Source: an optimization exercise on an open RTL-to-GDS flow (aim: small area, a short achievable clock period and few clock cycles). Production flows keep margins and buffers that such runs may drop. At most, simulation tests tie the RTL to the original design; equivalence was not proved. Not every run is shown, and edits may drop behaviour that the tests do not exercise. For runs 3 to 8, only the layout was checked, not whether the RTL still works.

==> flow/config.mk <==
export PLATFORM = sky130hd
export DESIGN_NAME = rs_decoder
export DESIGN_NICKNAME = rs_decoder
export VERILOG_FILES = /design/flow/design.v
export SDC_FILE = /design/flow/constraint.sdc
export NUM_CORES = 4
export LEC_CHECK = 0
export CAP_MARGIN = 20
export CORE_MARGIN = 2
export CORE_UTILIZATION = 40
export PLACE_DENSITY = 0.6
export SLEW_MARGIN = 20
==> flow/constraint.sdc <==
create_clock -name core_clock -period 11.0 [get_ports {clk}]
set_input_delay 2.2000 -clock core_clock [delete_from_list [all_inputs] [get_ports {clk}]]
set_output_delay 2.2000 -clock core_clock [all_outputs]
set_load 0.01 [all_outputs]
==> flow/design.v <==
module gf256mul(
      input [7:0] a,
      input [7:0] b,
      output [7:0] z
      );
reg [14:0] c;
integer i, j;
always @* begin
  c = 15'd0;
  for (i = 0; i < 8; i = i + 1)
    for (j = 0; j < 8; j = j + 1)
      c[i+j] = c[i+j] ^ (a[i] & b[j]);
  for (i = 14; i >= 8; i = i - 1)
    if (c[i]) c = c ^ (15'h11d << (i - 8));
end
assign z = c[7:0];
endmodule
module gf256inv(input [7:0] a, output [7:0] z);
  wire [7:0] c;
  assign c[0] = a[0] ^ a[1] ^ a[2] ^ a[3] ^ a[4] ^ a[6] ^ a[7];
  assign c[1] = a[2] ^ a[3] ^ a[6] ^ a[7];
  assign c[2] = a[2] ^ a[4] ^ a[6];
  assign c[3] = a[3] ^ a[4] ^ a[5] ^ a[6];
  assign c[4] = a[4] ^ a[7];
  assign c[5] = a[1] ^ a[3] ^ a[4];
  assign c[6] = a[2] ^ a[5] ^ a[6];
  assign c[7] = a[5];
  wire [3:0] h = c[7:4], l = c[3:0];
  function [3:0] m16(input [3:0] x, input [3:0] y);
    reg [6:0] p; integer i, j;
    begin
      p = 7'd0;
      for (i = 0; i < 4; i = i + 1) for (j = 0; j < 4; j = j + 1) p[i+j] = p[i+j] ^ (x[i] & y[j]);
      m16 = p[3:0] ^ {p[6:4], 1'b0} ^ {1'b0, p[6:4]};
    end
  endfunction
  wire [3:0] h2l, l2;
  assign h2l[0] = h[2];
  assign h2l[1] = h[1] ^ h[2] ^ h[3];
  assign h2l[2] = h[1];
  assign h2l[3] = h[0] ^ h[2] ^ h[3];
  assign l2[0] = l[0] ^ l[2];
  assign l2[1] = l[2];
  assign l2[2] = l[1] ^ l[3];
  assign l2[3] = l[3];
  wire [3:0] dl = h2l ^ l2 ^ m16(h, l);
  reg [3:0] di;
  always @* case (dl)
    4'd0: di = 4'd0;
    4'd1: di = 4'd1;
    4'd2: di = 4'd9;
    4'd3: di = 4'd14;
    4'd4: di = 4'd13;
    4'd5: di = 4'd11;
    4'd6: di = 4'd7;
    4'd7: di = 4'd6;
    4'd8: di = 4'd15;
    4'd9: di = 4'd2;
    4'd10: di = 4'd12;
    4'd11: di = 4'd5;
    4'd12: di = 4'd10;
    4'd13: di = 4'd4;
    4'd14: di = 4'd3;
    4'd15: di = 4'd8;
  endcase
  wire [7:0] q = {m16(h, di), m16(h ^ l, di)};
  assign z[0] = q[0] ^ q[2] ^ q[4] ^ q[5];
  assign z[1] = q[1] ^ q[4] ^ q[5] ^ q[6] ^ q[7];
  assign z[2] = q[1] ^ q[3] ^ q[4] ^ q[7];
  assign z[3] = q[1] ^ q[2] ^ q[4];
  assign z[4] = q[2] ^ q[6] ^ q[7];
  assign z[5] = q[7];
  assign z[6] = q[1] ^ q[3] ^ q[4] ^ q[6];
  assign z[7] = q[2] ^ q[4] ^ q[6] ^ q[7];
endmodule
`timescale 1ns/100ps
module rs_decoder(
      input clk,
      input rst_n,
      input din_val,
      input din_sop,
      input din_eop,
      input [7:0] din,
      output [7:0] el1,
      output [7:0] el2,
      output [7:0] el3,
      output [7:0] el4,
      output [7:0] ev1,
      output [7:0] ev2,
      output [7:0] ev3,
      output [7:0] ev4,
      output [2:0] error_num,
      output dec_done,
      output dec_fail,
      output busy
      );
localparam P = 4;                
function [7:0] gmul(input [7:0] a, input [7:0] b);
  reg [14:0] c;
  integer i, j;
  begin
    c = 15'd0;
    for (i = 0; i < 8; i = i + 1)
      for (j = 0; j < 8; j = j + 1)
        c[i+j] = c[i+j] ^ (a[i] & b[j]);
    for (i = 14; i >= 8; i = i - 1)
      if (c[i]) c = c ^ (15'h11d << (i - 8));
    gmul = c[7:0];
  end
endfunction
function [7:0] apow(input integer e);
  integer i;
  reg [7:0] v;
  begin
    v = 8'h01;
    for (i = 0; i < e; i = i + 1)
      v = {v[6:0], 1'b0} ^ (v[7] ? 8'h1d : 8'h00);
    apow = v;
  end
endfunction
localparam [2:0] ST_IDLE = 3'd0,
                 ST_BD   = 3'd1,    
                 ST_BU   = 3'd2,    
                 ST_BS   = 3'd3,    
                 ST_OM   = 3'd4,    
                 ST_CH   = 3'd5,    
                 ST_FN   = 3'd6;    
reg [2:0] state;
reg [3:0] r;           
reg [3:0] L;           
reg [2:0] cnt;         
reg [7:0] base;        
reg [P-1:0] mask;      
reg done_r, fail_r;
reg [7:0] s [0:7];     
reg [7:0] lam [1:4];   
reg [7:0] q [1:4];     
reg [7:0] d;           
reg [7:0] xr [0:3];    
reg [7:0] elr [0:3];   
reg [7:0] evr [0:3];   
reg [7:0] xb;          
assign el1 = elr[0]; assign el2 = elr[1]; assign el3 = elr[2]; assign el4 = elr[3];
assign ev1 = evr[0]; assign ev2 = evr[1]; assign ev3 = evr[2]; assign ev4 = evr[3];
assign error_num = L[2:0];
assign dec_done = done_r;
assign dec_fail = fail_r;
assign busy = 1'b0;
wire in_fn  = (state == ST_FN);
wire use_d  = (state == ST_BU) | (state == ST_BS) | (in_fn & (r == 4'd0));
wire [7:0] la [1:4];
wire [7:0] lb [1:4];
wire [7:0] lz [1:4];
genvar gi, gj, gk;
generate
  for (gi = 1; gi <= 4; gi = gi + 1) begin : lane
    assign la[gi] = use_d ? d : lam[gi];
    assign lb[gi] = ((state == ST_BD) | (state == ST_OM)) ? s[8 - gi] :
                    ((state == ST_BU) | (state == ST_BS)) ? q[gi] :
                    (in_fn & (r == 4'd4)) ? evr[gi-1] : xr[gi-1];
    gf256mul mul(.a(la[gi]), .b(lb[gi]), .z(lz[gi]));
  end
endgenerate
wire [7:0] dsum = s[0] ^ (lz[1] & {8{r >= 4'd1}}) ^ (lz[2] & {8{r >= 4'd2}})
                       ^ (lz[3] & {8{r >= 4'd3}}) ^ lz[4] & {8{r >= 4'd4}};
wire dz = (dsum == 8'h00);
wire [7:0] inv_a = (state == ST_BU) ? d : evr[r[1:0]];
wire [7:0] inv_z;
gf256inv u_inv(.a(inv_a), .z(inv_z));
wire [7:0] ct   [0:4*P+P];     
wire [7:0] csum [1:P];
wire [7:0] codd [1:P];
wire [7:0] cx   [1:P];
wire [P:1] croot;
generate
  for (gk = 1; gk <= P; gk = gk + 1) begin : cpt
    for (gj = 1; gj <= 4; gj = gj + 1) begin : cterm
      localparam [7:0] C = apow(gj * gk);
      assign ct[gj*P+gk] = gmul(lam[gj], C);
    end
    localparam [7:0] CX = apow(gk);
    assign codd[gk] = ct[1*P+gk] ^ ct[3*P+gk];
    assign csum[gk] = 8'h01 ^ codd[gk] ^ ct[2*P+gk] ^ ct[4*P+gk];
    assign cx[gk]   = gmul(xb, CX);
    assign croot[gk] = (csum[gk] == 8'h00) & ~mask[gk-1] & ({1'b0, base} + gk - 1 <= 9'd254);
  end
endgenerate
reg [P:1] cfirst;
reg [7:0] cpos, cxv, codv;
integer pk;
always @* begin
  cfirst = {P{1'b0}};
  cpos = 8'h00; cxv = 8'h00; codv = 8'h00;
  for (pk = P; pk >= 1; pk = pk - 1)
    if (croot[pk]) begin
      cfirst = {P{1'b0}};
      cfirst[pk] = 1'b1;
      cpos = base + pk - 1;
      cxv = cx[pk];
      codv = codd[pk];
    end
end
wire c_any  = |croot;
wire c_more = |(croot & ~cfirst);
wire c_all  = c_any & ({1'b0, cnt} + 4'd1 == L);
wire c_last = ({1'b0, base} + P > 9'd254);
localparam [7:0] CXP = apow(P);
wire szero = ~|{s[0], s[1], s[2], s[3], s[4], s[5], s[6], s[7]};
wire swap  = ({L, 1'b0} < {1'b0, r});    
wire start = din_val & din_eop;
always @(posedge clk or negedge rst_n)
if (!rst_n) begin
  state  <= ST_IDLE;
  r      <= 4'd0;
  L      <= 4'd0;
  cnt    <= 3'd0;
  base   <= 8'd0;
  mask   <= {P{1'b0}};
  done_r <= 1'b0;
  fail_r <= 1'b0;
end else begin
  done_r <= 1'b0;
  case (state)
    ST_IDLE: if (start) begin
      state <= ST_BD;
      r     <= 4'd0;
      L     <= 4'd0;
    end
    ST_BD: begin
      if (r == 4'd0 && szero) begin
        state  <= ST_IDLE;
        done_r <= 1'b1;
        fail_r <= 1'b0;
      end else begin
        r <= r + 4'd1;
        if (!dz)
          state <= ST_BU;
        else if (r == 4'd7) begin
          state <= ST_OM;
          r     <= 4'd0;
        end
      end
    end
    ST_BU: begin
      if (swap) begin
        L     <= r - L;
        state <= ST_BS;
      end else if (r == 4'd8) begin
        state <= ST_OM;
        r     <= 4'd0;
      end else
        state <= ST_BD;
    end
    ST_BS: begin
      if (r == 4'd8) begin
        state <= ST_OM;
        r     <= 4'd0;
      end else
        state <= ST_BD;
    end
    ST_OM: begin
      r <= r + 4'd1;
      if (r == 4'd3) begin
        cnt  <= 3'd0;
        base <= 8'd0;
        mask <= {P{1'b0}};
        if (L > 4'd4 || L == 4'd0) begin
          state  <= ST_IDLE;
          done_r <= 1'b1;
          fail_r <= 1'b1;
        end else
          state <= ST_CH;
      end
    end
    ST_CH: begin
      if (c_any)
        cnt <= cnt + 3'd1;
      if (c_all) begin
        state <= ST_FN;
        r     <= 4'd0;
      end else if (c_more)
        mask <= mask | cfirst;
      else begin
        mask <= {P{1'b0}};
        base <= base + P;
        if (c_last) begin
          state  <= ST_IDLE;
          done_r <= 1'b1;
          fail_r <= 1'b1;
        end
      end
    end
    ST_FN: begin
      r <= r + 4'd1;
      if (r == 4'd4) begin
        state  <= ST_IDLE;
        done_r <= 1'b1;
        fail_r <= 1'b0;
      end
    end
    default: state <= ST_IDLE;
  endcase
end
integer si;
always @(posedge clk)
  if (din_val) begin
    for (si = 0; si < 8; si = si + 1)
      s[si] <= (din_sop ? 8'h00 : gmul(s[si], apow(si + 1))) ^ din;
  end else if ((state == ST_BD && !(r == 4'd0 && szero)) || (state == ST_OM && r != 4'd3)) begin
    for (si = 0; si < 8; si = si + 1)
      s[si] <= s[(si + 1) % 8];
  end
integer li;
always @(posedge clk) begin
  case (state)
    ST_BD: if (r == 4'd0) begin
      for (li = 1; li <= 4; li = li + 1) lam[li] <= 8'h00;
    end
    ST_BU: for (li = 1; li <= 4; li = li + 1) lam[li] <= lam[li] ^ lz[li];
    ST_CH: if (!c_any || (!c_all && !c_more)) begin
      lam[1] <= ct[1*P+P]; lam[2] <= ct[2*P+P]; lam[3] <= ct[3*P+P]; lam[4] <= ct[4*P+P];
    end
    ST_FN: if (r != 4'd4) begin
      for (li = 1; li <= 4; li = li + 1)
        lam[li] <= lz[li] ^ ((r == 4'd0) ? q[2] : (r == 4'd1) ? q[1] : (r == 4'd2) ? s[5] : 8'h00);
    end
    default: ;
  endcase
end
always @(posedge clk) begin
  case (state)
    ST_BD: if (r == 4'd0) begin
      q[1] <= dz ? 8'h00 : 8'h01; q[2] <= dz ? 8'h01 : 8'h00; q[3] <= 8'h00; q[4] <= 8'h00;
    end else if (dz) begin
      q[1] <= 8'h00; q[2] <= q[1]; q[3] <= q[2]; q[4] <= q[3];
    end
    ST_BU: if (swap) begin
      q[1] <= 8'h01; q[2] <= lam[1]; q[3] <= lam[2]; q[4] <= lam[3];
    end else begin
      q[1] <= 8'h00; q[2] <= q[1]; q[3] <= q[2]; q[4] <= q[3];
    end
    ST_BS: for (li = 1; li <= 4; li = li + 1) q[li] <= lz[li];
    ST_OM: if (r == 4'd1) q[1] <= dsum; else if (r == 4'd2) q[2] <= dsum;
    default: ;
  endcase
end
always @(posedge clk) begin
  case (state)
    ST_BD: d <= dsum;
    ST_BU: d <= inv_z;
    ST_OM: if (r == 4'd3) d <= dsum;
    default: ;
  endcase
end
integer ei;
always @(posedge clk) begin
  if (state == ST_CH) begin
    xb <= c_any && (c_all || c_more) ? xb : gmul(xb, CXP);
    if (c_any) begin
      elr[cnt[1:0]] <= cpos;
      xr[cnt[1:0]]  <= cxv;
      evr[cnt[1:0]] <= codv;
    end
  end else if (state == ST_OM) begin
    xb <= 8'h01;
  end else if (state == ST_FN) begin
    if (r == 4'd4) begin
      for (ei = 0; ei < 4; ei = ei + 1) evr[ei] <= lz[ei+1];
    end else
      evr[r[1:0]] <= inv_z;
  end
end
endmodule
==> flow/run.sh <==
#!/bin/bash
# synth_recipe.tcl (not shown) runs the flow's synth.tcl, then flattens the netlist and writes it again
# the make line also repeats each setting of config.mk as NAME=value (left out here)
make -C /OpenROAD-flow-scripts/flow DESIGN_CONFIG=/design/flow/config.mk WORK_HOME=/design/flow/orfs CLKGATE_MAP_FILE= SYNTH_SCRIPT=/design/flow/synth_recipe.tcl finish
run_1/clock_tree.png
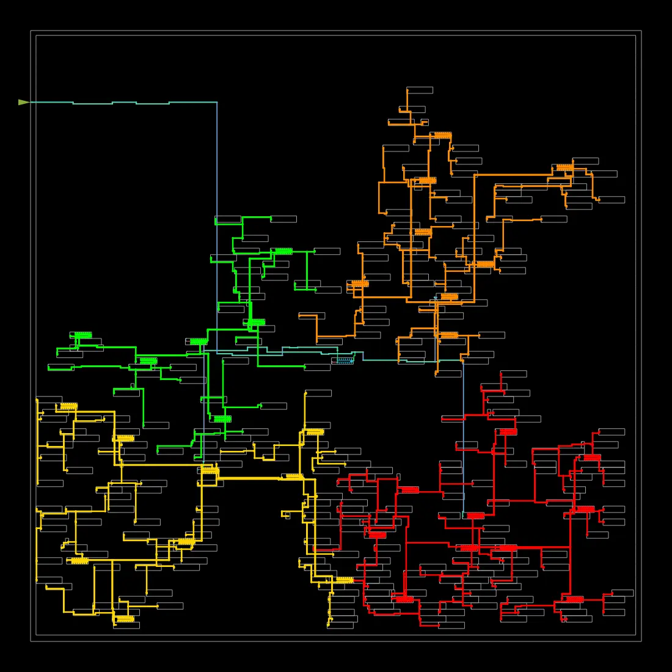
Sink Count: 266
clock tree root buffer cell: clkbuf_16
H-tree depth: 2

run_1/io_fan.png
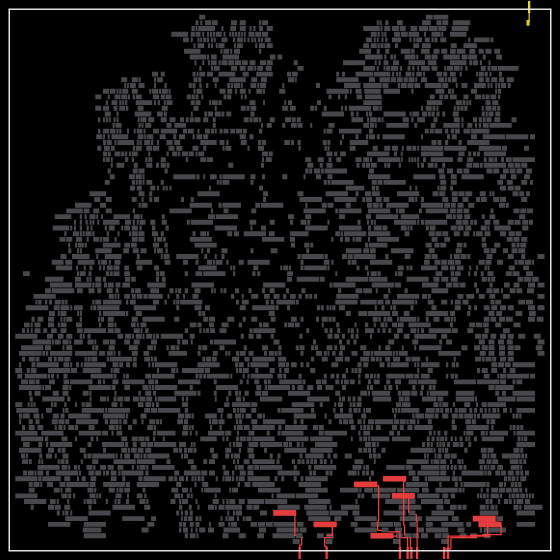
Key: el2 = red [direction output, end cells 8, buffers 8, wire 226 µm]; busy = yellow [direction output, end cells 1, buffers 0, wire 5.60 µm]

==> qor.txt, run 1 <==
Clock Tree Buf Depth -> 3
row count -> 93
first-pass GRT wire length -> 158,100 µm
setup TNS -> 0 ns
Final Hold Viols -> 0
Final setup viols -> 0
Cell Chain, Critical Path -> inv_1 > ha_1 > nand4bb_1 > a21oi_1 > a21o_1 > o221ai_1 > o21ai_0 > a22oi_1 > xnor2_1 > xor3_1 > xnor2_1 > o21ai_0 > xnor2_1 > xnor2_1 > nand2b_1 > nor4_1 > and3_1 > nor3_1 > a21o_1 > nor2_1
post-DR vias/cell -> 6.119
status -> complete, no violations
mapped cell area -> 25,750 µm²
DR WL met3 -> 10,210 µm
#FFs+latches synth -> 266
ratio of cells with drive above 1 in the final layout -> 6.443%
remaining global-route overflow -> 0
Max FO, Critical Path -> 18
post-synthesis net count -> 3,031
GRT Total Usage -> 32.27%
TritonCTS buffer count -> 34
endpoint class of the critical path -> register
max-slew violation count -> 0
cts repair resizes -> 0
routability cong. -> 1.024
HPWL after DPL -> 84,780 µm
Post-CTS Setup Inserts -> 0
die area -> 66,420 µm²
Crit path arrival time -> 9.14 ns
I/O pin cnt -> 83
ys async rst share -> 9.774%
Synth cell types -> 100
syn avg cell area -> 8.635 µm²
Hold-fix buffers, CTS -> 0
Filler cells -> 6,334
slew margin rel. -> 22.08%
Clk pin slew, worst setup/hold paths -> 0.06 ns
initial antenna violation count -> 1
slew at the pin closest to its max-slew limit -> 1.160 ns
WL per Instance -> 28.69 µm
Max Fclk -> 0.1114 GHz
most used cell, CP -> xnor2_1
Critical Path Max Stage Delay -> 1.02 ns
Yosys warning total -> 9
max_cap viols -> 0
Starting Density -> 40.23%
main flop type after synthesis -> edfxtp_1
Testbench counts for the RTL of run 1, summed over its fixed seeds: cycles 123,859.
run_1/power_grid.png
The bar under the picture is 100 µm long. Pins as bars on the die edge. Tap cells in grey.
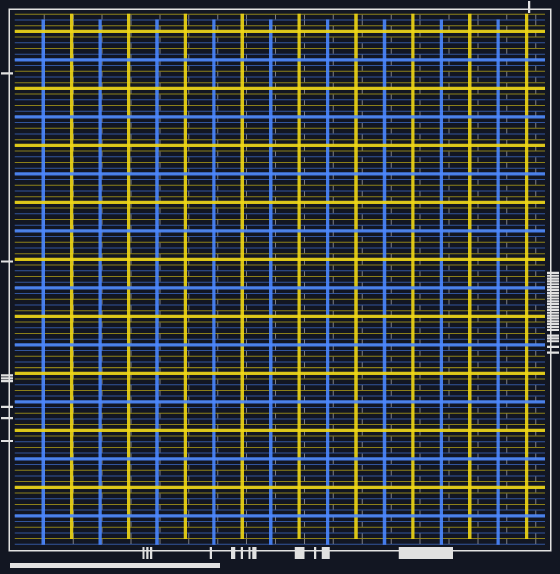
Key: VDD = yellow; VSS = blue
855 tap cells. 83 signal pins sit on the boundary. 94 met1 rails follow the rows. The core has 93 rows.
Die Span Y: 257.7 µm
Die W: 257.7 µm
CORE AREA: 64,000 µm²

run 1: synth_stat cells (44+ instances only):
library cell,instances
xor2_1,174
nor2_1,391
nand3_1,75
a21o_1,45
a21oi_1,217
inv_1,46
nand2_1,264
o21ai_0,194
xnor2_1,518
edfxtp_1,240
clkbuf_1,166
xnor3_1,44
run 1: cell type report:
class,instances,area [µm²],share of cell area (%)
clock buffer,43,905.9,3.190
clock inverter,18,168.9,0.5949
inverter,50,187.7,0.6610
multi-input combinational,2453,16880,59.46
sequential,266,7858,27.67
tap,855,1070,3.768
timing repair buffer,150,1321,4.653
run 1: path summary, 6_finish.rpt:
check,startpoint,endpoint,cells past startpoint
max,r[0],q[2][6],20
min,mask[3],mask[3],2
max reg2reg,r[0],q[2][6],20
min reg2reg,mask[3],mask[3],2
max in group asynchronous,rst_n,fail_r,2
min in group asynchronous,rst_n,base[5],2
run 1: flip-flops by register name (all words and copies together) (netlist names), 6 cells and up:
signal	cells
xb	8
s	64
d	8
base	6
evr	32
q	32
lam	32
xr	32
elr	32
run 1: stage by stage:
step	cells	hold slack [ns]	area, µm²	setup slack [ns]
final	3835	0.5100	28390	2.026
after global routing	3835	0.5489	28390	1.875
after CTS	3834	0.5236	28380	2.376
after detailed placement	3773	0.5005	27300	2.454
after global placement	3773	0.5096	27290	2.111
after floorplan	2982	0.4628	25750	4.592
run 1: cells by family (layout without fill, tap and decap cells):
family,after synthesis,in the layout,synth area share (%)
compound gates,718,718,17.63
simple gates,910,910,15.52
mux,40,40,2.075
xor+xnor,748,748,28.32
flops,266,266,30.52
fa+ha+maj,36,36,1.778
buf+inv,263,261,4.135
other cells,1,1,0.01456
run 1: layer usage:
metal | track usage, % | vias up
li1 | - | 10350
met3 | 6.400 | 334
met2 | 50.12 | 1350
met1 | 42.39 | 11440
met5 | 0 | -
met4 | 17.24 | 0
run 1: critical path, delay by kind of cell (launching register included):
family,cells,cell delay (ns)
fa+ha+maj,1,0.30
xor+xnor,5,2.30
buf+inv,1,0.41
compound gates,7,2.33
flops,1,0.72
simple gates,6,2.50
==> run 2: changes to the inputs <==
--- a/flow/config.mk
+++ b/flow/config.mk
@@ -10,3 +10,4 @@
 export CORE_UTILIZATION = 40
 export PLACE_DENSITY = 0.6
+export SETUP_SLACK_MARGIN = 5
 export SLEW_MARGIN = 20
run_2/io_fan.png
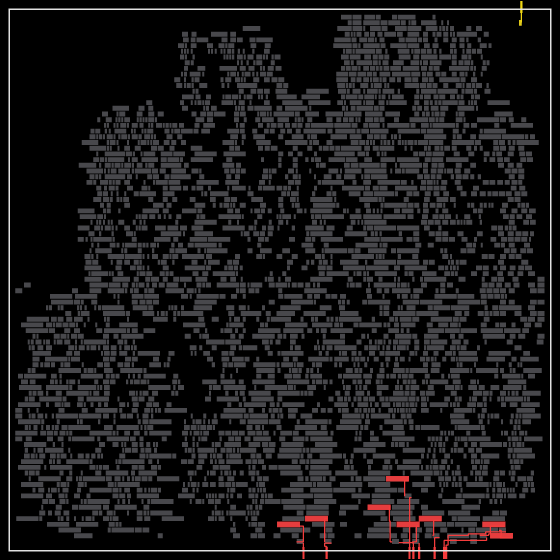
Key: busy = yellow [direction output, end cells 1, buffers 0, wire 5.60 µm]; el2 = red [direction output, end cells 8, buffers 8, wire 220 µm]
I/O pin cnt: 83
port bufs: 81

run_2/power_grid.png
The bar under the picture is 100 µm long. Pins as bars on the die edge. Tap cells in grey.
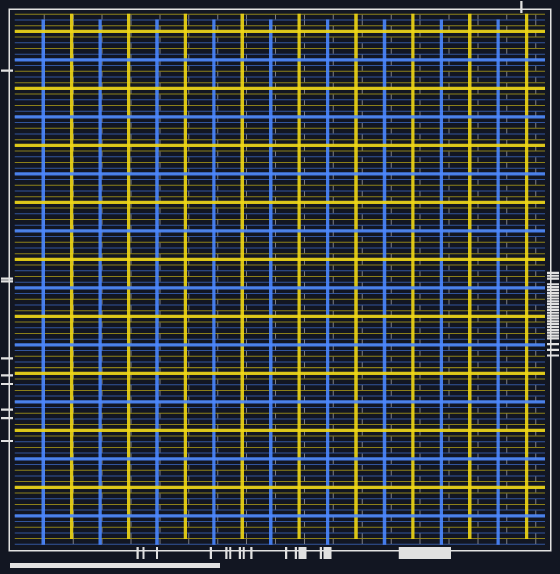
Key: VDD = yellow; VSS = blue
18 straps on met4. 94 met1 rails follow the rows. 855 tap cells. The core has 93 rows. 83 signal pins sit on the boundary.

==> run 2 against run 1 <==
Against the previous run: first-iteration DRC count up 12%; clock-buffer cell count shrank 7; still clean; final area is 14% higher; final cell count rose by 5.0%; global-route usage rose by 0.73 points; synthesized cell count stayed put; critical path depth rose by 2; via count rose by 5.9%; sequential share of layout area fell by 3.3 points; largest cell class unchanged; flip-flop and latch count unchanged; highest routed layer is now met5; clock skew down 0.024 ns.
==> qor.txt, run 2 <==
status -> complete, no violations
hold_sp -> mask[3]
row count -> 93 (unchanged)
Reg area -> 7869 µm² (+0.14%)
M2 GR Usage -> 49.47% (-0.65 points)
Yosys warning total -> 9 (unchanged)
main flop type after synthesis -> edfxtp_1
reg-to-reg critical path endpoint -> evr[0][6]
endpoint class of the critical path -> register
post-DR vias/cell -> 6.173 (+0.87%)
final instance area -> 32,240 µm² (+14%)
Die Span Y -> 257.7 µm (unchanged)
Crit path arrival time -> 6.69 ns (-2.45 ns)
TritonCTS buffer count -> 31 (-8.8%)
setup TNS -> 0 ns (unchanged)
met3 Track Usage GR -> 8.284% (+1.9 points)
DP Area -> 27,420 µm² (+0.43%)
slew at the pin closest to its max-slew limit -> 1.257 ns (+0.09641 ns)
first-pass GRT wire length -> 163,100 µm (+3.1%)
clock tree root buffer cell -> clkbuf_16
max-slew violation count -> 0 (unchanged)
Synth cell types -> 100 (unchanged)
Max Fclk -> 0.1583 GHz (+42%)
cts repair resizes -> 257 (+257)
WHS Endpoint -> mask[3]
ys async rst share -> 9.774% (unchanged)
post-synthesis net count -> 3,031 (unchanged)
Hold-fix buffers, CTS -> 0 (unchanged)
Clock Tree Buf Depth -> 3 (unchanged)
Starting Density -> 40.23% (unchanged)
met1 GRT Util -> 43.43% (+1.0 points)
Filler cells -> 5,900 (-6.9%)
-- run 2: cell types whose count changed in the layout (fill, tap and decap cells not counted), moves of 20 or more --
cell     before  now
a21oi_1     217  173
buf_4        70  220
a21oi_4       0   23
xnor2_2       6   42
xnor2_1     517  467
a21oi_2       2   24
buf_6         0   20
o21ai_0     194  167
-- run 2: worst max-delay path, cell delays in order (launching register included) --
cell	delay, ns
edfxtp_1	0.58
mux4_2	0.63
or3_1	0.35
nand3_1	0.12
and2_4	0.17
xnor3_1	0.42
ha_2	0.20
xor2_2	0.15
xnor2_2	0.15
xnor2_2	0.16
xnor2_2	0.25
ha_2	0.22
inv_2	0.04
or4_4	0.52
o211ai_4	0.14
buf_6	0.14
nand2_2	0.06
xnor3_2	0.40
xnor3_2	0.45
xnor2_4	0.25
mux2i_4	0.33
a21oi_2	0.11
a21o_1	0.19
-- run 2: layer usage --
layer,wire length (µm),vias up
li1,-,10740
met1,44900,12110
met2,49160,1606
met3,12600,400
met4,8033,4
met5,29,-
-- run 2: worst max path at each step --
stage / from / to / slack (ns) / cells past startpoint
after floorplan: state[0] / evr[2][6] / 4.99 / 28
after global placement: state[0] / q[2][1] / 2.31 / 20
after detailed placement: state[0] / q[2][1] / 2.25 / 20
after CTS: state[0] / evr[2][6] / 4.87 / 26
after global routing: state[0] / evr[2][6] / 4.53 / 26
final: evr[0][4] / evr[0][6] / 4.68 / 22
-- run 2: logic make-up after synthesis --
logic type	synth area share, %
muxes	2.075
buffers and inverters	4.135
adders and majority gates	1.778
AOI/OAI and AO/OA	17.63
DFF	30.52
xor gates and xnor gates	28.32
other	0.01456
and+or+nand+nor	15.52
-- run 2: per-stage QoR --
stage | hold slack, ns | std cells
final | 0.5339 | 4028
after CTS | 0.5416 | 3941
after global placement | 0.5078 | 3781
after detailed placement | 0.5282 | 3781
after floorplan | 0.4628 | 2982
after global routing | 0.5810 | 4026
-- run 2: final cells by class --
class                      count  share of cell area (%)
multi-input combinational   2457                   58.71
sequential                   266                   24.41
timing repair buffer         339                   9.579
tap                          855                   3.318
clock buffer                  36                   2.527
clock inverter                22                  0.8306
inverter                      50                  0.6054
antenna                        3                 0.02329
## Run 3: files that changed since run 2, shown whole
==> flow/design.v <==
module gf256mul(
      input [7:0] a,
      input [7:0] b,
      output [7:0] z
      );
reg [14:0] c;
integer i, j;
always @* begin
  c = 15'd0;
  for (i = 0; i < 8; i = i + 1)
    for (j = 0; j < 8; j = j + 1)
      c[i+j] = c[i+j] ^ (a[i] & b[j]);
  for (i = 14; i >= 8; i = i - 1)
    if (c[i]) c = c ^ (15'h11d << (i - 8));
end
assign z = c[7:0];
endmodule
module gf256inv(input [7:0] a, output [7:0] z);
  wire [7:0] c;
  assign c[0] = a[0] ^ a[1] ^ a[2] ^ a[3] ^ a[4] ^ a[6] ^ a[7];
  assign c[1] = a[2] ^ a[3] ^ a[6] ^ a[7];
  assign c[2] = a[2] ^ a[4] ^ a[6];
  assign c[3] = a[3] ^ a[4] ^ a[5] ^ a[6];
  assign c[4] = a[4] ^ a[7];
  assign c[5] = a[1] ^ a[3] ^ a[4];
  assign c[6] = a[2] ^ a[5] ^ a[6];
  assign c[7] = a[5];
  wire [3:0] h = c[7:4], l = c[3:0];
  function [3:0] m16(input [3:0] x, input [3:0] y);
    reg [6:0] p; integer i, j;
    begin
      p = 7'd0;
      for (i = 0; i < 4; i = i + 1) for (j = 0; j < 4; j = j + 1) p[i+j] = p[i+j] ^ (x[i] & y[j]);
      m16 = p[3:0] ^ {p[6:4], 1'b0} ^ {1'b0, p[6:4]};
    end
  endfunction
  wire [3:0] h2l, l2;
  assign h2l[0] = h[2];
  assign h2l[1] = h[1] ^ h[2] ^ h[3];
  assign h2l[2] = h[1];
  assign h2l[3] = h[0] ^ h[2] ^ h[3];
  assign l2[0] = l[0] ^ l[2];
  assign l2[1] = l[2];
  assign l2[2] = l[1] ^ l[3];
  assign l2[3] = l[3];
  wire [3:0] dl = h2l ^ l2 ^ m16(h, l);
  reg [3:0] di;
  always @* case (dl)
    4'd0: di = 4'd0;
    4'd1: di = 4'd1;
    4'd2: di = 4'd9;
    4'd3: di = 4'd14;
    4'd4: di = 4'd13;
    4'd5: di = 4'd11;
    4'd6: di = 4'd7;
    4'd7: di = 4'd6;
    4'd8: di = 4'd15;
    4'd9: di = 4'd2;
    4'd10: di = 4'd12;
    4'd11: di = 4'd5;
    4'd12: di = 4'd10;
    4'd13: di = 4'd4;
    4'd14: di = 4'd3;
    4'd15: di = 4'd8;
  endcase
  wire [7:0] q = {m16(h, di), m16(h ^ l, di)};
  assign z[0] = q[0] ^ q[2] ^ q[4] ^ q[5];
  assign z[1] = q[1] ^ q[4] ^ q[5] ^ q[6] ^ q[7];
  assign z[2] = q[1] ^ q[3] ^ q[4] ^ q[7];
  assign z[3] = q[1] ^ q[2] ^ q[4];
  assign z[4] = q[2] ^ q[6] ^ q[7];
  assign z[5] = q[7];
  assign z[6] = q[1] ^ q[3] ^ q[4] ^ q[6];
  assign z[7] = q[2] ^ q[4] ^ q[6] ^ q[7];
endmodule
`timescale 1ns/100ps
module rs_decoder(
      input clk,
      input rst_n,
      input din_val,
      input din_sop,
      input din_eop,
      input [7:0] din,
      output [7:0] el1,
      output [7:0] el2,
      output [7:0] el3,
      output [7:0] el4,
      output [7:0] ev1,
      output [7:0] ev2,
      output [7:0] ev3,
      output [7:0] ev4,
      output [2:0] error_num,
      output dec_done,
      output dec_fail,
      output busy
      );
localparam P = 4;                
function [7:0] gmul(input [7:0] a, input [7:0] b);
  reg [14:0] c;
  integer i, j;
  begin
    c = 15'd0;
    for (i = 0; i < 8; i = i + 1)
      for (j = 0; j < 8; j = j + 1)
        c[i+j] = c[i+j] ^ (a[i] & b[j]);
    for (i = 14; i >= 8; i = i - 1)
      if (c[i]) c = c ^ (15'h11d << (i - 8));
    gmul = c[7:0];
  end
endfunction
function [7:0] apow(input integer e);
  integer i;
  reg [7:0] v;
  begin
    v = 8'h01;
    for (i = 0; i < e; i = i + 1)
      v = {v[6:0], 1'b0} ^ (v[7] ? 8'h1d : 8'h00);
    apow = v;
  end
endfunction
reg st_bd, st_bu, st_bs, st_om, st_sc, st_rc, st_fn;
reg [4:0] fs;          
reg [3:0] r;           
reg [3:0] mk;          
reg [3:0] L;           
reg [2:0] cnt;         
reg [7:0] base;        
reg [P:1] rootr;       
reg [P:1] mask;        
reg done_r, fail_r;
reg [7:0] s [0:7];     
reg [7:0] lam [1:4];   
reg [7:0] q [1:4];     
reg [7:0] d;           
reg [7:0] evr [0:3];   
reg [7:0] xb;          
assign el1 = s[0]; assign el2 = s[1]; assign el3 = s[2]; assign el4 = s[3];
assign ev1 = evr[0]; assign ev2 = evr[1]; assign ev3 = evr[2]; assign ev4 = evr[3];
assign error_num = L[2:0];
assign dec_done = done_r;
assign dec_fail = fail_r;
assign busy = 1'b0;
wire use_d = st_bu | st_bs | fs[0];
wire sel_q = st_bu | st_bs;
wire sel_e = fs[4];
wire [7:0] la [1:4];
wire [7:0] lb [1:4];
wire [7:0] lz [1:4];
genvar gi, gj, gk;
generate
  for (gi = 1; gi <= 4; gi = gi + 1) begin : lane
    assign la[gi] = use_d ? d : lam[gi];
    assign lb[gi] = sel_q ? q[gi] : sel_e ? evr[gi-1] : s[8 - gi];
    gf256mul mul(.a(la[gi]), .b(lb[gi]), .z(lz[gi]));
  end
endgenerate
wire [7:0] dsum = s[0] ^ (lz[1] & {8{mk[0]}}) ^ (lz[2] & {8{mk[1]}})
                       ^ (lz[3] & {8{mk[2]}}) ^ (lz[4] & {8{mk[3]}});
wire [7:0] inv_a = st_bu ? d : evr[0];
wire [7:0] inv_z;
gf256inv u_inv(.a(inv_a), .z(inv_z));
wire [7:0] ct   [0:4*P+P];     
wire [7:0] codd [1:P];
wire [7:0] cx   [1:P];
wire [P:1] croot;
generate
  for (gk = 1; gk <= P; gk = gk + 1) begin : cpt
    for (gj = 1; gj <= 4; gj = gj + 1) begin : cterm
      localparam [7:0] C = apow(gj * gk);
      assign ct[gj*P+gk] = gmul(lam[gj], C);
    end
    localparam [7:0] CB1 = apow(255 + gk - P);
    localparam [7:0] CB3 = apow(255 + 3 * (gk - P));
    assign codd[gk] = gmul(lam[1], CB1) ^ gmul(lam[3], CB3);
    assign cx[gk]   = gmul(xb, CB1);
    assign croot[gk] = ((ct[1*P+gk] ^ ct[3*P+gk] ^ 8'h01) == (ct[2*P+gk] ^ ct[4*P+gk])) &
                       ({1'b0, base} + gk - 1 <= 9'd254);
  end
endgenerate
wire [P:1] rrem = rootr & ~mask;
reg [P:1] cfirst;
reg [7:0] cpos, cxv, codv;
integer pk;
always @* begin
  cfirst = {P{1'b0}};
  cpos = 8'h00; cxv = 8'h00; codv = 8'h00;
  for (pk = P; pk >= 1; pk = pk - 1)
    if (rrem[pk]) begin
      cfirst = {P{1'b0}};
      cfirst[pk] = 1'b1;
      cpos = base - P + pk - 1;
      cxv = cx[pk];
      codv = codd[pk];
    end
end
wire c_any  = |croot;
wire c_more = |(rrem & ~cfirst);
wire c_all  = ({1'b0, cnt} + 4'd1 == L);
wire c_last = ({1'b0, base} + P > 9'd254);
wire advance = st_sc;
reg  lastr;           
localparam [7:0] CXP = apow(P);
wire szero = ~|{s[0], s[1], s[2], s[3], s[4], s[5], s[6], s[7]};
wire dnz   = |d;
wire swap  = dnz & ({L, 1'b0} < {1'b0, r});    
wire start = din_val & din_eop;
always @(posedge clk or negedge rst_n)
if (!rst_n) begin
  st_bd <= 1'b0; st_bu <= 1'b0; st_bs <= 1'b0; st_om <= 1'b0;
  st_sc <= 1'b0; st_rc <= 1'b0; st_fn <= 1'b0;
  fs     <= 5'd0;
  r      <= 4'd0;
  mk     <= 4'd0;
  L      <= 4'd0;
  cnt    <= 3'd0;
  base   <= 8'd0;
  rootr  <= {P{1'b0}};
  lastr  <= 1'b0;
  mask   <= {P{1'b0}};
  done_r <= 1'b0;
  fail_r <= 1'b0;
end else begin
  done_r <= 1'b0;
  fs     <= {fs[3:0], 1'b0};
  if (start) begin
    st_bd <= 1'b1; st_bu <= 1'b0; st_bs <= 1'b0; st_om <= 1'b0;
    st_sc <= 1'b0; st_rc <= 1'b0; st_fn <= 1'b0;
    fs <= 5'd0;
    r  <= 4'd0;
    mk <= 4'd0;
    L  <= 4'd0;
  end
  if (st_bd) begin
    if (r == 4'd0 && szero) begin
      st_bd  <= 1'b0;
      done_r <= 1'b1;
      fail_r <= 1'b0;
    end else begin
      st_bd <= 1'b0;
      st_bu <= 1'b1;
      r     <= r + 4'd1;
      mk    <= {mk[2:0], 1'b1};
    end
  end
  if (st_bu) begin
    st_bu <= 1'b0;
    if (swap) begin
      L     <= r - L;
      st_bs <= 1'b1;
    end else if (r == 4'd8) begin
      st_om <= 1'b1;
      r     <= 4'd0;
      mk    <= 4'd0;
    end else
      st_bd <= 1'b1;
  end
  if (st_bs) begin
    st_bs <= 1'b0;
    if (r == 4'd8) begin
      st_om <= 1'b1;
      r     <= 4'd0;
      mk    <= 4'd0;
    end else
      st_bd <= 1'b1;
  end
  if (st_om) begin
    r  <= r + 4'd1;
    mk <= {mk[2:0], 1'b1};
    if (r == 4'd3) begin
      st_om <= 1'b0;
      cnt   <= 3'd0;
      base  <= 8'd0;
      mask  <= {P{1'b0}};
      if (L > 4'd4 || L == 4'd0) begin
        done_r <= 1'b1;
        fail_r <= 1'b1;
      end else
        st_sc <= 1'b1;
    end
  end
  if (st_sc) begin
    rootr <= croot;
    lastr <= c_last;
    mask  <= {P{1'b0}};
    base  <= base + P;
    if (c_any) begin
      st_sc <= 1'b0;
      st_rc <= 1'b1;
    end else if (c_last) begin
      st_sc  <= 1'b0;
      done_r <= 1'b1;
      fail_r <= 1'b1;
    end
  end
  if (st_rc) begin
    cnt  <= cnt + 3'd1;
    mask <= mask | cfirst;
    if (c_all) begin
      st_rc <= 1'b0;
      st_fn <= 1'b1;
      fs    <= 5'd1;
    end else if (!c_more) begin
      st_rc <= 1'b0;
      if (lastr) begin
        done_r <= 1'b1;
        fail_r <= 1'b1;
      end else
        st_sc <= 1'b1;
    end
  end
  if (fs[4]) begin
    st_fn  <= 1'b0;
    done_r <= 1'b1;
    fail_r <= 1'b0;
  end
end
wire rot = (st_bd & ~(r == 4'd0 && szero)) | (st_om & (r != 4'd3));
integer si;
always @(posedge clk)
  if (din_val) begin
    for (si = 0; si < 8; si = si + 1)
      s[si] <= (din_sop ? 8'h00 : gmul(s[si], apow(si + 1))) ^ din;
  end else if (rot) begin
    for (si = 0; si < 8; si = si + 1)
      s[si] <= s[(si + 1) % 8];
  end else if (st_rc) begin
    s[cnt[1:0]]       <= cpos;
    s[7 - cnt[1:0]]   <= cxv;
  end
integer li;
always @(posedge clk) begin
  if (st_bd && r == 4'd0) begin
    for (li = 1; li <= 4; li = li + 1) lam[li] <= 8'h00;
  end
  if (st_bu) begin
    for (li = 1; li <= 4; li = li + 1) lam[li] <= lam[li] ^ lz[li];
  end
  if (advance) begin
    lam[1] <= ct[1*P+P]; lam[2] <= ct[2*P+P]; lam[3] <= ct[3*P+P]; lam[4] <= ct[4*P+P];
  end
  if (fs[0] | fs[1] | fs[2] | fs[3]) begin
    for (li = 1; li <= 4; li = li + 1)
      lam[li] <= lz[li] ^ (fs[0] ? q[2] : fs[1] ? q[1] : fs[2] ? q[3] : 8'h00);
  end
end
always @(posedge clk) begin
  if (st_bd && r == 4'd0) begin
    q[1] <= 8'h01; q[2] <= 8'h00; q[3] <= 8'h00; q[4] <= 8'h00;
  end
  if (st_bu) begin
    if (swap) begin
      q[1] <= 8'h01; q[2] <= lam[1]; q[3] <= lam[2]; q[4] <= lam[3];
    end else begin
      q[1] <= 8'h00; q[2] <= q[1]; q[3] <= q[2]; q[4] <= q[3];
    end
  end
  if (st_bs) begin
    for (li = 1; li <= 4; li = li + 1) q[li] <= lz[li];
  end
  if (st_om) begin
    if (r == 4'd0) q[3] <= dsum;
    if (r == 4'd1) q[1] <= dsum;
    if (r == 4'd2) q[2] <= dsum;
  end
end
always @(posedge clk) begin
  if (st_bd) d <= dsum;
  if (st_bu) d <= inv_z;
  if (st_om && r == 4'd3) d <= dsum;
end
integer ei;
always @(posedge clk) begin
  if (st_om) xb <= 8'h01;
  if (advance) xb <= gmul(xb, CXP);
  if (st_rc) evr[cnt[1:0]] <= codv;
  if (fs[0] | fs[1] | fs[2] | fs[3]) begin
    evr[0] <= evr[1]; evr[1] <= evr[2]; evr[2] <= evr[3]; evr[3] <= inv_z;
  end
  if (fs[4]) begin
    for (ei = 0; ei < 4; ei = ei + 1) evr[ei] <= lz[ei+1];
  end
end
endmodule
==> flow/config.mk <==
export PLATFORM = sky130hd
export DESIGN_NAME = rs_decoder
export DESIGN_NICKNAME = rs_decoder
export VERILOG_FILES = /design/flow/design.v
export SDC_FILE = /design/flow/constraint.sdc
export NUM_CORES = 4
export LEC_CHECK = 0
export ABC_AREA = 1
export CAP_MARGIN = 20
export CORE_MARGIN = 2
export CORE_UTILIZATION = 40
export PLACE_DENSITY = 0.6
export SETUP_SLACK_MARGIN = 5
export SLEW_MARGIN = 20
run_3/detail.png
The bar under the picture is 10 µm long. Window x 116 to 141, y 168 to 193 µm. Cells in grey, sequential cells in the stronger grey; small squares are vias.
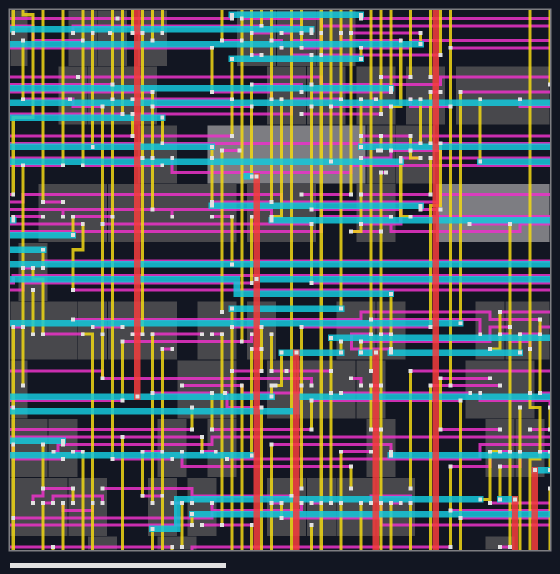
Key: metal 3 = cyan; metal 2 = yellow; metal 1 = magenta; metal 4 = red
Sequential cells in the window: 2. 53 logic cells have their middle in the window. Most frequent: nand2_1 (12). Netlist names of flops here include q (2).

run_3/flops_by_reg.png
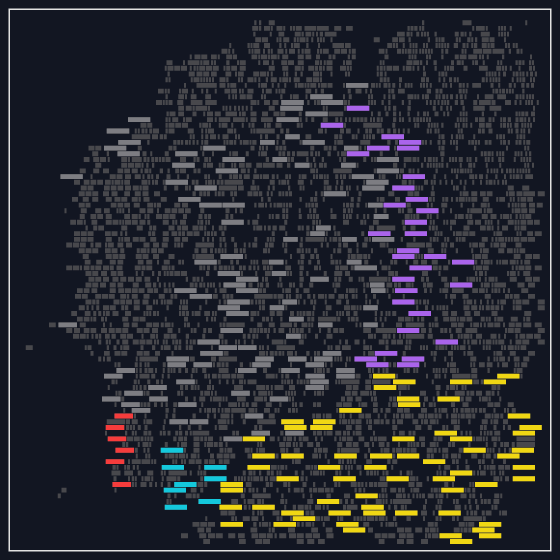
Key: s = yellow [sequential cells 64]; evr = purple [sequential cells 32]; xb = cyan [sequential cells 8]; base = red [sequential cells 6, where bottom left]
Another 109 sequential cells are not coloured.

==> run 3 against run 2 <==
Against the previous run: still clean; die area is essentially flat; fmax grew 17%; synthesized cell count grew 27%; clock-buffer cell count grew 12; clock skew shrank 0.0026 ns; setup slack gained 0.94 ns; via count grew 5.1%; highest routed layer unchanged.
==> qor.txt, run 3 <==
CP delay by family, top -> XOR/XNOR gates
port bufs -> 81 (unchanged)
I/O pin cnt -> 83 (unchanged)
Die W -> 257.7 µm
worst path bufs/invs -> 1 (-1)
status -> complete, no violations
synth top area cells -> edfxtp_1, nand2_1, xor2_1, xnor2_1, inv_1
Starting Density -> 40.65% (+0.42 points)
Synth cell types -> 69 (-31%)
Crit path arrival time -> 5.71 ns (-0.98 ns)
first-pass GRT wire length -> 153,000 µm (-6.1%)
hold_sp -> lastr
Area Overhead vs Synth -> 9.450%
main flop type after synthesis -> edfxtp_1
HPWL after DPL -> 80,500 µm
met1 GRT Util -> 42.71% (-0.71 points)
Clock Tree Buf Depth -> 3 (unchanged)
met3 Track Usage GR -> 7.283% (-1.0 points)
row count -> 92 (-1.1%)
CP startpoint -> st_bu
Initial DRT Pass Iterations -> 7
slew at the pin closest to its max-slew limit -> 1.218 ns (-0.03849 ns)
max-slew violation count -> 0 (unchanged)
setup TNS -> 0 ns (unchanged)
Critical-path top delay cell -> xor2_1
Max Fclk -> 0.1858 GHz (+17%)
Die Span Y -> 257.7 µm (about the same)
M2 GR Usage -> 43.45% (-6.0 points)
endpoint class of the critical path -> register
TritonCTS buffer count -> 28 (-9.7%)
Post-synth EDFFs -> 152
Yosys warning total -> 7 (-2)
post-synthesis net count -> 3,820 (+26%)
routability cong. -> 1.074
largest net degree at the start of global routing -> 60
Cell Chain, Critical Path -> nor2_4 > buf_4 > o21ai_0 > o22ai_1 > nand2_1 > xor2_1 > xor2_1 > xor2_1 > xor2_1 > xor2_1 > xor2_1 > nor2_1 > xor2_1 > xnor2_2 > or2_1 > nand2_1
most used cell, CP -> xor2_1
Critical Path Max Stage Delay -> 0.68 ns (+0.05 ns)
ys async rst share -> 19.63% (+9.9 points)
post-DR vias/cell -> 5.618 (-9.0%)
Filler cells -> 6,492 (+10%)
final clock skew -> 0.01616 ns
clock tree root buffer cell -> clkbuf_16
[run 3: area by class of cell]
type                       instances  area (µm²)  share of cell area, %
tap                              846        1059                  3.758
timing repair buffer             117        1081                  3.837
inverter                         404        1519                  5.392
clock buffer                      48       930.9                  3.304
antenna                            4       10.01                0.03553
multi-input combinational       3008       17430                  61.87
clock inverter                     4       18.77                0.06662
sequential                       219        6122                  21.73
[run 3: routing by layer]
layer  vias to the layer above  share of wire (%)
met3                       275                 12
met1                     12120                 42
met4                         2                4.9
met2                      1523                 41
met5                         -              0.013
li1                      12200                  -
[run 3: worst register-to-register path: stages (launching register included)]
cell and delay (ns):
dfrtp_2 0.58, nor2_4 0.21, buf_4 0.62, o21ai_0 0.21, o22ai_1 0.62, nand2_1 0.13, xor2_1 0.20, xor2_1 0.19
xor2_1 0.23, xor2_1 0.28, xor2_1 0.36, xor2_1 0.69, nor2_1 0.11, xor2_1 0.20, xnor2_2 0.29, or2_1 0.15
nand2_1 0.05
[run 3: per-stage QoR]
stage / cell area, µm² / hold slack, ns / cells / util [%]
after floorplan: 25740 / 0.4352 / 3774 / -
after global placement: 27180 / 0.4490 / 4592 / 42.92
after detailed placement: 27190 / 0.4550 / 4593 / 42.95
after CTS: 28140 / 0.4716 / 4645 / 44.45
after global routing: 28160 / 0.4858 / 4646 / 44.48
final: 28170 / 0.4660 / 4650 / 44.50
[run 3: final timing paths]
| check | endpoint | slack (ns) | depth (start not counted) |
|---|---|---|---|
| min reg2reg | st_sc | 0.47 | 1 |
| max | d[0] | 5.62 | 16 |
| max in group asynchronous | st_bu | 8.82 | 2 |
| min in group asynchronous | base[2] | 1.71 | 2 |
| min | st_sc | 0.47 | 1 |
| max reg2reg | d[0] | 5.62 | 16 |
[run 3: cells by family after synthesis]
logic type      synth area share, %
fa+ha+maj                     1.633
other cells                 0.01457
buf+inv                       8.600
simple gates                  26.22
compound gates                14.86
xor+xnor                      24.90
flops                         23.78
[run 3: what timing repair did]
item	4_1_cts	5_1_grt
resized for setup	0	3
endpoints found under the setup margin	0	15
buffers inserted	0	0
hold buffers	0	0
==> run 4: changes to the inputs <==
--- a/flow/config.mk
+++ b/flow/config.mk
@@ -6,5 +6,4 @@
 export NUM_CORES = 4
 export LEC_CHECK = 0
-export ABC_AREA = 1
 export CAP_MARGIN = 20
 export CORE_MARGIN = 2
run_4/flops_by_reg.png
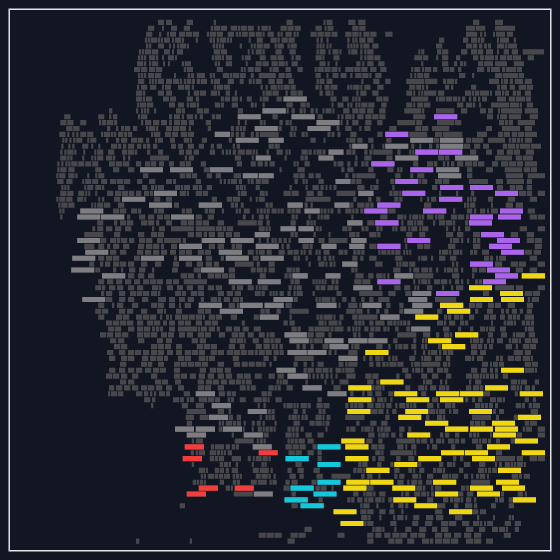
Key: evr = purple [sequential cells 32]; base = red [sequential cells 6]; xb = cyan [sequential cells 8, where bottom middle]; s = yellow [sequential cells 64, where bottom right]
Another 109 sequential cells are not coloured.

run_4/clock_tree.png
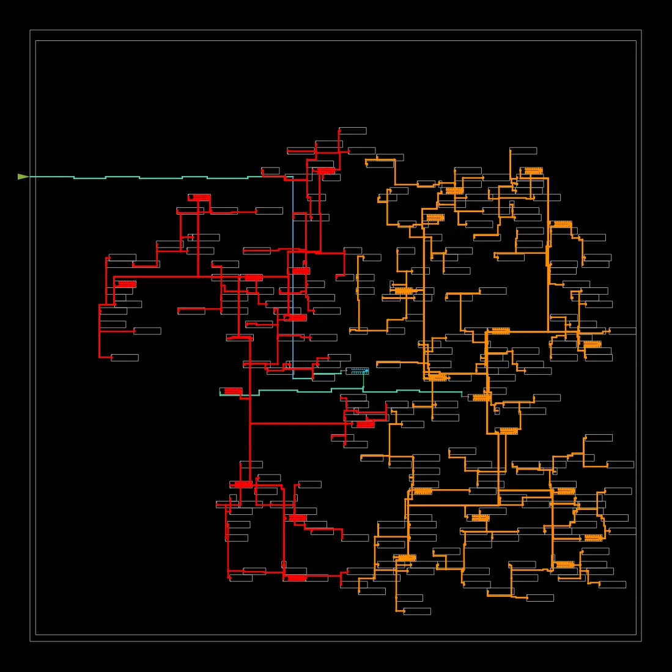
H-tree depth: 1
TritonCTS buffer count: 28
FFs & Latches: 219
Sink Count: 219

==> run 4 against run 3 <==
Against the previous run: largest cell class unchanged; fmax decreased by 7.7%; still clean on timing, DRC and antenna; worst hold slack improved by 0.051 ns; wire length decreased by 13%; final area decreased by 5.0%; final cell count decreased by 20%; critical path type unchanged; core utilization increased by 0.69 points; via count decreased by 15%; highest routed layer is now met4; area after synthesis decreased by 6.6%.
==> qor.txt, run 4 <==
status -> complete, no violations
most used cell, CP -> xnor2_1
Yosys warning total -> 7 (unchanged)
Initial DRT Pass Iterations -> 6 (-1)
Clock Tree Buf Depth -> 3 (unchanged)
worst hold-check slack -> 0.5170 ns (+0.05102 ns)
Post-synth EDFFs -> 152 (unchanged)
Critical Path Max Stage Delay -> 0.81 ns (+0.13 ns)
slew at the pin closest to its max-slew limit -> 1.108 ns (-0.1099 ns)
R2R cell count -> 15 (-1)
synth top area cells -> xnor2_1, edfxtp_1, xor2_1, nand2_1, dfrtp_1
Starting Density -> 40.58% (-0.070 points)
setup TNS -> 0 ns (unchanged)
largest net degree at the start of global routing -> 97 (+62%)
M2 GR Usage -> 43.85% (+0.40 points)
port bufs -> 81 (unchanged)
main flop type after synthesis -> edfxtp_1
routability cong. -> 1.009 (-6.1%)
I/O pin cnt -> 83 (unchanged)
Die Span Y -> 249.2 µm (-3.3%)
met1 GRT Util -> 37.88% (-4.8 points)
clock tree root buffer cell -> clkbuf_16
endpoint class of the critical path -> register
WP depth -> 15 (-1)
ANT cells -> 0 (-4)
Max Fclk -> 0.1715 GHz (-7.7%)
Crit path arrival time -> 6.15 ns (+0.44 ns)
Critical-path top delay cell -> xnor2_1
met3 Track Usage GR -> 5.528% (-1.8 points)
run 4: cell count changes in the layout (fill, tap and decap cells not counted), moves of 38 or more:
cell	change
buf_4	+46
nand3_1	-167
a21o_1	+41
xnor2_1	+360
o21ai_0	-76
xor2_1	-194
nor2_1	-93
a221oi_1	+53
nand2_1	-531
nand2_2	-38
mux2i_1	+57
inv_1	-321
o22ai_1	-39
run 4: stage by stage:
step | worst slack [ns] | cell area [µm²] | cells
3_3_place_gp | 3.232 | 25450 | 3654
5_1_grt | 4.987 | 26770 | 3724
2_1_floorplan | 5.502 | 24040 | 2959
3_5_place_dp | 3.171 | 25460 | 3654
4_1_cts | 5.003 | 26540 | 3710
6_report | 5.169 | 26770 | 3724
run 4: logic make-up after synthesis:
family                     after synthesis  synth area share (%)
and+or+nand+nor                        850                 15.48
adders and majority gates               33                 1.749
buffers and inverters                  280                 4.496
DFF                                    219                 25.46
muxes                                   78                 3.429
xor gates and xnor gates               871                 32.73
AOI/OAI and AO/OA                      627                 16.65
other                                    1               0.01560
run 4: repair_timing:
item	4_1_cts	5_1_grt
cloned	1	1
buffers inserted	3	13
gates resized for setup	19	16
pin swaps	0	3
hold buffers	0	0
setup endpoints to repair	16	18
run 4: cell type report:
class,count,area [µm²]
Multi-Input combinational cell,2460,17050
Timing Repair Buffer,165,1498
Fill cell,5805,32470
Tap cell,773,967.2
Inverter,55,207.7
Clock inverter,20,196.4
Sequential cell,219,6128
Clock buffer,32,725.7
run 4: metal layers:
metal,vias to the layer above,part of all wire [%]
met4,0,4.0
met5,-,0
met1,10850,41
li1,10020,-
met3,198,9.7
met2,1122,45
run 4: path summary, 6_finish.rpt:
kind,start,slack [ns],end
worst max-delay path,fs[4],5.17,d[4]
worst min-delay path,mask[2],0.52,mask[2]
worst max register to register,fs[4],5.17,d[4]
worst min register to register,mask[2],0.52,mask[2]
max in group asynchronous,rst_n,8.80,fs[4]
min in group asynchronous,rst_n,1.73,cnt[2]
==> run 5: changes to the inputs <==
--- a/flow/design.v
+++ b/flow/design.v
@@ -16,5 +16,5 @@
 assign z = c[7:0];
 endmodule
-module gf256inv(input [7:0] a, output [7:0] z);
+module gf256inv_s1(input [7:0] a, output [11:0] p);
   wire [7:0] c;
   assign c[0] = a[0] ^ a[1] ^ a[2] ^ a[3] ^ a[4] ^ a[6] ^ a[7];
@@ -45,4 +45,16 @@
   assign l2[3] = l[3];
   wire [3:0] dl = h2l ^ l2 ^ m16(h, l);
+  assign p = {h, l, dl};
+endmodule
+module gf256inv_s2(input [11:0] p, output [7:0] z);
+  wire [3:0] h = p[11:8], l = p[7:4], dl = p[3:0];
+  function [3:0] m16(input [3:0] x, input [3:0] y);
+    reg [6:0] p; integer i, j;
+    begin
+      p = 7'd0;
+      for (i = 0; i < 4; i = i + 1) for (j = 0; j < 4; j = j + 1) p[i+j] = p[i+j] ^ (x[i] & y[j]);
+      m16 = p[3:0] ^ {p[6:4], 1'b0} ^ {1'b0, p[6:4]};
+    end
+  endfunction
   reg [3:0] di;
   always @* case (dl)
@@ -119,6 +131,6 @@
   end
 endfunction
-reg st_bd, st_bu, st_bs, st_om, st_sc, st_rc, st_fn;
-reg [4:0] fs;          
+reg st_bd, st_bu, st_bw, st_bs, st_om, st_sc, st_rc, st_fn;
+reg [5:0] fs;          
 reg [3:0] r;           
 reg [3:0] mk;          
@@ -143,5 +155,5 @@
 wire use_d = st_bu | st_bs | fs[0];
 wire sel_q = st_bu | st_bs;
-wire sel_e = fs[4];
+wire sel_e = fs[5];
 wire [7:0] la [1:4];
 wire [7:0] lb [1:4];
@@ -158,6 +170,10 @@
                        ^ (lz[3] & {8{mk[2]}}) ^ (lz[4] & {8{mk[3]}});
 wire [7:0] inv_a = st_bu ? d : evr[0];
+wire [11:0] inv_p;
+reg  [11:0] inv_r;
 wire [7:0] inv_z;
-gf256inv u_inv(.a(inv_a), .z(inv_z));
+gf256inv_s1 u_inv1(.a(inv_a), .p(inv_p));
+gf256inv_s2 u_inv2(.p(inv_r), .z(inv_z));
+always @(posedge clk) inv_r <= inv_p;
 wire [7:0] ct   [0:4*P+P];     
 wire [7:0] codd [1:P];
@@ -207,7 +223,7 @@
 always @(posedge clk or negedge rst_n)
 if (!rst_n) begin
-  st_bd <= 1'b0; st_bu <= 1'b0; st_bs <= 1'b0; st_om <= 1'b0;
+  st_bd <= 1'b0; st_bu <= 1'b0; st_bw <= 1'b0; st_bs <= 1'b0; st_om <= 1'b0;
   st_sc <= 1'b0; st_rc <= 1'b0; st_fn <= 1'b0;
-  fs     <= 5'd0;
+  fs     <= 6'd0;
   r      <= 4'd0;
   mk     <= 4'd0;
@@ -222,9 +238,9 @@
 end else begin
   done_r <= 1'b0;
-  fs     <= {fs[3:0], 1'b0};
+  fs     <= {fs[4:0], 1'b0};
   if (start) begin
-    st_bd <= 1'b1; st_bu <= 1'b0; st_bs <= 1'b0; st_om <= 1'b0;
+    st_bd <= 1'b1; st_bu <= 1'b0; st_bw <= 1'b0; st_bs <= 1'b0; st_om <= 1'b0;
     st_sc <= 1'b0; st_rc <= 1'b0; st_fn <= 1'b0;
-    fs <= 5'd0;
+    fs <= 6'd0;
     r  <= 4'd0;
     mk <= 4'd0;
@@ -247,5 +263,5 @@
     if (swap) begin
       L     <= r - L;
-      st_bs <= 1'b1;
+      st_bw <= 1'b1;
     end else if (r == 4'd8) begin
       st_om <= 1'b1;
@@ -255,4 +271,8 @@
       st_bd <= 1'b1;
   end
+  if (st_bw) begin
+    st_bw <= 1'b0;
+    st_bs <= 1'b1;
+  end
   if (st_bs) begin
     st_bs <= 1'b0;
@@ -299,5 +319,5 @@
       st_rc <= 1'b0;
       st_fn <= 1'b1;
-      fs    <= 5'd1;
+      fs    <= 6'd1;
     end else if (!c_more) begin
       st_rc <= 1'b0;
@@ -309,5 +329,5 @@
     end
   end
-  if (fs[4]) begin
+  if (fs[5]) begin
     st_fn  <= 1'b0;
     done_r <= 1'b1;
@@ -366,5 +386,5 @@
 always @(posedge clk) begin
   if (st_bd) d <= dsum;
-  if (st_bu) d <= inv_z;
+  if (st_bw) d <= inv_z;
   if (st_om && r == 4'd3) d <= dsum;
 end
@@ -374,8 +394,8 @@
   if (advance) xb <= gmul(xb, CXP);
   if (st_rc) evr[cnt[1:0]] <= codv;
-  if (fs[0] | fs[1] | fs[2] | fs[3]) begin
+  if (fs[0] | fs[1] | fs[2] | fs[3] | fs[4]) begin
     evr[0] <= evr[1]; evr[1] <= evr[2]; evr[2] <= evr[3]; evr[3] <= inv_z;
   end
-  if (fs[4]) begin
+  if (fs[5]) begin
     for (ei = 0; ei < 4; ei = ei + 1) evr[ei] <= lz[ei+1];
   end
==> flow/flow/run.sh (new file) <==
#!/bin/bash
set -euo pipefail
MARGIN=$(cat flow/margin.txt)
sed "s|\"\${@:-finish}\"|SETUP_SLACK_MARGIN=${MARGIN} \"\${@:-finish}\"|" standard.sh > standard_margin.sh
grep -q "SETUP_SLACK_MARGIN=${MARGIN}" standard_margin.sh
bash standard_margin.sh > flow_make.log 2>&1
==> flow/flow/margin.txt (new file) <==
7
==> flow/standard.sh (new file) <==
#!/bin/bash
# synth_recipe.tcl (not shown) runs the flow's synth.tcl, then flattens the netlist and writes it again
# the make line also repeats each setting of config.mk as NAME=value (left out here)
make -C /OpenROAD-flow-scripts/flow DESIGN_CONFIG=/design/flow/config.mk WORK_HOME=/design/flow/orfs CLKGATE_MAP_FILE= SYNTH_SCRIPT=/design/flow/synth_recipe.tcl "${@:-finish}"
--- a/flow/config.mk
+++ b/flow/config.mk
@@ -6,8 +6,8 @@
 export NUM_CORES = 4
 export LEC_CHECK = 0
+export ABC_AREA = 1
 export CAP_MARGIN = 20
 export CORE_MARGIN = 2
 export CORE_UTILIZATION = 40
 export PLACE_DENSITY = 0.6
-export SETUP_SLACK_MARGIN = 5
 export SLEW_MARGIN = 20
removed: flow/run.sh
run_5/detail.png
The bar under the picture is 10 µm long. Window x 120 to 145, y 174 to 199 µm. Cells in grey, sequential cells in the stronger grey; small squares are vias.
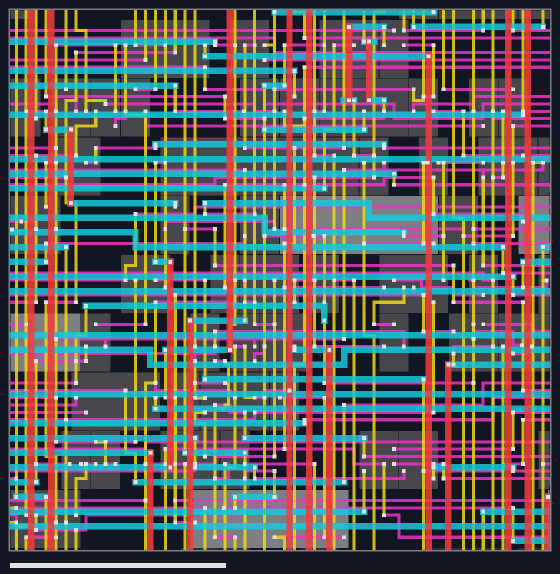
Key: metal 4 = red; metal 3 = cyan; metal 1 = magenta; metal 2 = yellow
Most frequent: nand2_1 (22), nand3_1 (8). 52 logic cells have their middle in the window. Netlist names of flops here include q (2). Sequential cells in the window: 2.

run_5/io_fan.png
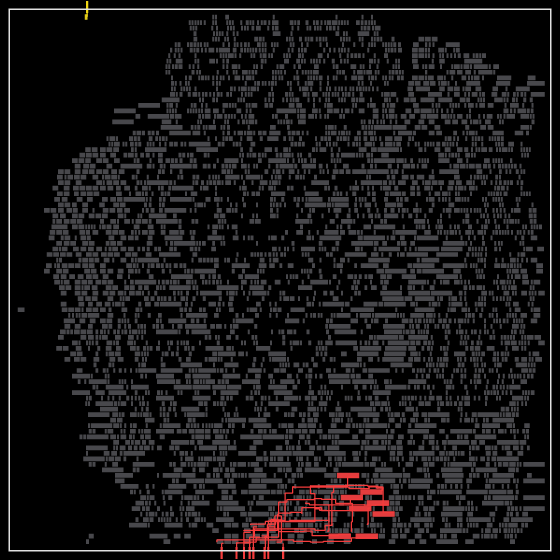

==> run 5 against run 4 <==
Against the previous run: still clean on timing, DRC and antenna; fmax is 45% higher; sequential share of layout area is 2.3 points lower; wire length is 34% higher; register-to-register slack better by 2.0 ns; area after synthesis is 14% higher; clock-buffer cell count is 10 higher; synthesized cell count is 44% higher; first-iteration DRC count is 49% higher; highest routed layer is now met5.
==> qor.txt, run 5 <==
setup TNS -> 0 ns (unchanged)
TritonCTS buffer count -> 31 (+11%)
Crit path arrival time -> 1.83 ns (-4.32 ns)
Reg area -> 6415 µm² (+4.7%)
fin worst setup slack -> 6.969 ns (+1.801 ns)
I/O pin cnt -> 83 (unchanged)
Clock Tree Buf Depth -> 3 (unchanged)
Initial DRT Pass Iterations -> 9 (+3)
met1 GRT Util -> 46.94% (+9.1 points)
non-filler cells, final -> 5,218 (+40%)
met3 Track Usage GR -> 8.087% (+2.6 points)
DR WL met3 -> 15,020 µm (+72%)
M2 GR Usage -> 46.86% (+3.0 points)
Starting Density -> 40.23% (-0.36 points)
Max Fclk -> 0.2481 GHz (+45%)
synth top area cells -> nand2_1, edfxtp_1, xor2_1, xnor2_1, nand3_1
Die Span Y -> 265.9 µm (+6.7%)
Yosys warning total -> 8 (+1)
status -> complete, no violations
endpoint class of the critical path -> output port
main flop type after synthesis -> edfxtp_1
DR top layer -> met5
Filler cells -> 7,073 (+22%)
crit path time final -> 4.031 ns
slew at the pin closest to its max-slew limit -> 1.324 ns (+0.2153 ns)
pre-CTS setup slack -> 6.222 ns (+3.051 ns)
Critical-path top delay cell -> clkdlybuf4s50_1
routability cong. -> 1.071 (+6.2%)
Critical Path Max Stage Delay -> 0.63 ns (-0.18 ns)
Cells after DPL -> 5,085 (+39%)
clock tree root buffer cell -> clkbuf_16
run 5: worst paths after layout:
check                          end  depth (start not counted)     from  slack, ns
min in group asynchronous  base[7]                          2    rst_n       1.71
hold reg to reg              st_sc                          1    lastr       0.45
setup / recovery            el3[6]                          1  s[2][6]       6.97
setup reg to reg           s[4][2]                         15  s[5][6]       7.14
hold / removal               st_sc                          1    lastr       0.45
max in group asynchronous    fs[0]                          2    rst_n       8.82
run 5: kinds of logic (layout without fill, tap and decap cells):
family                     after synthesis  in the layout  share of synthesized area (%)
xor gates and xnor gates               609            609                          19.79
adders and majority gates               30             30                          1.395
other                                    1              1                        0.01366
DFF                                    233            233                          23.36
muxes                                    3              3                         0.1094
AOI/OAI and AO/OA                      575            575                          12.53
buffers and inverters                  593            679                          8.813
and+or+nand+nor                       2203           2206                          33.99
run 5: per-stage QoR:
step           instance area (µm²)
2_1_floorplan                27440
3_3_place_gp                 28830
3_5_place_dp                 28840
4_1_cts                      30260
5_1_grt                      31130
6_report                     31130
run 5: area by class of cell:
class / instances / area share [%]
Clock buffer: 42 / 2.850
Clock inverter: 15 / 0.6391
Inverter: 434 / 5.346
Multi-Input combinational cell: 3424 / 61.30
Sequential cell: 233 / 20.61
Tap cell: 882 / 3.545
Timing Repair Buffer: 188 / 5.712
run 5: worst register-to-register path, stage by stage, from the launching register on:
cell	delay, ns
edfxtp_1	0.51
or2_2	0.36
nor3_1	0.14
nand2_1	0.11
nor4_2	0.46
nand3_1	0.14
inv_1	0.10
nor2_1	0.09
a21oi_1	0.33
inv_1	0.10
nor2_2	0.37
inv_1	0.20
nor2_4	0.23
inv_1	0.21
o211ai_1	0.13
o21ai_0	0.10
run 5: what timing repair did:
action                     CTS  global route
gates resized for setup     31            99
hold buffers                 0             0
pin swaps                    3             9
cloned                       4             2
buffers inserted            19            51
setup endpoints to repair  130           118
==> run 6: changes to the inputs <==
--- a/flow/config.mk
+++ b/flow/config.mk
@@ -6,5 +6,4 @@
 export NUM_CORES = 4
 export LEC_CHECK = 0
-export ABC_AREA = 1
 export CAP_MARGIN = 20
 export CORE_MARGIN = 2
run_6/flops_by_reg.png
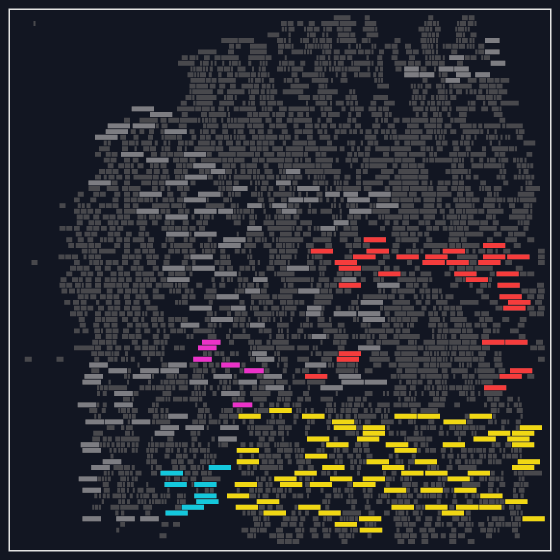
Reg area: 6424 µm²
fraction of area in registers: 19.96%
Core Util, Final: 50.20%

run_6/power_grid.png
The bar under the picture is 100 µm long. Pins as bars on the die edge. Tap cells in grey.
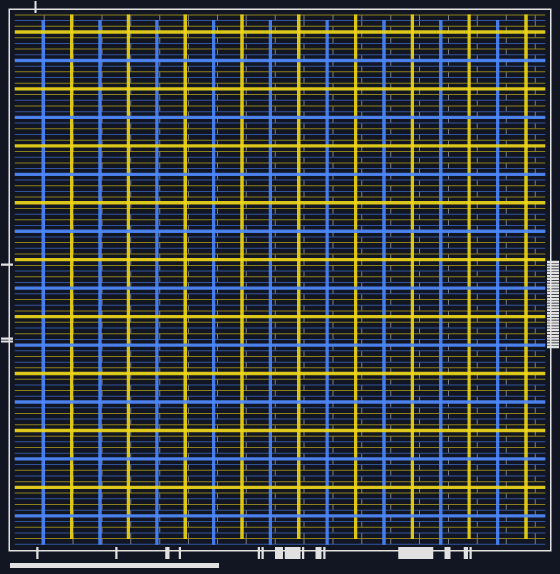
Key: VDD = yellow; VSS = blue
855 tap cells. 18 straps on met4. 83 signal pins sit on the boundary. The core has 93 rows.

==> run 6 against run 5 <==
Against the previous run: still clean; fmax is 4.6% lower; worst hold slack better by 0.062 ns; critical path depth rose by 13; final cell count shrank 22%; area after synthesis is 5.9% lower; global-route usage is 0.59 points lower; via count shrank 15%; wire length fell by 6.7%; final area increased by 3.4%; flip-flop and latch count stayed put; core utilization grew 4.6 points; largest cell class unchanged.
==> qor.txt, run 6 <==
endpoint class of the critical path -> register
Final Hold Viols -> 0
Final period util -> 38.41%
Initial DRT Pass Iterations -> 7 (-2)
Max Fclk -> 0.2367 GHz (-4.6%)
hold_sp -> lastr
slew at the pin closest to its max-slew limit -> 1.085 ns (-0.2393 ns)
setup slack, reg-to-reg -> 6.78 ns (-0.36 ns)
routability cong. -> 1.055 (-1.5%)
main flop type after synthesis -> edfxtp_1
Crit path required time -> 11.44 ns
R2R cell count -> 14 (-1)
Hold-fix buffers, CTS -> 0 (unchanged)
Clock Tree Buf Depth -> 3 (unchanged)
hold path cells -> 1 (unchanged)
Final nets -> 3,204
clock tree root buffer cell -> clkbuf_16
Yosys warning total -> 8 (unchanged)
Starting Density -> 40.26% (about the same)
Area Overhead vs Synth -> 24.69%
Critical Path Max Stage Delay -> 0.52 ns (-0.11 ns)
WHS Endpoint -> lastr
TritonCTS buffer count -> 30 (-3.2%)
reg-to-reg critical path endpoint -> d[4]
Die Span Y -> 258.0 µm (-3.0%)
crit path time final -> 4.225 ns (+0.1940 ns)
status -> complete, no violations
[run 6: cell count changes in the layout (fill, tap and decap cells not counted), moves of 35 or more]
cell,before,now
mux2_2,0,38
o21ai_0,224,165
nand2_2,89,9
nand3_1,322,42
buf_4,95,203
xor2_1,333,184
nand2_1,1327,336
xnor2_2,6,45
nor2_1,295,235
inv_1,398,41
xnor2_1,255,478
mux2i_1,3,38
[run 6: repair_timing]
item	4_1_cts	5_1_grt
pin swaps	70	64
setup endpoints to repair	249	198
cloned	18	4
setup buffers	118	79
gates resized for setup	283	123
[run 6: worst max path at each step]
stage / from / to / slack (ns) / depth (start not counted)
6_report: st_bu / d[4] / 6.78 / 14
5_1_grt: st_bu / d[4] / 6.69 / 15
4_1_cts: st_bu / d[3] / 6.88 / 13
3_5_place_dp: st_bu / d[4] / 5.48 / 11
3_3_place_gp: st_bu / d[4] / 5.11 / 11
2_1_floorplan: st_bu / u_inv2.di[3] / 7.02 / 19
[run 6: final cells by class]
class / instances / area (µm²)
Inverter: 43 / 161.4
Sequential cell: 233 / 6424
Tap cell: 855 / 1070
Antenna cell: 4 / 10.01
Clock buffer: 43 / 882.1
Multi-Input combinational cell: 2502 / 20010
Fill cell: 5798 / 31930
Clock inverter: 13 / 96.34
Timing Repair Buffer: 351 / 3535
[run 6: routing by layer]
metal | global-route usage [%] | wire length, µm | vias to the layer above
met3 | 10.14 | 14780 | 457
met2 | 47.25 | 47160 | 1761
met5 | 1.425 | 194 | -
li1 | - | - | 10880
met4 | 16.44 | 7131 | 9
met1 | 42.88 | 43620 | 12330
[run 6: cells by family (layout without fill, tap and decap cells)]
group	count (synthesis)	after routing	synth area share (%)
other	1	5	0.01453
flip-flops	233	233	24.84
multiplexers	84	84	3.504
adder cells (fa/ha/maj)	30	30	1.483
AO/OA/AOI/OAI	720	723	18.66
AND/OR/NAND/NOR	859	864	15.33
buffers and inverters	288	450	5.017
XOR/XNOR	800	800	31.15
[run 6: through the flow]
stage | cell area, µm² | worst slack [ns] | utilization, % | cells
final | 32190 | 6.775 | 50.20 | 4044
after global routing | 32180 | 6.694 | 50.18 | 4040
after CTS | 30810 | 6.882 | 48.06 | 3957
after detailed placement | 27080 | 5.477 | 42.23 | 3765
after global placement | 27040 | 5.109 | 42.18 | 3765
after floorplan | 25810 | 7.015 | - | 3015
==> run 7: changes to the inputs <==
--- a/flow/design.v
+++ b/flow/design.v
@@ -261,12 +261,13 @@
   if (st_bu) begin
     st_bu <= 1'b0;
-    if (swap) begin
-      L     <= r - L;
-      st_bw <= 1'b1;
-    end else if (r == 4'd8) begin
+    if (swap)
+      L <= r - L;
+    if (r == 4'd8) begin
       st_om <= 1'b1;
-      r     <= 4'd0;
-      mk    <= 4'd0;
-    end else
+      r     <= 4'd1;
+      mk    <= 4'd1;
+    end else if (swap)
+      st_bw <= 1'b1;
+    else
       st_bd <= 1'b1;
   end
@@ -277,10 +278,5 @@
   if (st_bs) begin
     st_bs <= 1'b0;
-    if (r == 4'd8) begin
-      st_om <= 1'b1;
-      r     <= 4'd0;
-      mk    <= 4'd0;
-    end else
-      st_bd <= 1'b1;
+    st_bd <= 1'b1;
   end
   if (st_om) begin
@@ -335,5 +331,5 @@
   end
 end
-wire rot = (st_bd & ~(r == 4'd0 && szero)) | (st_om & (r != 4'd3));
+wire rot = (st_bd & ~(r == 4'd0 && szero)) | (st_bu & (r == 4'd8)) | (st_om & (r != 4'd3));
 integer si;
 always @(posedge clk)
@@ -378,6 +374,6 @@
     for (li = 1; li <= 4; li = li + 1) q[li] <= lz[li];
   end
+  if (st_bu && r == 4'd8) q[3] <= s[0];
   if (st_om) begin
-    if (r == 4'd0) q[3] <= dsum;
     if (r == 4'd1) q[1] <= dsum;
     if (r == 4'd2) q[2] <= dsum;
==> flow/flow/run.sh (replaced) <==
#!/bin/bash
set -euo pipefail
extra=""
while IFS= read -r line; do
  [[ -z "$line" ]] && continue
  extra+="$(printf '%q' "$line") "
done < flow/knobs.txt
awk -v extra="$extra" '{ i = index($0, "\"${@:-finish}\""); if (i > 0) $0 = substr($0, 1, i - 1) extra substr($0, i); print }' standard.sh > standard_knobs.sh
grep -q "SETUP_SLACK_MARGIN" standard_knobs.sh
bash standard_knobs.sh > flow_make.log 2>&1
==> flow/flow/knobs.txt (new file) <==
SETUP_SLACK_MARGIN=7.5
BUFFER_PORTS_ARGS=-buffer_cell sky130_fd_sc_hd__buf_4
--- a/flow/config.mk
+++ b/flow/config.mk
@@ -6,4 +6,5 @@
 export NUM_CORES = 4
 export LEC_CHECK = 0
+export ABC_AREA = 1
 export CAP_MARGIN = 20
 export CORE_MARGIN = 2
removed: flow/flow/margin.txt
run_7/power_grid.png
The bar under the picture is 100 µm long. Pins as bars on the die edge. Tap cells in grey.
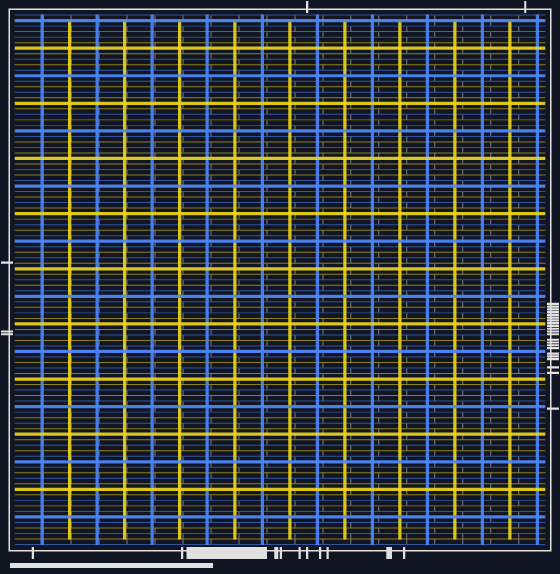
Die Span Y: 266.4 µm
Die W: 266.4 µm
CORE AREA: 68,350 µm²

run_7/flops_by_reg.png
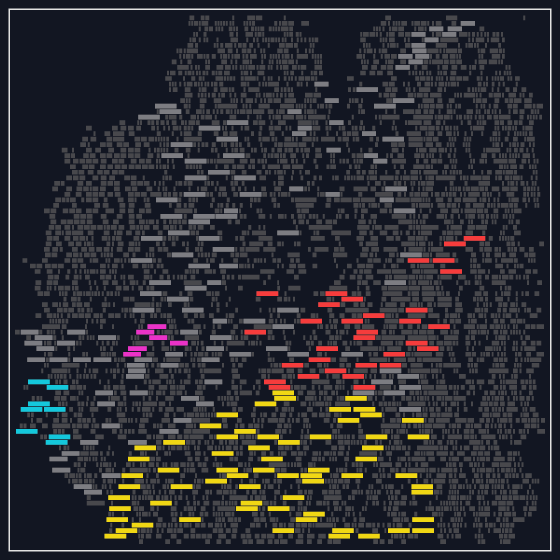
Core Util, Final: 52.55%

==> run 7 against run 6 <==
Against the previous run: global-route usage rose by 3.2 points; synthesized cell count rose by 42%; clock-buffer cell count fell by 2; first-iteration DRC count rose by 31%; worst hold slack got worse by 0.073 ns; fmax rose by 17%; critical endpoint is now el1[3]; largest cell class unchanged; highest routed layer unchanged.
==> qor.txt, run 7 <==
status -> complete, no violations
reg-to-reg critical path endpoint -> q[4][4]
Final nets -> 4,609 (+44%)
Critical Path Max Stage Delay -> 0.57 ns (+0.05 ns)
Crit path required time -> 8.80 ns (-2.64 ns)
Initial DRT Pass Iterations -> 8 (+1)
Hold-fix buffers, CTS -> 0 (unchanged)
R2R cell count -> 22 (+8)
routability cong. -> 1.058 (+0.29%)
Reg area -> 6502 µm² (+1.2%)
endpoint class of the critical path -> output port
main flop type after synthesis -> edfxtp_1
Starting Density -> 40.28% (about the same)
Worst Setup EP -> el1[3]
worst hold path type -> register to register
CP startpoint -> s[0][3]
Final Hold Viols -> 0 (unchanged)
WP depth -> 1 (-13)
Clock Tree Buf Depth -> 3 (unchanged)
TritonCTS buffer count -> 30 (unchanged)
area of the multi-input gates -> 21,640 µm² (+8.1%)
fin worst setup slack -> 7.390 ns (+0.6148 ns)
Final period util -> 32.82% (-5.6 points)
Max Fclk -> 0.2770 GHz (+17%)
Filler cells -> 6,736 (+16%)
crit path time final -> 3.610 ns (-0.6148 ns)
clock tree root buffer cell -> clkbuf_16
pre-CTS setup slack -> 5.588 ns (+0.1108 ns)
Area Overhead vs Synth -> 30.46%
slew at the pin closest to its max-slew limit -> 1.119 ns (+0.03440 ns)
-- run 7: changes by cell type after synthesis, moves of 69 or more --
cell / delta
nand2_2: +69
xnor2_1: -292
nor2_1: +79
xor2_1: +163
nand2_1: +1016
inv_1: +383
nand3_1: +253
-- run 7: cells by family after synthesis --
family          after synthesis  synth area share (%)
mux                           1               0.03636
compound gates              598                 12.78
buf+inv                     629                 9.198
fa+ha+maj                    30                 1.391
flops                       233                 23.58
other cells                   1               0.01362
simple gates               2187                 33.51
xor+xnor                    601                 19.49
-- run 7: per-layer routing --
| layer | GRT usage, % | up-vias | wire length (µm) |
|---|---|---|---|
| li1 | - | 14340 | - |
| met1 | 48.81 | 14780 | 52860 |
| met2 | 52.34 | 2017 | 55630 |
| met3 | 8.078 | 421 | 16550 |
| met4 | 17.42 | 2 | 8717 |
| met5 | 0 | - | 13 |
-- run 7: per-stage QoR --
step | cell area, µm² | std cells | util (%)
6_report | 35920 | 5474 | 52.55
2_1_floorplan | 27530 | 4280 | -
4_1_cts | 32640 | 5346 | 47.75
3_3_place_gp | 28720 | 5116 | 42.01
3_5_place_dp | 28720 | 5117 | 42.03
5_1_grt | 35910 | 5472 | 52.54
-- run 7: final cells by class --
class / instances / area share, %
Clock inverter: 15 / 0.3414
Tap cell: 882 / 3.073
Timing Repair Buffer: 396 / 10.27
Sequential cell: 233 / 18.10
Multi-Input combinational cell: 3427 / 60.24
Timing Repair inverter: 3 / 0.08361
Antenna cell: 2 / 0.01393
Clock buffer: 41 / 2.439
Inverter: 475 / 5.438
-- run 7: repair_timing --
item,in CTS,in global routing
setup buffers,157,117
cloned,16,9
resized for setup,324,575
pin swaps,57,210
endpoints found under the setup margin,316,192
-- run 7: worst min path at each step --
stage	from	endpoint	slack (ns)	depth (start not counted)
after floorplan	st_bw	st_bw	0.41	1
after global placement	st_bw	st_bw	0.42	1
after detailed placement	st_bw	st_bw	0.43	1
after CTS	st_bw	st_bw	0.44	1
after global routing	st_bw	st_bw	0.46	1
final	st_bw	st_bw	0.44	1
==> run 8: changes to the inputs <==
==> flow/flow/knobs.txt (replaced) <==
SETUP_SLACK_MARGIN=7
BUFFER_PORTS_ARGS=-buffer_cell sky130_fd_sc_hd__buf_4
run_8/clock_tree.png
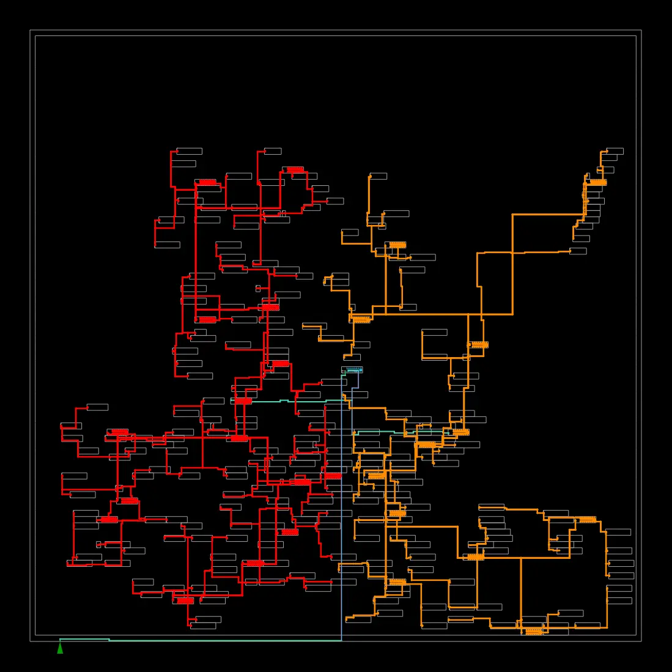
Sink Count: 233
FFs & Latches: 233

run_8/power_grid.png
The bar under the picture is 100 µm long. Pins as bars on the die edge. Tap cells in grey.
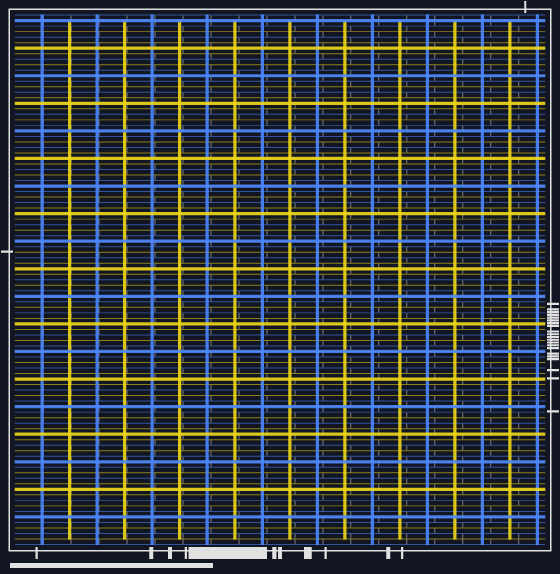
Key: VSS = blue; VDD = yellow
97 met1 rails follow the rows. 882 tap cells. 19 straps on met5. 19 straps on met4.

==> run 8 against run 7 <==
Against the previous run: clock-buffer cell count decreased by 2; final area decreased by 16%; fmax decreased by 7.5%; via count decreased by 6.3%; wire length decreased by 9.8%; setup slack got worse by 0.29 ns; area after synthesis unchanged; core utilization decreased by 8.2 points; flip-flop and latch count unchanged.
==> qor.txt, run 8 <==
Die W -> 266.4 µm (unchanged)
Hold-fix buffers, CTS -> 0 (unchanged)
main flop type after synthesis -> edfxtp_1
Final Hold Viols -> 0 (unchanged)
pre-CTS setup slack -> 5.724 ns (+0.1357 ns)
endpoint class of the critical path -> register
Cells after DPL -> 5,115 (-0.039%)
ANT cells -> 0 (-2)
M2 GR Usage -> 47.43% (-4.9 points)
cts repair resizes -> 22 (-93%)
status -> complete, no violations
crit path time final -> 3.904 ns (+0.2942 ns)
Most Crowded Layer GR -> met2
met3 Track Usage GR -> 6.941% (-1.1 points)
Crit path required time -> 11.33 ns (+2.53 ns)
clock tree root buffer cell -> clkbuf_16
met1 GRT Util -> 46.93% (-1.9 points)
routability cong. -> 1.057 (about the same)
TritonCTS buffer count -> 28 (-6.7%)
Die Span Y -> 266.4 µm (unchanged)
Post-CTS Setup Inserts -> 4 (-97%)
Final nets -> 4,349 (-5.6%)
fin worst setup slack -> 7.096 ns (-0.2942 ns)
Yosys warning total -> 8
Initial DRT Pass Iterations -> 6 (-2)
Starting Density -> 40.28% (unchanged)
final instance area -> 30,300 µm² (-16%)
Clock Tree Buf Depth -> 3 (unchanged)
worst hold path type -> register to register
CORE AREA -> 68,350 µm² (unchanged)
Final period util -> 35.49% (+2.7 points)
Max Fclk -> 0.2561 GHz (-7.5%)
-- run 8: cell count changes in the layout (fill, tap and decap cells not counted), moves of 75 or more --
cell and change:
nand3_1 +94, nand3_2 -75, nand2_4 -94, buf_4 -186
nand2_2 -152, nand2_1 +266
-- run 8: worst max-delay path, cell delays in order (launching register included) --
cell and delay (ns):
dfrtp_4 0.52, nor2_8 0.19, buf_4 0.17, bufbuf_16 0.34, nor2_1 0.05, a21oi_1 0.50, nor2_1 0.08, nand2_1 0.09
nand2_1 0.09, inv_1 0.07, nand2_1 0.07, nand2_1 0.06, nand2_1 0.07, nand2_2 0.16, xor2_1 0.46, nand2_1 0.09
nand2_1 0.08, nand2_1 0.08, inv_1 0.05, nand2_1 0.07, nand2_1 0.09, nand2_1 0.07, nand3_1 0.07, o21ai_1 0.08
-- run 8: cell families (layout without fill, tap and decap cells) --
family	after synthesis	after routing	share of synthesized area [%]
fa+ha+maj	30	30	1.391
buf+inv	629	673	9.198
xor+xnor	601	601	19.49
flops	233	233	23.58
other cells	1	1	0.01362
simple gates	2187	2191	33.51
mux	1	1	0.03636
compound gates	598	598	12.78
-- run 8: path summary, 6_finish.rpt --
kind                            slack, ns  start  endpoint  depth (start not counted)
worst max-delay path                 7.10  st_bu      d[0]                         23
worst min-delay path                 0.44  st_bw     st_bw                          1
worst max register to register       7.10  st_bu      d[0]                         23
worst min register to register       0.44  st_bw     st_bw                          1
max in group asynchronous            8.84  rst_n     fs[0]                          1
min in group asynchronous            1.63  rst_n   mask[2]                          1
-- run 8: per-layer routing --
layer / vias up / routed length (µm)
met5: - / 17
met4: 2 / 6590
met3: 322 / 14490
met2: 1679 / 48840
met1: 13800 / 50670
li1: 13780 / -
-- run 8: final cells by class --
cell class                      count  area, µm²
Timing Repair Buffer              145       1195
Sequential cell                   233       6502
Clock buffer                       39      782.0
Fill cell                        7230      38050
Inverter                          475       1821
Tap cell                          882       1104
Multi-Input combinational cell   3422      18700
Clock inverter                     13      187.7
Timing Repair inverter              1      7.507
==> run 9: changes to the inputs <==
--- a/flow/design.v
+++ b/flow/design.v
@@ -12,5 +12,5 @@
       c[i+j] = c[i+j] ^ (a[i] & b[j]);
   for (i = 14; i >= 8; i = i - 1)
-    if (c[i]) c = c ^ (15'h11d << (i - 8));
+    c = c ^ ({15{c[i]}} & (15'h11d << (i - 8)));
 end
 assign z = c[7:0];
@@ -117,5 +117,5 @@
         c[i+j] = c[i+j] ^ (a[i] & b[j]);
     for (i = 14; i >= 8; i = i - 1)
-      if (c[i]) c = c ^ (15'h11d << (i - 8));
+      c = c ^ ({15{c[i]}} & (15'h11d << (i - 8)));
     gmul = c[7:0];
   end
==> flow/flow/knobs.txt (replaced) <==
SETUP_SLACK_MARGIN=7.25
BUFFER_PORTS_ARGS=-buffer_cell sky130_fd_sc_hd__buf_4
run_9/clock_tree.png
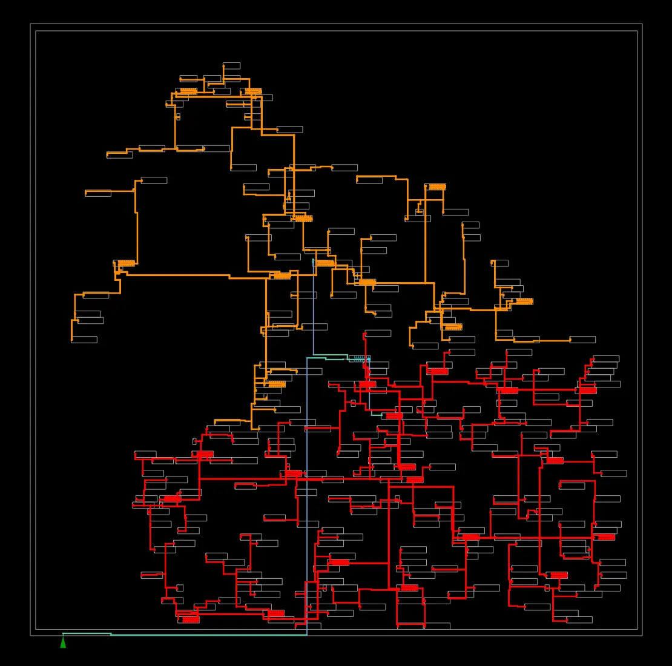
TritonCTS buffer count: 30

run_9/io_fan.png
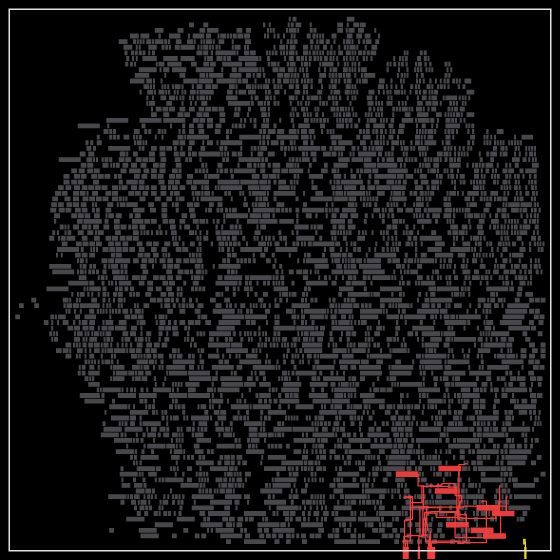
Key: el2 = red [direction output, end cells 8, buffers 8, wire 617 µm]; busy = yellow [direction output, end cells 1, buffers 0, wire 3.60 µm]

==> run 9 against run 8 <==
Against the previous run: clock-buffer cell count rose by 10; core utilization rose by 4.3 points; global-route usage fell by 0.052 points; clock skew rose by 0.031 ns; fmax rose by 3.1%; synthesized cell count fell by 6.4%; register-to-register slack improved by 0.12 ns; first-iteration DRC count rose by 3.1%; non-clock buffer count rose by 131; largest cell class unchanged.
==> qor.txt, run 9 <==
status -> complete, no violations
Crit path required time -> 11.34 ns (about the same)
I/O pin cnt -> 83
Critical-path top delay cell -> dfrtp_4
post-DR vias/cell -> 5.770
Yosys warning total -> 8 (unchanged)
worst hold path type -> register to register
crit path time final -> 3.785 ns (-0.1192 ns)
pre-CTS setup slack -> 5.624 ns (-0.1001 ns)
Critical Path Max Stage Delay -> 0.55 ns (+0.03 ns)
Starting Density -> 40.34% (+0.053 points)
GRT Total Usage -> 32.92%
final instance area -> 31,970 µm² (+5.5%)
Clock Tree Buf Depth -> 3 (unchanged)
main flop type after synthesis -> edfxtp_1
CORE AREA -> 65,750 µm² (-3.8%)
endpoint class of the critical path -> register
#FFs+latches synth -> 233
Max Fclk -> 0.2642 GHz (+3.1%)
Final Hold Viols -> 0 (unchanged)
Final nets -> 4,213 (-3.1%)
Final period util -> 34.41% (-1.1 points)
Filler cells -> 6,630 (-8.3%)
Cell Chain, Critical Path -> nor2_8 > buf_12 > buf_4 > nand2_8 > o21ai_1 > nand2_1 > xor2_1 > xnor2_1 > xor2_2 > nand2_1 > nand2_4 > nand2_1 > nand2_1 > inv_1 > nand2_2 > nand3_4 > inv_2 > nand3_1 > nand3_1 > nand2_1
count leader, synth -> nand2_1
clock tree root buffer cell -> clkbuf_16
most used cell, CP -> nand2_1
worst path bufs/invs -> 4 (unchanged)
Sink Count -> 233 (unchanged)
Hold-fix buffers, CTS -> 0 (unchanged)
CP delay by family, top -> simple AND/OR/NAND/NOR gates
Initial DRT Pass Iterations -> 7 (+1)
Die W -> 261.5 µm (-1.8%)
Testbench counts for the RTL of run 9, summed over its fixed seeds: cycles 126,409.
run 9: changes by cell type in the layout (fill, tap and decap cells not counted), sizes merged, moves of 7 or more:
cell	before	now
inv	457	414
o211ai	61	43
clkbuf	42	53
a31oi	52	45
nand4	14	23
nand3	309	275
a21oi	120	149
xnor2	235	277
buf	141	272
clkinv	22	15
nand2	1441	1187
run 9: final cells by class:
type | instances | area [µm²] | share of cell area (%)
Timing Repair Buffer | 276 | 2344 | 7.329
Tap cell | 864 | 1081 | 3.381
Clock buffer | 49 | 893.4 | 2.794
Timing Repair inverter | 5 | 35.03 | 0.1096
Antenna cell | 1 | 2.502 | 0.007826
Sequential cell | 233 | 6501 | 20.33
Clock inverter | 7 | 66.31 | 0.2074
Inverter | 429 | 1698 | 5.310
Multi-Input combinational cell | 3195 | 19350 | 60.53
run 9: worst paths after layout:
path | from | end | slack, ns | depth (start not counted)
max reg2reg | st_bu | d[4] | 7.22 | 20
min reg2reg | st_bw | st_bw | 0.46 | 1
min in group asynchronous | rst_n | base[4] | 1.59 | 1
min | st_bw | st_bw | 0.46 | 1
max in group asynchronous | rst_n | st_bu | 8.94 | 1
max | st_bu | d[4] | 7.22 | 20
run 9: kinds of logic (layout without fill, tap and decap cells):
kind of cell	Yosys count	after routing	synth area share, %
buf+inv	586	766	8.757
other cells	1	2	0.01414
xor+xnor	645	645	21.86
compound gates	619	619	13.87
mux	1	1	0.03775
simple gates	1891	1899	29.54
fa+ha+maj	30	30	1.444
flops	233	233	24.48
run 9: metal layers:
layer  track usage (%)  share of wire [%]  wire (µm)  vias up
li1                  -                  -          -    13270
met1             46.06                 40      48060    13580
met2             48.13                 41      48290     1976
met3             7.549                 13      15670      371
met4             14.50                5.7       6789        0
met5                 0                  0          0        -
run 9: per-stage QoR:
step	instances
after global routing	5058
after global placement	4818
after floorplan	4006
after CTS	4911
final	5059
after detailed placement	4819
run 9: what timing repair did:
action,CTS,global route
cloned,8,9
setup buffers,28,136
endpoints found under the setup margin,240,204
resized for setup,135,290
pin swaps,8,87
==> run 10: changes to the inputs <==
==> flow/flow/knobs.txt (replaced) <==
SETUP_SLACK_MARGIN=7
BUFFER_PORTS_ARGS=-buffer_cell sky130_fd_sc_hd__buf_4
run_10/power_grid.png
The bar under the picture is 100 µm long. Pins as bars on the die edge. Tap cells in grey.
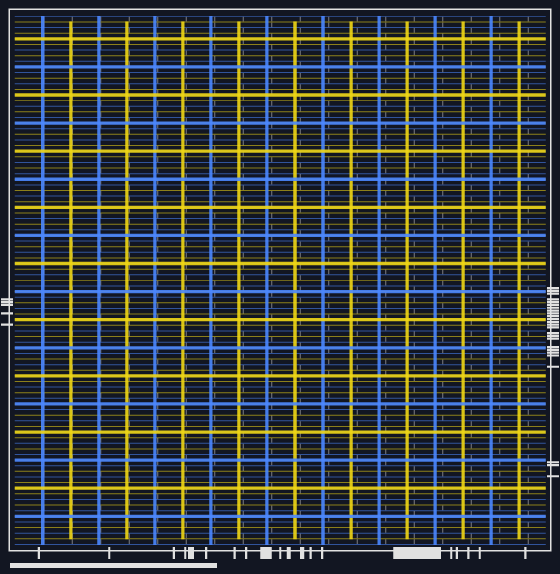
Key: VDD = yellow; VSS = blue
83 signal pins sit on the boundary. 864 tap cells. The core has 94 rows.
Die Span Y: 261.5 µm
CORE AREA: 65,750 µm²
Die W: 261.5 µm

run_10/flops_by_reg.png
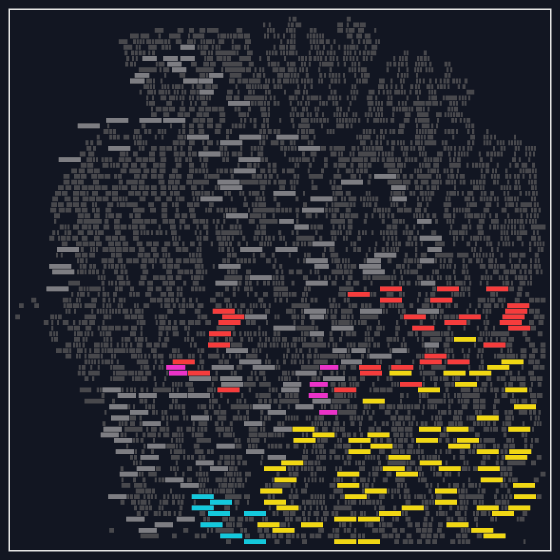
Reg area: 6501 µm²
Core Util, Final: 46.08%
fraction of area in registers: 21.46%

==> run 10 against run 9 <==
Against the previous run: global-route usage shrank 0.096 points; final area down 5.3%; still clean; critical path type unchanged; setup slack lost 0.17 ns; first-iteration DRC count increased by 1.9%; synthesized cell count unchanged; non-clock buffer count fell by 90.
==> qor.txt, run 10 <==
Clock Tree Buf Depth -> 3 (unchanged)
Crit path required time -> 11.33 ns (about the same)
worst hold-check slack -> 0.4692 ns
I/O pin cnt -> 83 (unchanged)
die area -> 68,370 µm²
Filler cells -> 6,794 (+2.5%)
Critical Path Max Stage Delay -> 0.53 ns (-0.02 ns)
post-DR vias/cell -> 5.712 (-1.0%)
row count -> 94
final clock skew -> 0.06486 ns
initial DRC count -> 4,143
count leader, synth -> nand2_1
Initial DRT Pass Iterations -> 6 (-1)
Max Fclk -> 0.2529 GHz (-4.3%)
Final Hold Viols -> 0 (unchanged)
Sink Count -> 233 (unchanged)
TritonCTS clock tree -> yes
Hold-fix buffers, CTS -> 0 (unchanged)
crit path time final -> 3.954 ns (+0.1689 ns)
Area Overhead vs Synth -> 14.23%
Synth cell types -> 60
slew margin rel. -> 13.05%
CP startpoint kind -> register
Critical-path top delay cell -> dfrtp_4
pre-CTS setup slack -> 5.624 ns (unchanged)
GRT Total Usage -> 32.82% (-0.096 points)
Cell Chain, Critical Path -> nor2_8 > nand2_8 > buf_4 > o21ai_4 > inv_2 > nand2_1 > xnor2_2 > xor2_4 > xnor2_1 > nand2_1 > nand2_2 > nand2_1 > nand2_1 > inv_1 > nand2_1 > nand3_2 > inv_1 > nand3_1 > nand3_1 > nand2_1
endpoint class of the critical path -> register
non-filler cells, final -> 4,965 (-1.9%)
max_cap viols -> 0
clock latency at the later pin of the worst-skew pair -> 0.64 ns
Cells after DPL -> 4,819 (unchanged)
most used cell, CP -> nand2_1
Yosys warning total -> 8 (unchanged)
post-synthesis net count -> 4,049
cell accounting for the most synthesized area -> edfxtp_1
Final ANT Viol Nets -> 0
first-pass GRT wire length -> 167,400 µm
TritonCTS buffer count -> 30 (unchanged)
synth cell count leaders -> nand2_1, inv_1, xor2_1
#FFs+latches synth -> 233 (unchanged)
setup slack, reg-to-reg -> 7.05 ns (-0.17 ns)
WL per Instance -> 23.49 µm
ANT cells -> 0 (-1)
main flop type after synthesis -> edfxtp_1
fin worst setup slack -> 7.046 ns
WS Path Type -> register to register
vias -> 28,360
Final period util -> 35.94% (+1.5 points)
final wirelength -> 116,600 µm
status -> complete, no violations
largest net degree at the start of global routing -> 56
number of flip-flops in the largest register -> 64
clock tree root buffer cell -> clkbuf_16
Starting Density -> 40.34% (unchanged)
Final setup viols -> 0
Final nets -> 4,120 (-2.2%)
worst hold path type -> register to register
## run 10: cell counts after synthesis
No cell type changed its count.
## run 10: cell type report
type                            count  area [µm²]  area share, %
Sequential cell                   233        6501          21.46
Tap cell                          864        1081          3.569
Timing Repair inverter              5       35.03         0.1156
Inverter                          429        1660          5.481
Clock buffer                       49       893.4          2.949
Multi-Input combinational cell   3192       18520          61.14
Timing Repair Buffer              186        1535          5.068
Clock inverter                      7       66.31         0.2189
## run 10: repair_timing
action                     in CTS  in global routing
gates resized for setup        75                145
setup buffers                  18                 58
cloned                          7                  5
setup endpoints to repair     230                185
hold endpoints to repair        0                  0
pin swaps                       5                 18
## run 10: routing by layer
layer  routed length, µm  share of wire, %  global-route usage [%]
met1               47860                41                   45.93
met2               47200                40                   48.04
met3               15300                13                   7.656
met4                6187               5.3                   14.11
met5                  67             0.057                       0
## run 10: cell families (layout without fill, tap and decap cells)
family	after synthesis	count (layout)	share of synthesized area, %
xor+xnor	645	645	21.86
other cells	1	1	0.01414
fa+ha+maj	30	30	1.444
compound gates	619	619	13.87
mux	1	1	0.03775
simple gates	1891	1896	29.54
buf+inv	586	676	8.757
flops	233	233	24.48
## run 10: critical path: cells and delay by family (launching register included)
kind	cells	cell delay [ns]
XOR/XNOR	3	0.63
AO/OA/AOI/OAI	1	0.29
buffers and inverters	4	0.51
flip-flops	1	0.53
AND/OR/NAND/NOR	12	1.65
## run 10: worst paths after layout
path,cells past startpoint,start,to
worst max-delay path,20,st_bs,d[4]
worst min-delay path,1,st_bw,st_bw
worst max register to register,20,st_bs,d[4]
worst min register to register,1,st_bw,st_bw
max in group asynchronous,1,rst_n,st_bu
min in group asynchronous,1,rst_n,base[4]
## run 10: stage by stage
stage               utilization, %  cell area, µm²
finish                       46.08           30290
global route                 46.08           30290
CTS                          44.35           29160
detailed placement           42.13           27700
global placement             42.12           27690
floorplan                        -           26520
==> run 11: changes to the inputs <==
==> flow/flow/knobs.txt (replaced) <==
SETUP_SLACK_MARGIN=6.75
BUFFER_PORTS_ARGS=-buffer_cell sky130_fd_sc_hd__buf_4
run_11/clock_tree.png
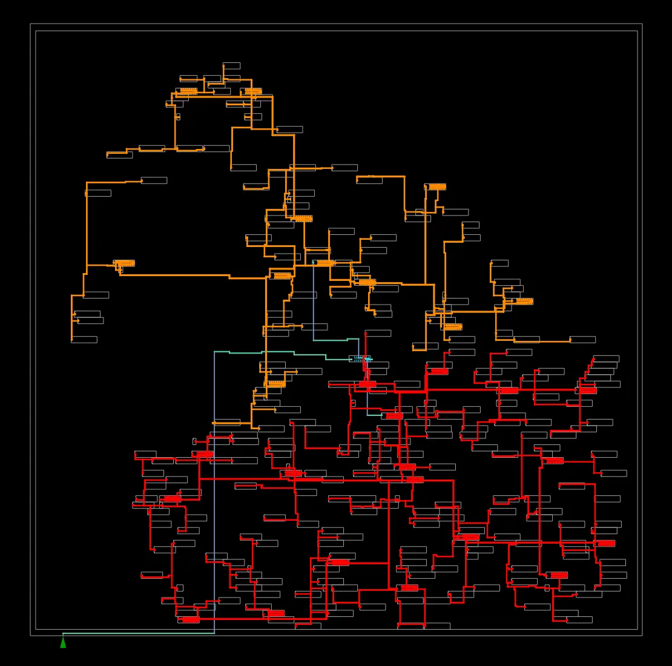

run_11/detail.png
The bar under the picture is 10 µm long. Window x 118 to 143, y 171 to 196 µm. Cells in grey, sequential cells in the stronger grey; small squares are vias.
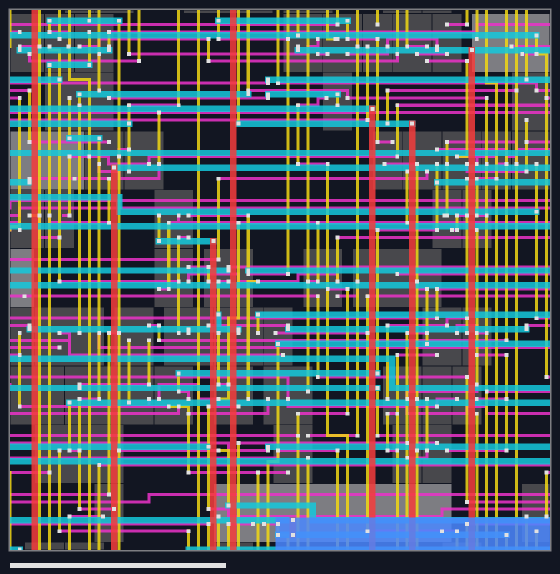
Key: metal 5 = blue; metal 3 = cyan; metal 4 = red; metal 1 = magenta; metal 2 = yellow
Sequential cells in the window: 1. Most frequent: nand3_1 (14), nand2_1 (11), nand2_2 (5). 48 logic cells have their middle in the window. Netlist names of flops here include d (1).

==> run 11 against run 10 <==
Against the previous run: still clean; core utilization fell by 1.4 points; first-iteration DRC count is 1.1% higher; synthesized cell count stayed put; area after synthesis is the same; critical path depth grew 5; wire length is 1.3% lower; fmax shrank 6.3%; die area is the same; global-route usage down 0.27 points; critical endpoint unchanged; largest cell class unchanged; highest routed layer unchanged.
==> qor.txt, run 11 <==
status -> complete, no violations
Critical-path top delay cell -> edfxtp_1
I/O pin cnt -> 83 (unchanged)
fin worst setup slack -> 6.782 ns (-0.2646 ns)
GRT Total Usage -> 32.55% (-0.27 points)
post-synthesis net count -> 4,049 (unchanged)
Area Overhead vs Synth -> 10.72%
Die W -> 261.5 µm (unchanged)
clock tree root buffer cell -> clkbuf_16
TritonCTS clock tree -> yes
WL per Instance -> 23.42 µm (-0.28%)
WS Path Type -> register to register
#FFs+latches synth -> 233 (unchanged)
initial DRC count -> 4,189 (+1.1%)
endpoint class of the critical path -> register
Final Hold Viols -> 0 (unchanged)
first-pass GRT wire length -> 166,200 µm (-0.76%)
Critical Path Max Stage Delay -> 0.88 ns (+0.35 ns)
clock latency at the later pin of the worst-skew pair -> 0.63 ns (about the same)
CP startpoint kind -> register
Initial DRT Pass Iterations -> 8 (+2)
TritonCTS buffer count -> 30 (unchanged)
Final period util -> 38.35% (+2.4 points)
final instance area -> 29,360 µm² (-3.1%)
CP delay by family, top -> simple AND/OR/NAND/NOR gates
number of flip-flops in the largest register -> 64 (unchanged)
crit path time final -> 4.218 ns (+0.2646 ns)
Crit path required time -> 11.33 ns (about the same)
Synth cell types -> 60 (unchanged)
final wirelength -> 115,100 µm (-1.3%)
Final nets -> 4,069 (-1.2%)
Yosys warning total -> 8 (unchanged)
Sink Count -> 233 (unchanged)
cell accounting for the most synthesized area -> edfxtp_1
CORE AREA -> 65,750 µm² (unchanged)
Starting Density -> 40.34% (unchanged)
row count -> 94 (unchanged)
main flop type after synthesis -> edfxtp_1
area of the multi-input gates -> 18,040 µm² (-2.6%)
die area -> 68,370 µm² (unchanged)
Hold-fix buffers, CTS -> 0 (unchanged)
final clock skew -> 0.05115 ns (-0.01370 ns)
Filler cells -> 6,859 (+0.96%)
Die Span Y -> 261.5 µm (unchanged)
synth cell count leaders -> nand2_1, inv_1, xor2_1
max_cap viols -> 0 (unchanged)
slew margin rel. -> 12.80% (-0.25 points)
post-DR vias/cell -> 5.747 (+0.62%)
count leader, synth -> nand2_1
Clock Tree Buf Depth -> 3 (unchanged)
worst hold path type -> register to register
run 11: cell counts after synthesis:
No cell type changed its count.
run 11: cells by family after synthesis:
kind of cell	after synthesis	synth area share (%)
other	1	0.01414
multiplexers	1	0.03775
AO/OA/AOI/OAI	619	13.87
flip-flops	233	24.48
AND/OR/NAND/NOR	1891	29.54
XOR/XNOR	645	21.86
adder cells (fa/ha/maj)	30	1.444
buffers and inverters	586	8.757
run 11: repair_timing:
item / 4_1_cts / 5_1_grt
gates cloned: 5 / 2
buffers inserted: 2 / 28
pin swaps: 1 / 7
setup endpoints to repair: 162 / 163
gates resized for setup: 39 / 60
run 11: area by class of cell:
class                      count  area share, %
sequential                   233          22.14
inverter                     429          5.587
timing repair buffer         139          3.784
timing repair inverter         3        0.07670
antenna                        1       0.008523
clock buffer                  49          3.043
clock inverter                 7         0.2258
tap                          864          3.682
multi-input combinational   3190          61.46
run 11: path summary, 6_finish.rpt:
path / cells past startpoint / endpoint / slack, ns / start
setup reg to reg: 25 / d[4] / 6.78 / lam[3][0]
setup / recovery: 25 / d[4] / 6.78 / lam[3][0]
min in group asynchronous: 1 / base[4] / 1.59 / rst_n
max in group asynchronous: 1 / st_bu / 8.93 / rst_n
hold / removal: 1 / st_bw / 0.47 / st_bw
hold reg to reg: 1 / st_bw / 0.47 / st_bw
run 11: layer usage:
metal / global-route usage [%] / vias to the layer above / routed length, µm
met1: 45.95 / 13090 / 47860
met2: 47.85 / 1877 / 46680
li1: - / 12960 / -
met4: 13.26 / 2 / 5869
met5: 0 / - / 14
met3: 7.133 / 319 / 14690
run 11: stage by stage:
step	util, %	hold WS, ns
after detailed placement	42.13	0.4578
after floorplan	-	0.4239
after global routing	44.66	0.4829
after CTS	43.89	0.4663
final	44.66	0.4742
after global placement	42.12	0.4553
==> run 12: changes to the inputs <==
==> flow/flow/knobs.txt (replaced) <==
SETUP_SLACK_MARGIN=7
BUFFER_PORTS_ARGS=-buffer_cell sky130_fd_sc_hd__buf_4
--- a/flow/config.mk
+++ b/flow/config.mk
@@ -6,5 +6,4 @@
 export NUM_CORES = 4
 export LEC_CHECK = 0
-export ABC_AREA = 1
 export CAP_MARGIN = 20
 export CORE_MARGIN = 2
run_12/io_fan.png
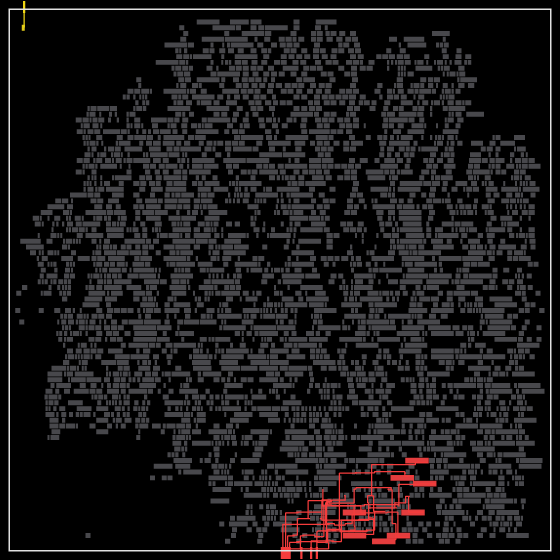

run_12/power_grid.png
The bar under the picture is 100 µm long. Pins as bars on the die edge. Tap cells in grey.
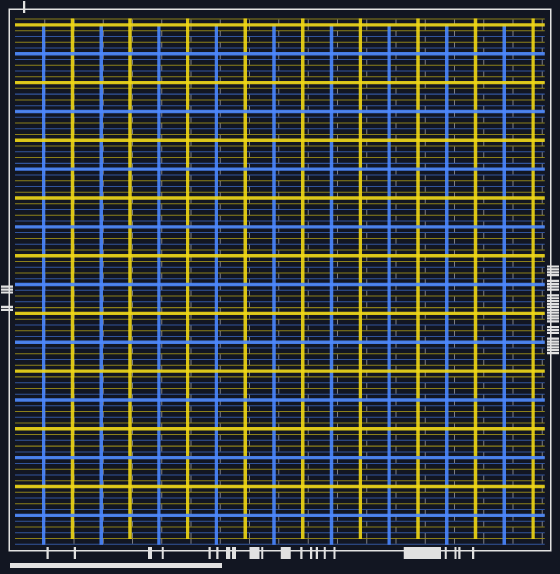
CORE AREA: 61,830 µm²
Die Span Y: 254.5 µm
Die W: 254.5 µm

==> run 12 against run 11 <==
Against the previous run: still clean; via count down 15%; non-clock buffer count up 153; worst hold slack better by 0.0044 ns; final area up 2.6%; area after synthesis down 5.3%; critical path depth down 11; die area down 5.2%; flip-flop and latch count unchanged; clock-buffer cell count down 16; critical endpoint is now d[3]; highest routed layer unchanged.
==> qor.txt, run 12 <==
post-synthesis adder-cell area fraction -> 1.525% (+0.081 points)
post-synthesis compound-gate area fraction -> 17.37% (+3.5 points)
max_cap viols -> 0 (unchanged)
largest family of logic cells by synthesized area -> XOR/XNOR gates
status -> complete, no violations
post-synthesis xor/xnor area fraction -> 31.30% (+9.4 points)
ANT cells -> 1 (unchanged)
first-pass GRT wire length -> 152,000 µm (-8.5%)
inverters -> 40 (-91%)
Critical-path top delay cell -> xnor3_2
Final period util -> 38.31% (-0.042 points)
multi-input combinational area share -> 62.35% (+0.89 points)
synth cell count leaders -> xnor2_1, nand2_1, nor2_1
multiplexer area fraction after synthesis -> 3.219% (+3.2 points)
Starting Density -> 40.61% (+0.27 points)
fraction of area in registers -> 21.59% (-0.55 points)
WS Path Type -> register to register
Final nets -> 3,153 (-23%)
WL per Instance -> 26.66 µm (+14%)
post-synthesis net count -> 3,058 (-24%)
Sink Count -> 233 (unchanged)
Synth cell types -> 94 (+57%)
crit path time final -> 4.214 ns (-0.004620 ns)
TritonCTS clock tree -> yes
Yosys warning total -> 8 (unchanged)
final clock skew -> 0.06703 ns (+0.01587 ns)
Clock Tree Buf Depth -> 3 (unchanged)
TritonCTS buffer count -> 30 (unchanged)
number of flip-flops in the largest register -> 64 (unchanged)
Filler cells -> 5,829 (-15%)
slew margin rel. -> 21.23% (+8.4 points)
Core Util, Final -> 48.70% (+4.0 points)
Buffers excl. clock -> 292 (+110%)
cell accounting for the most synthesized area -> xnor2_1
clock tree root buffer cell -> clkbuf_16
endpoint class of the critical path -> register
main flop type after synthesis -> edfxtp_1
-- run 12: cell count changes after synthesis, sizes merged, moves of 46 or more --
cell and change:
o21ai -68, o211ai +46, nor2 -103, nand3 -231, nand2 -727, xnor2 +294
xor2 -164, inv -380
-- run 12: critical path: cells and delay by family (launching register included) --
family	cells	cell delay, ns
XOR/XNOR	7	2.10
AO/OA/AOI/OAI	2	0.70
flip-flops	1	0.45
buffers and inverters	2	0.32
AND/OR/NAND/NOR	2	0.20
multiplexers	1	0.09
-- run 12: stage by stage --
stage	hold WS (ns)	setup WS (ns)	cell area, µm²	std cells
after floorplan	0.4562	7.174	25110	3015
after global placement	0.4883	5.253	26120	3746
after detailed placement	0.5084	5.240	26120	3746
after CTS	0.4773	6.907	29070	3903
after global routing	0.5087	6.690	30110	3971
final	0.4785	6.786	30110	3972
-- run 12: logic make-up (layout without fill, tap and decap cells) --
kind of cell,Yosys count,in the layout
and+or+nand+nor,923,927
buffers and inverters,273,388
DFF,233,233
muxes,74,74
AOI/OAI and AO/OA,665,665
other,1,2
adders and majority gates,30,30
xor gates and xnor gates,816,816
-- run 12: final timing paths --
check | start | endpoint | slack (ns) | cells past startpoint
worst max-delay path | st_bs | d[3] | 6.79 | 14
worst min-delay path | fs[4] | fs[5] | 0.48 | 1
worst max register to register | st_bs | d[3] | 6.79 | 14
worst min register to register | fs[4] | fs[5] | 0.48 | 1
max in group asynchronous | rst_n | st_bu | 8.81 | 1
min in group asynchronous | rst_n | L[3] | 1.62 | 1
-- run 12: layer usage --
layer | wire, µm | track usage (%) | up-vias
met3 | 12120 | 6.603 | 322
met5 | 39 | 0 | -
met4 | 6091 | 15.56 | 6
met1 | 42500 | 43.30 | 11680
met2 | 45150 | 47.31 | 1480
li1 | - | - | 10590
-- run 12: timing repair --
action	4_1_cts	5_1_grt
gates resized for setup	194	92
buffers inserted	93	65
hold buffers	0	0
gates cloned	8	3
setup endpoints to repair	238	84
pin swaps	34	30

## Gallery

Nets reached from selected ports.
picture 1
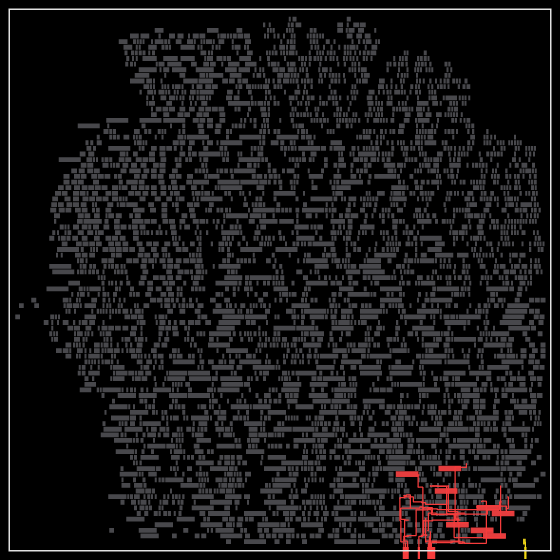
picture 2
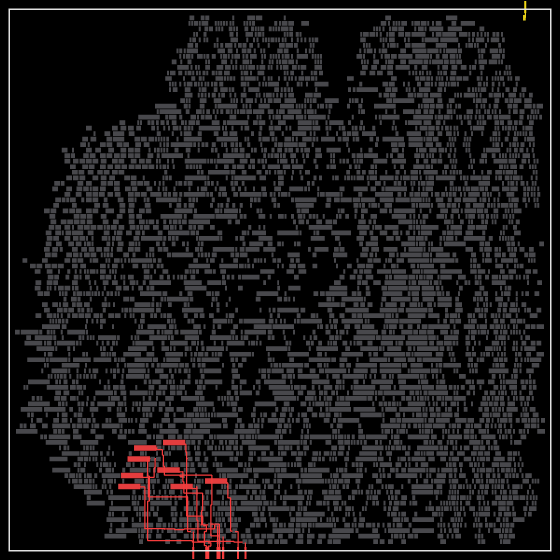
picture 3
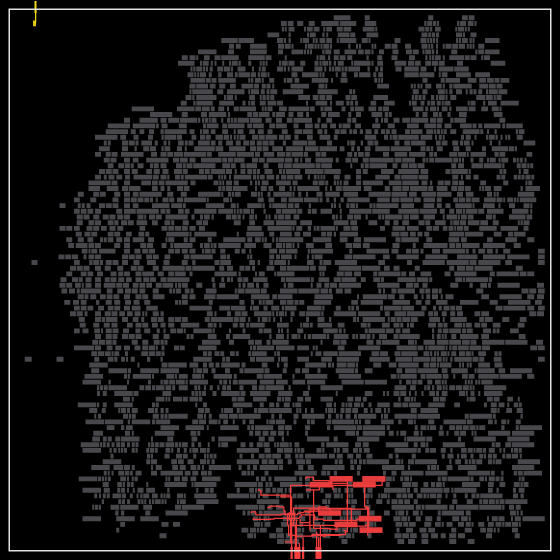
picture 4
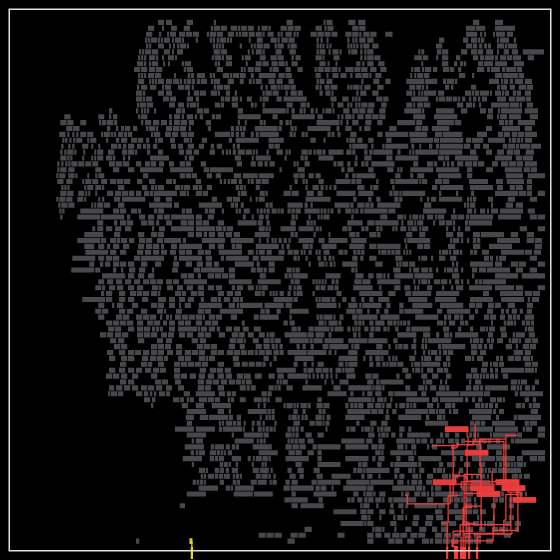
run 7: picture 2
run 11: picture 1
run 4: picture 4
run 6: picture 3


==> layout pictures side by side <==
Nets reached from selected ports.
image #1
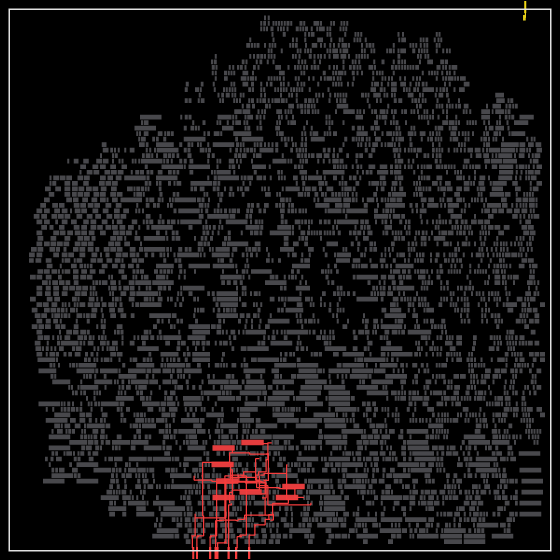
image #2
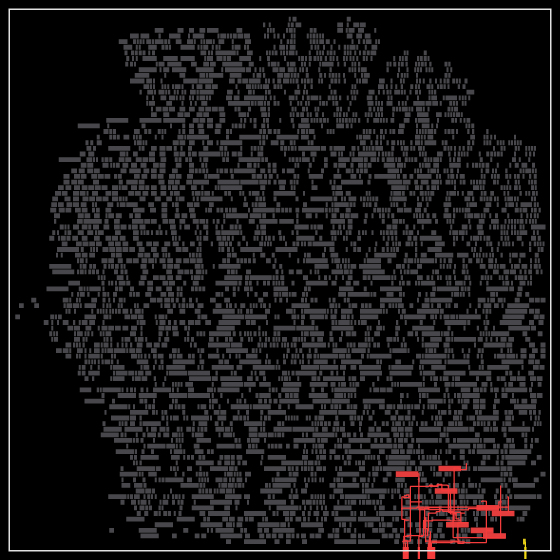
image #3
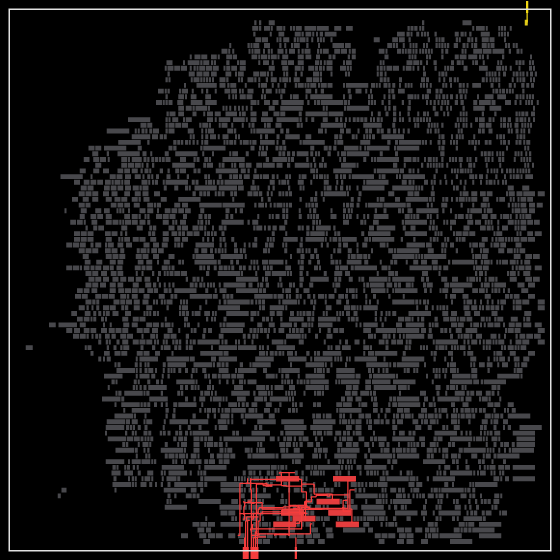
image #2 -> run 10
image #3 -> run 3
image #1 -> run 8

Key to image #1:
Key: busy = yellow [direction output, end cells 1, buffers 0, wire 3.50 µm]; el2 = red [direction output, end cells 8, buffers 8, wire 724 µm]

-- port drivers added, routing unchanged --
The flow's constraints put no driver on any port. The routed layouts listed below were extracted and timed again, unchanged, in two steps.
Step 1, drivers: a clkbuf_16 drives clk and a buf_2 each remaining input, both assumed.
Step 2 also shifts input and output timing later by t, the mid clock arrival at the registers, as if the neighbouring blocks saw the same clock.
a / b / c = ideal ports / drivers / drivers and shift; a / b = the first two.
| run | t (ns) | setup slack, ns | clock arrival spread, ns |
|---|---|---|---|
| run 1 | 0.610 | 2.026 / 2.026 / 2.026 | 0.044 / 0.044 |
| run 2 | 0.676 | 4.681 / 4.681 / 4.681 | 0.023 / 0.023 |
| run 3 | 0.632 | 5.618 / 5.618 / 5.618 | 0.016 / 0.016 |
| run 4 | 0.639 | 5.169 / 5.169 / 5.169 | 0.035 / 0.035 |
| run 5 | 0.656 | 6.969 / 6.906 / 6.565 | 0.015 / 0.014 |
| run 6 | 0.663 | 6.775 / 6.775 / 6.569 | 0.050 / 0.050 |
| run 7 | 0.669 | 7.390 / 7.330 / 7.080 | 0.061 / 0.061 |
| run 8 | 0.653 | 7.096 / 7.096 / 6.758 | 0.021 / 0.020 |
| run 9 | 0.666 | 7.215 / 7.215 / 6.946 | 0.051 / 0.051 |
| run 10 | 0.675 | 7.046 / 7.019 / 6.909 | 0.065 / 0.065 |
| run 11 | 0.669 | 6.782 / 6.782 / 6.782 | 0.051 / 0.051 |
| run 12 | 0.665 | 6.786 / 6.786 / 6.786 | 0.067 / 0.067 |
After both steps every run listed still meets setup and hold. For run 5, which loses most, drivers alone change the setup slack by -0.063 ns; drivers and shift together by -0.404 ns.
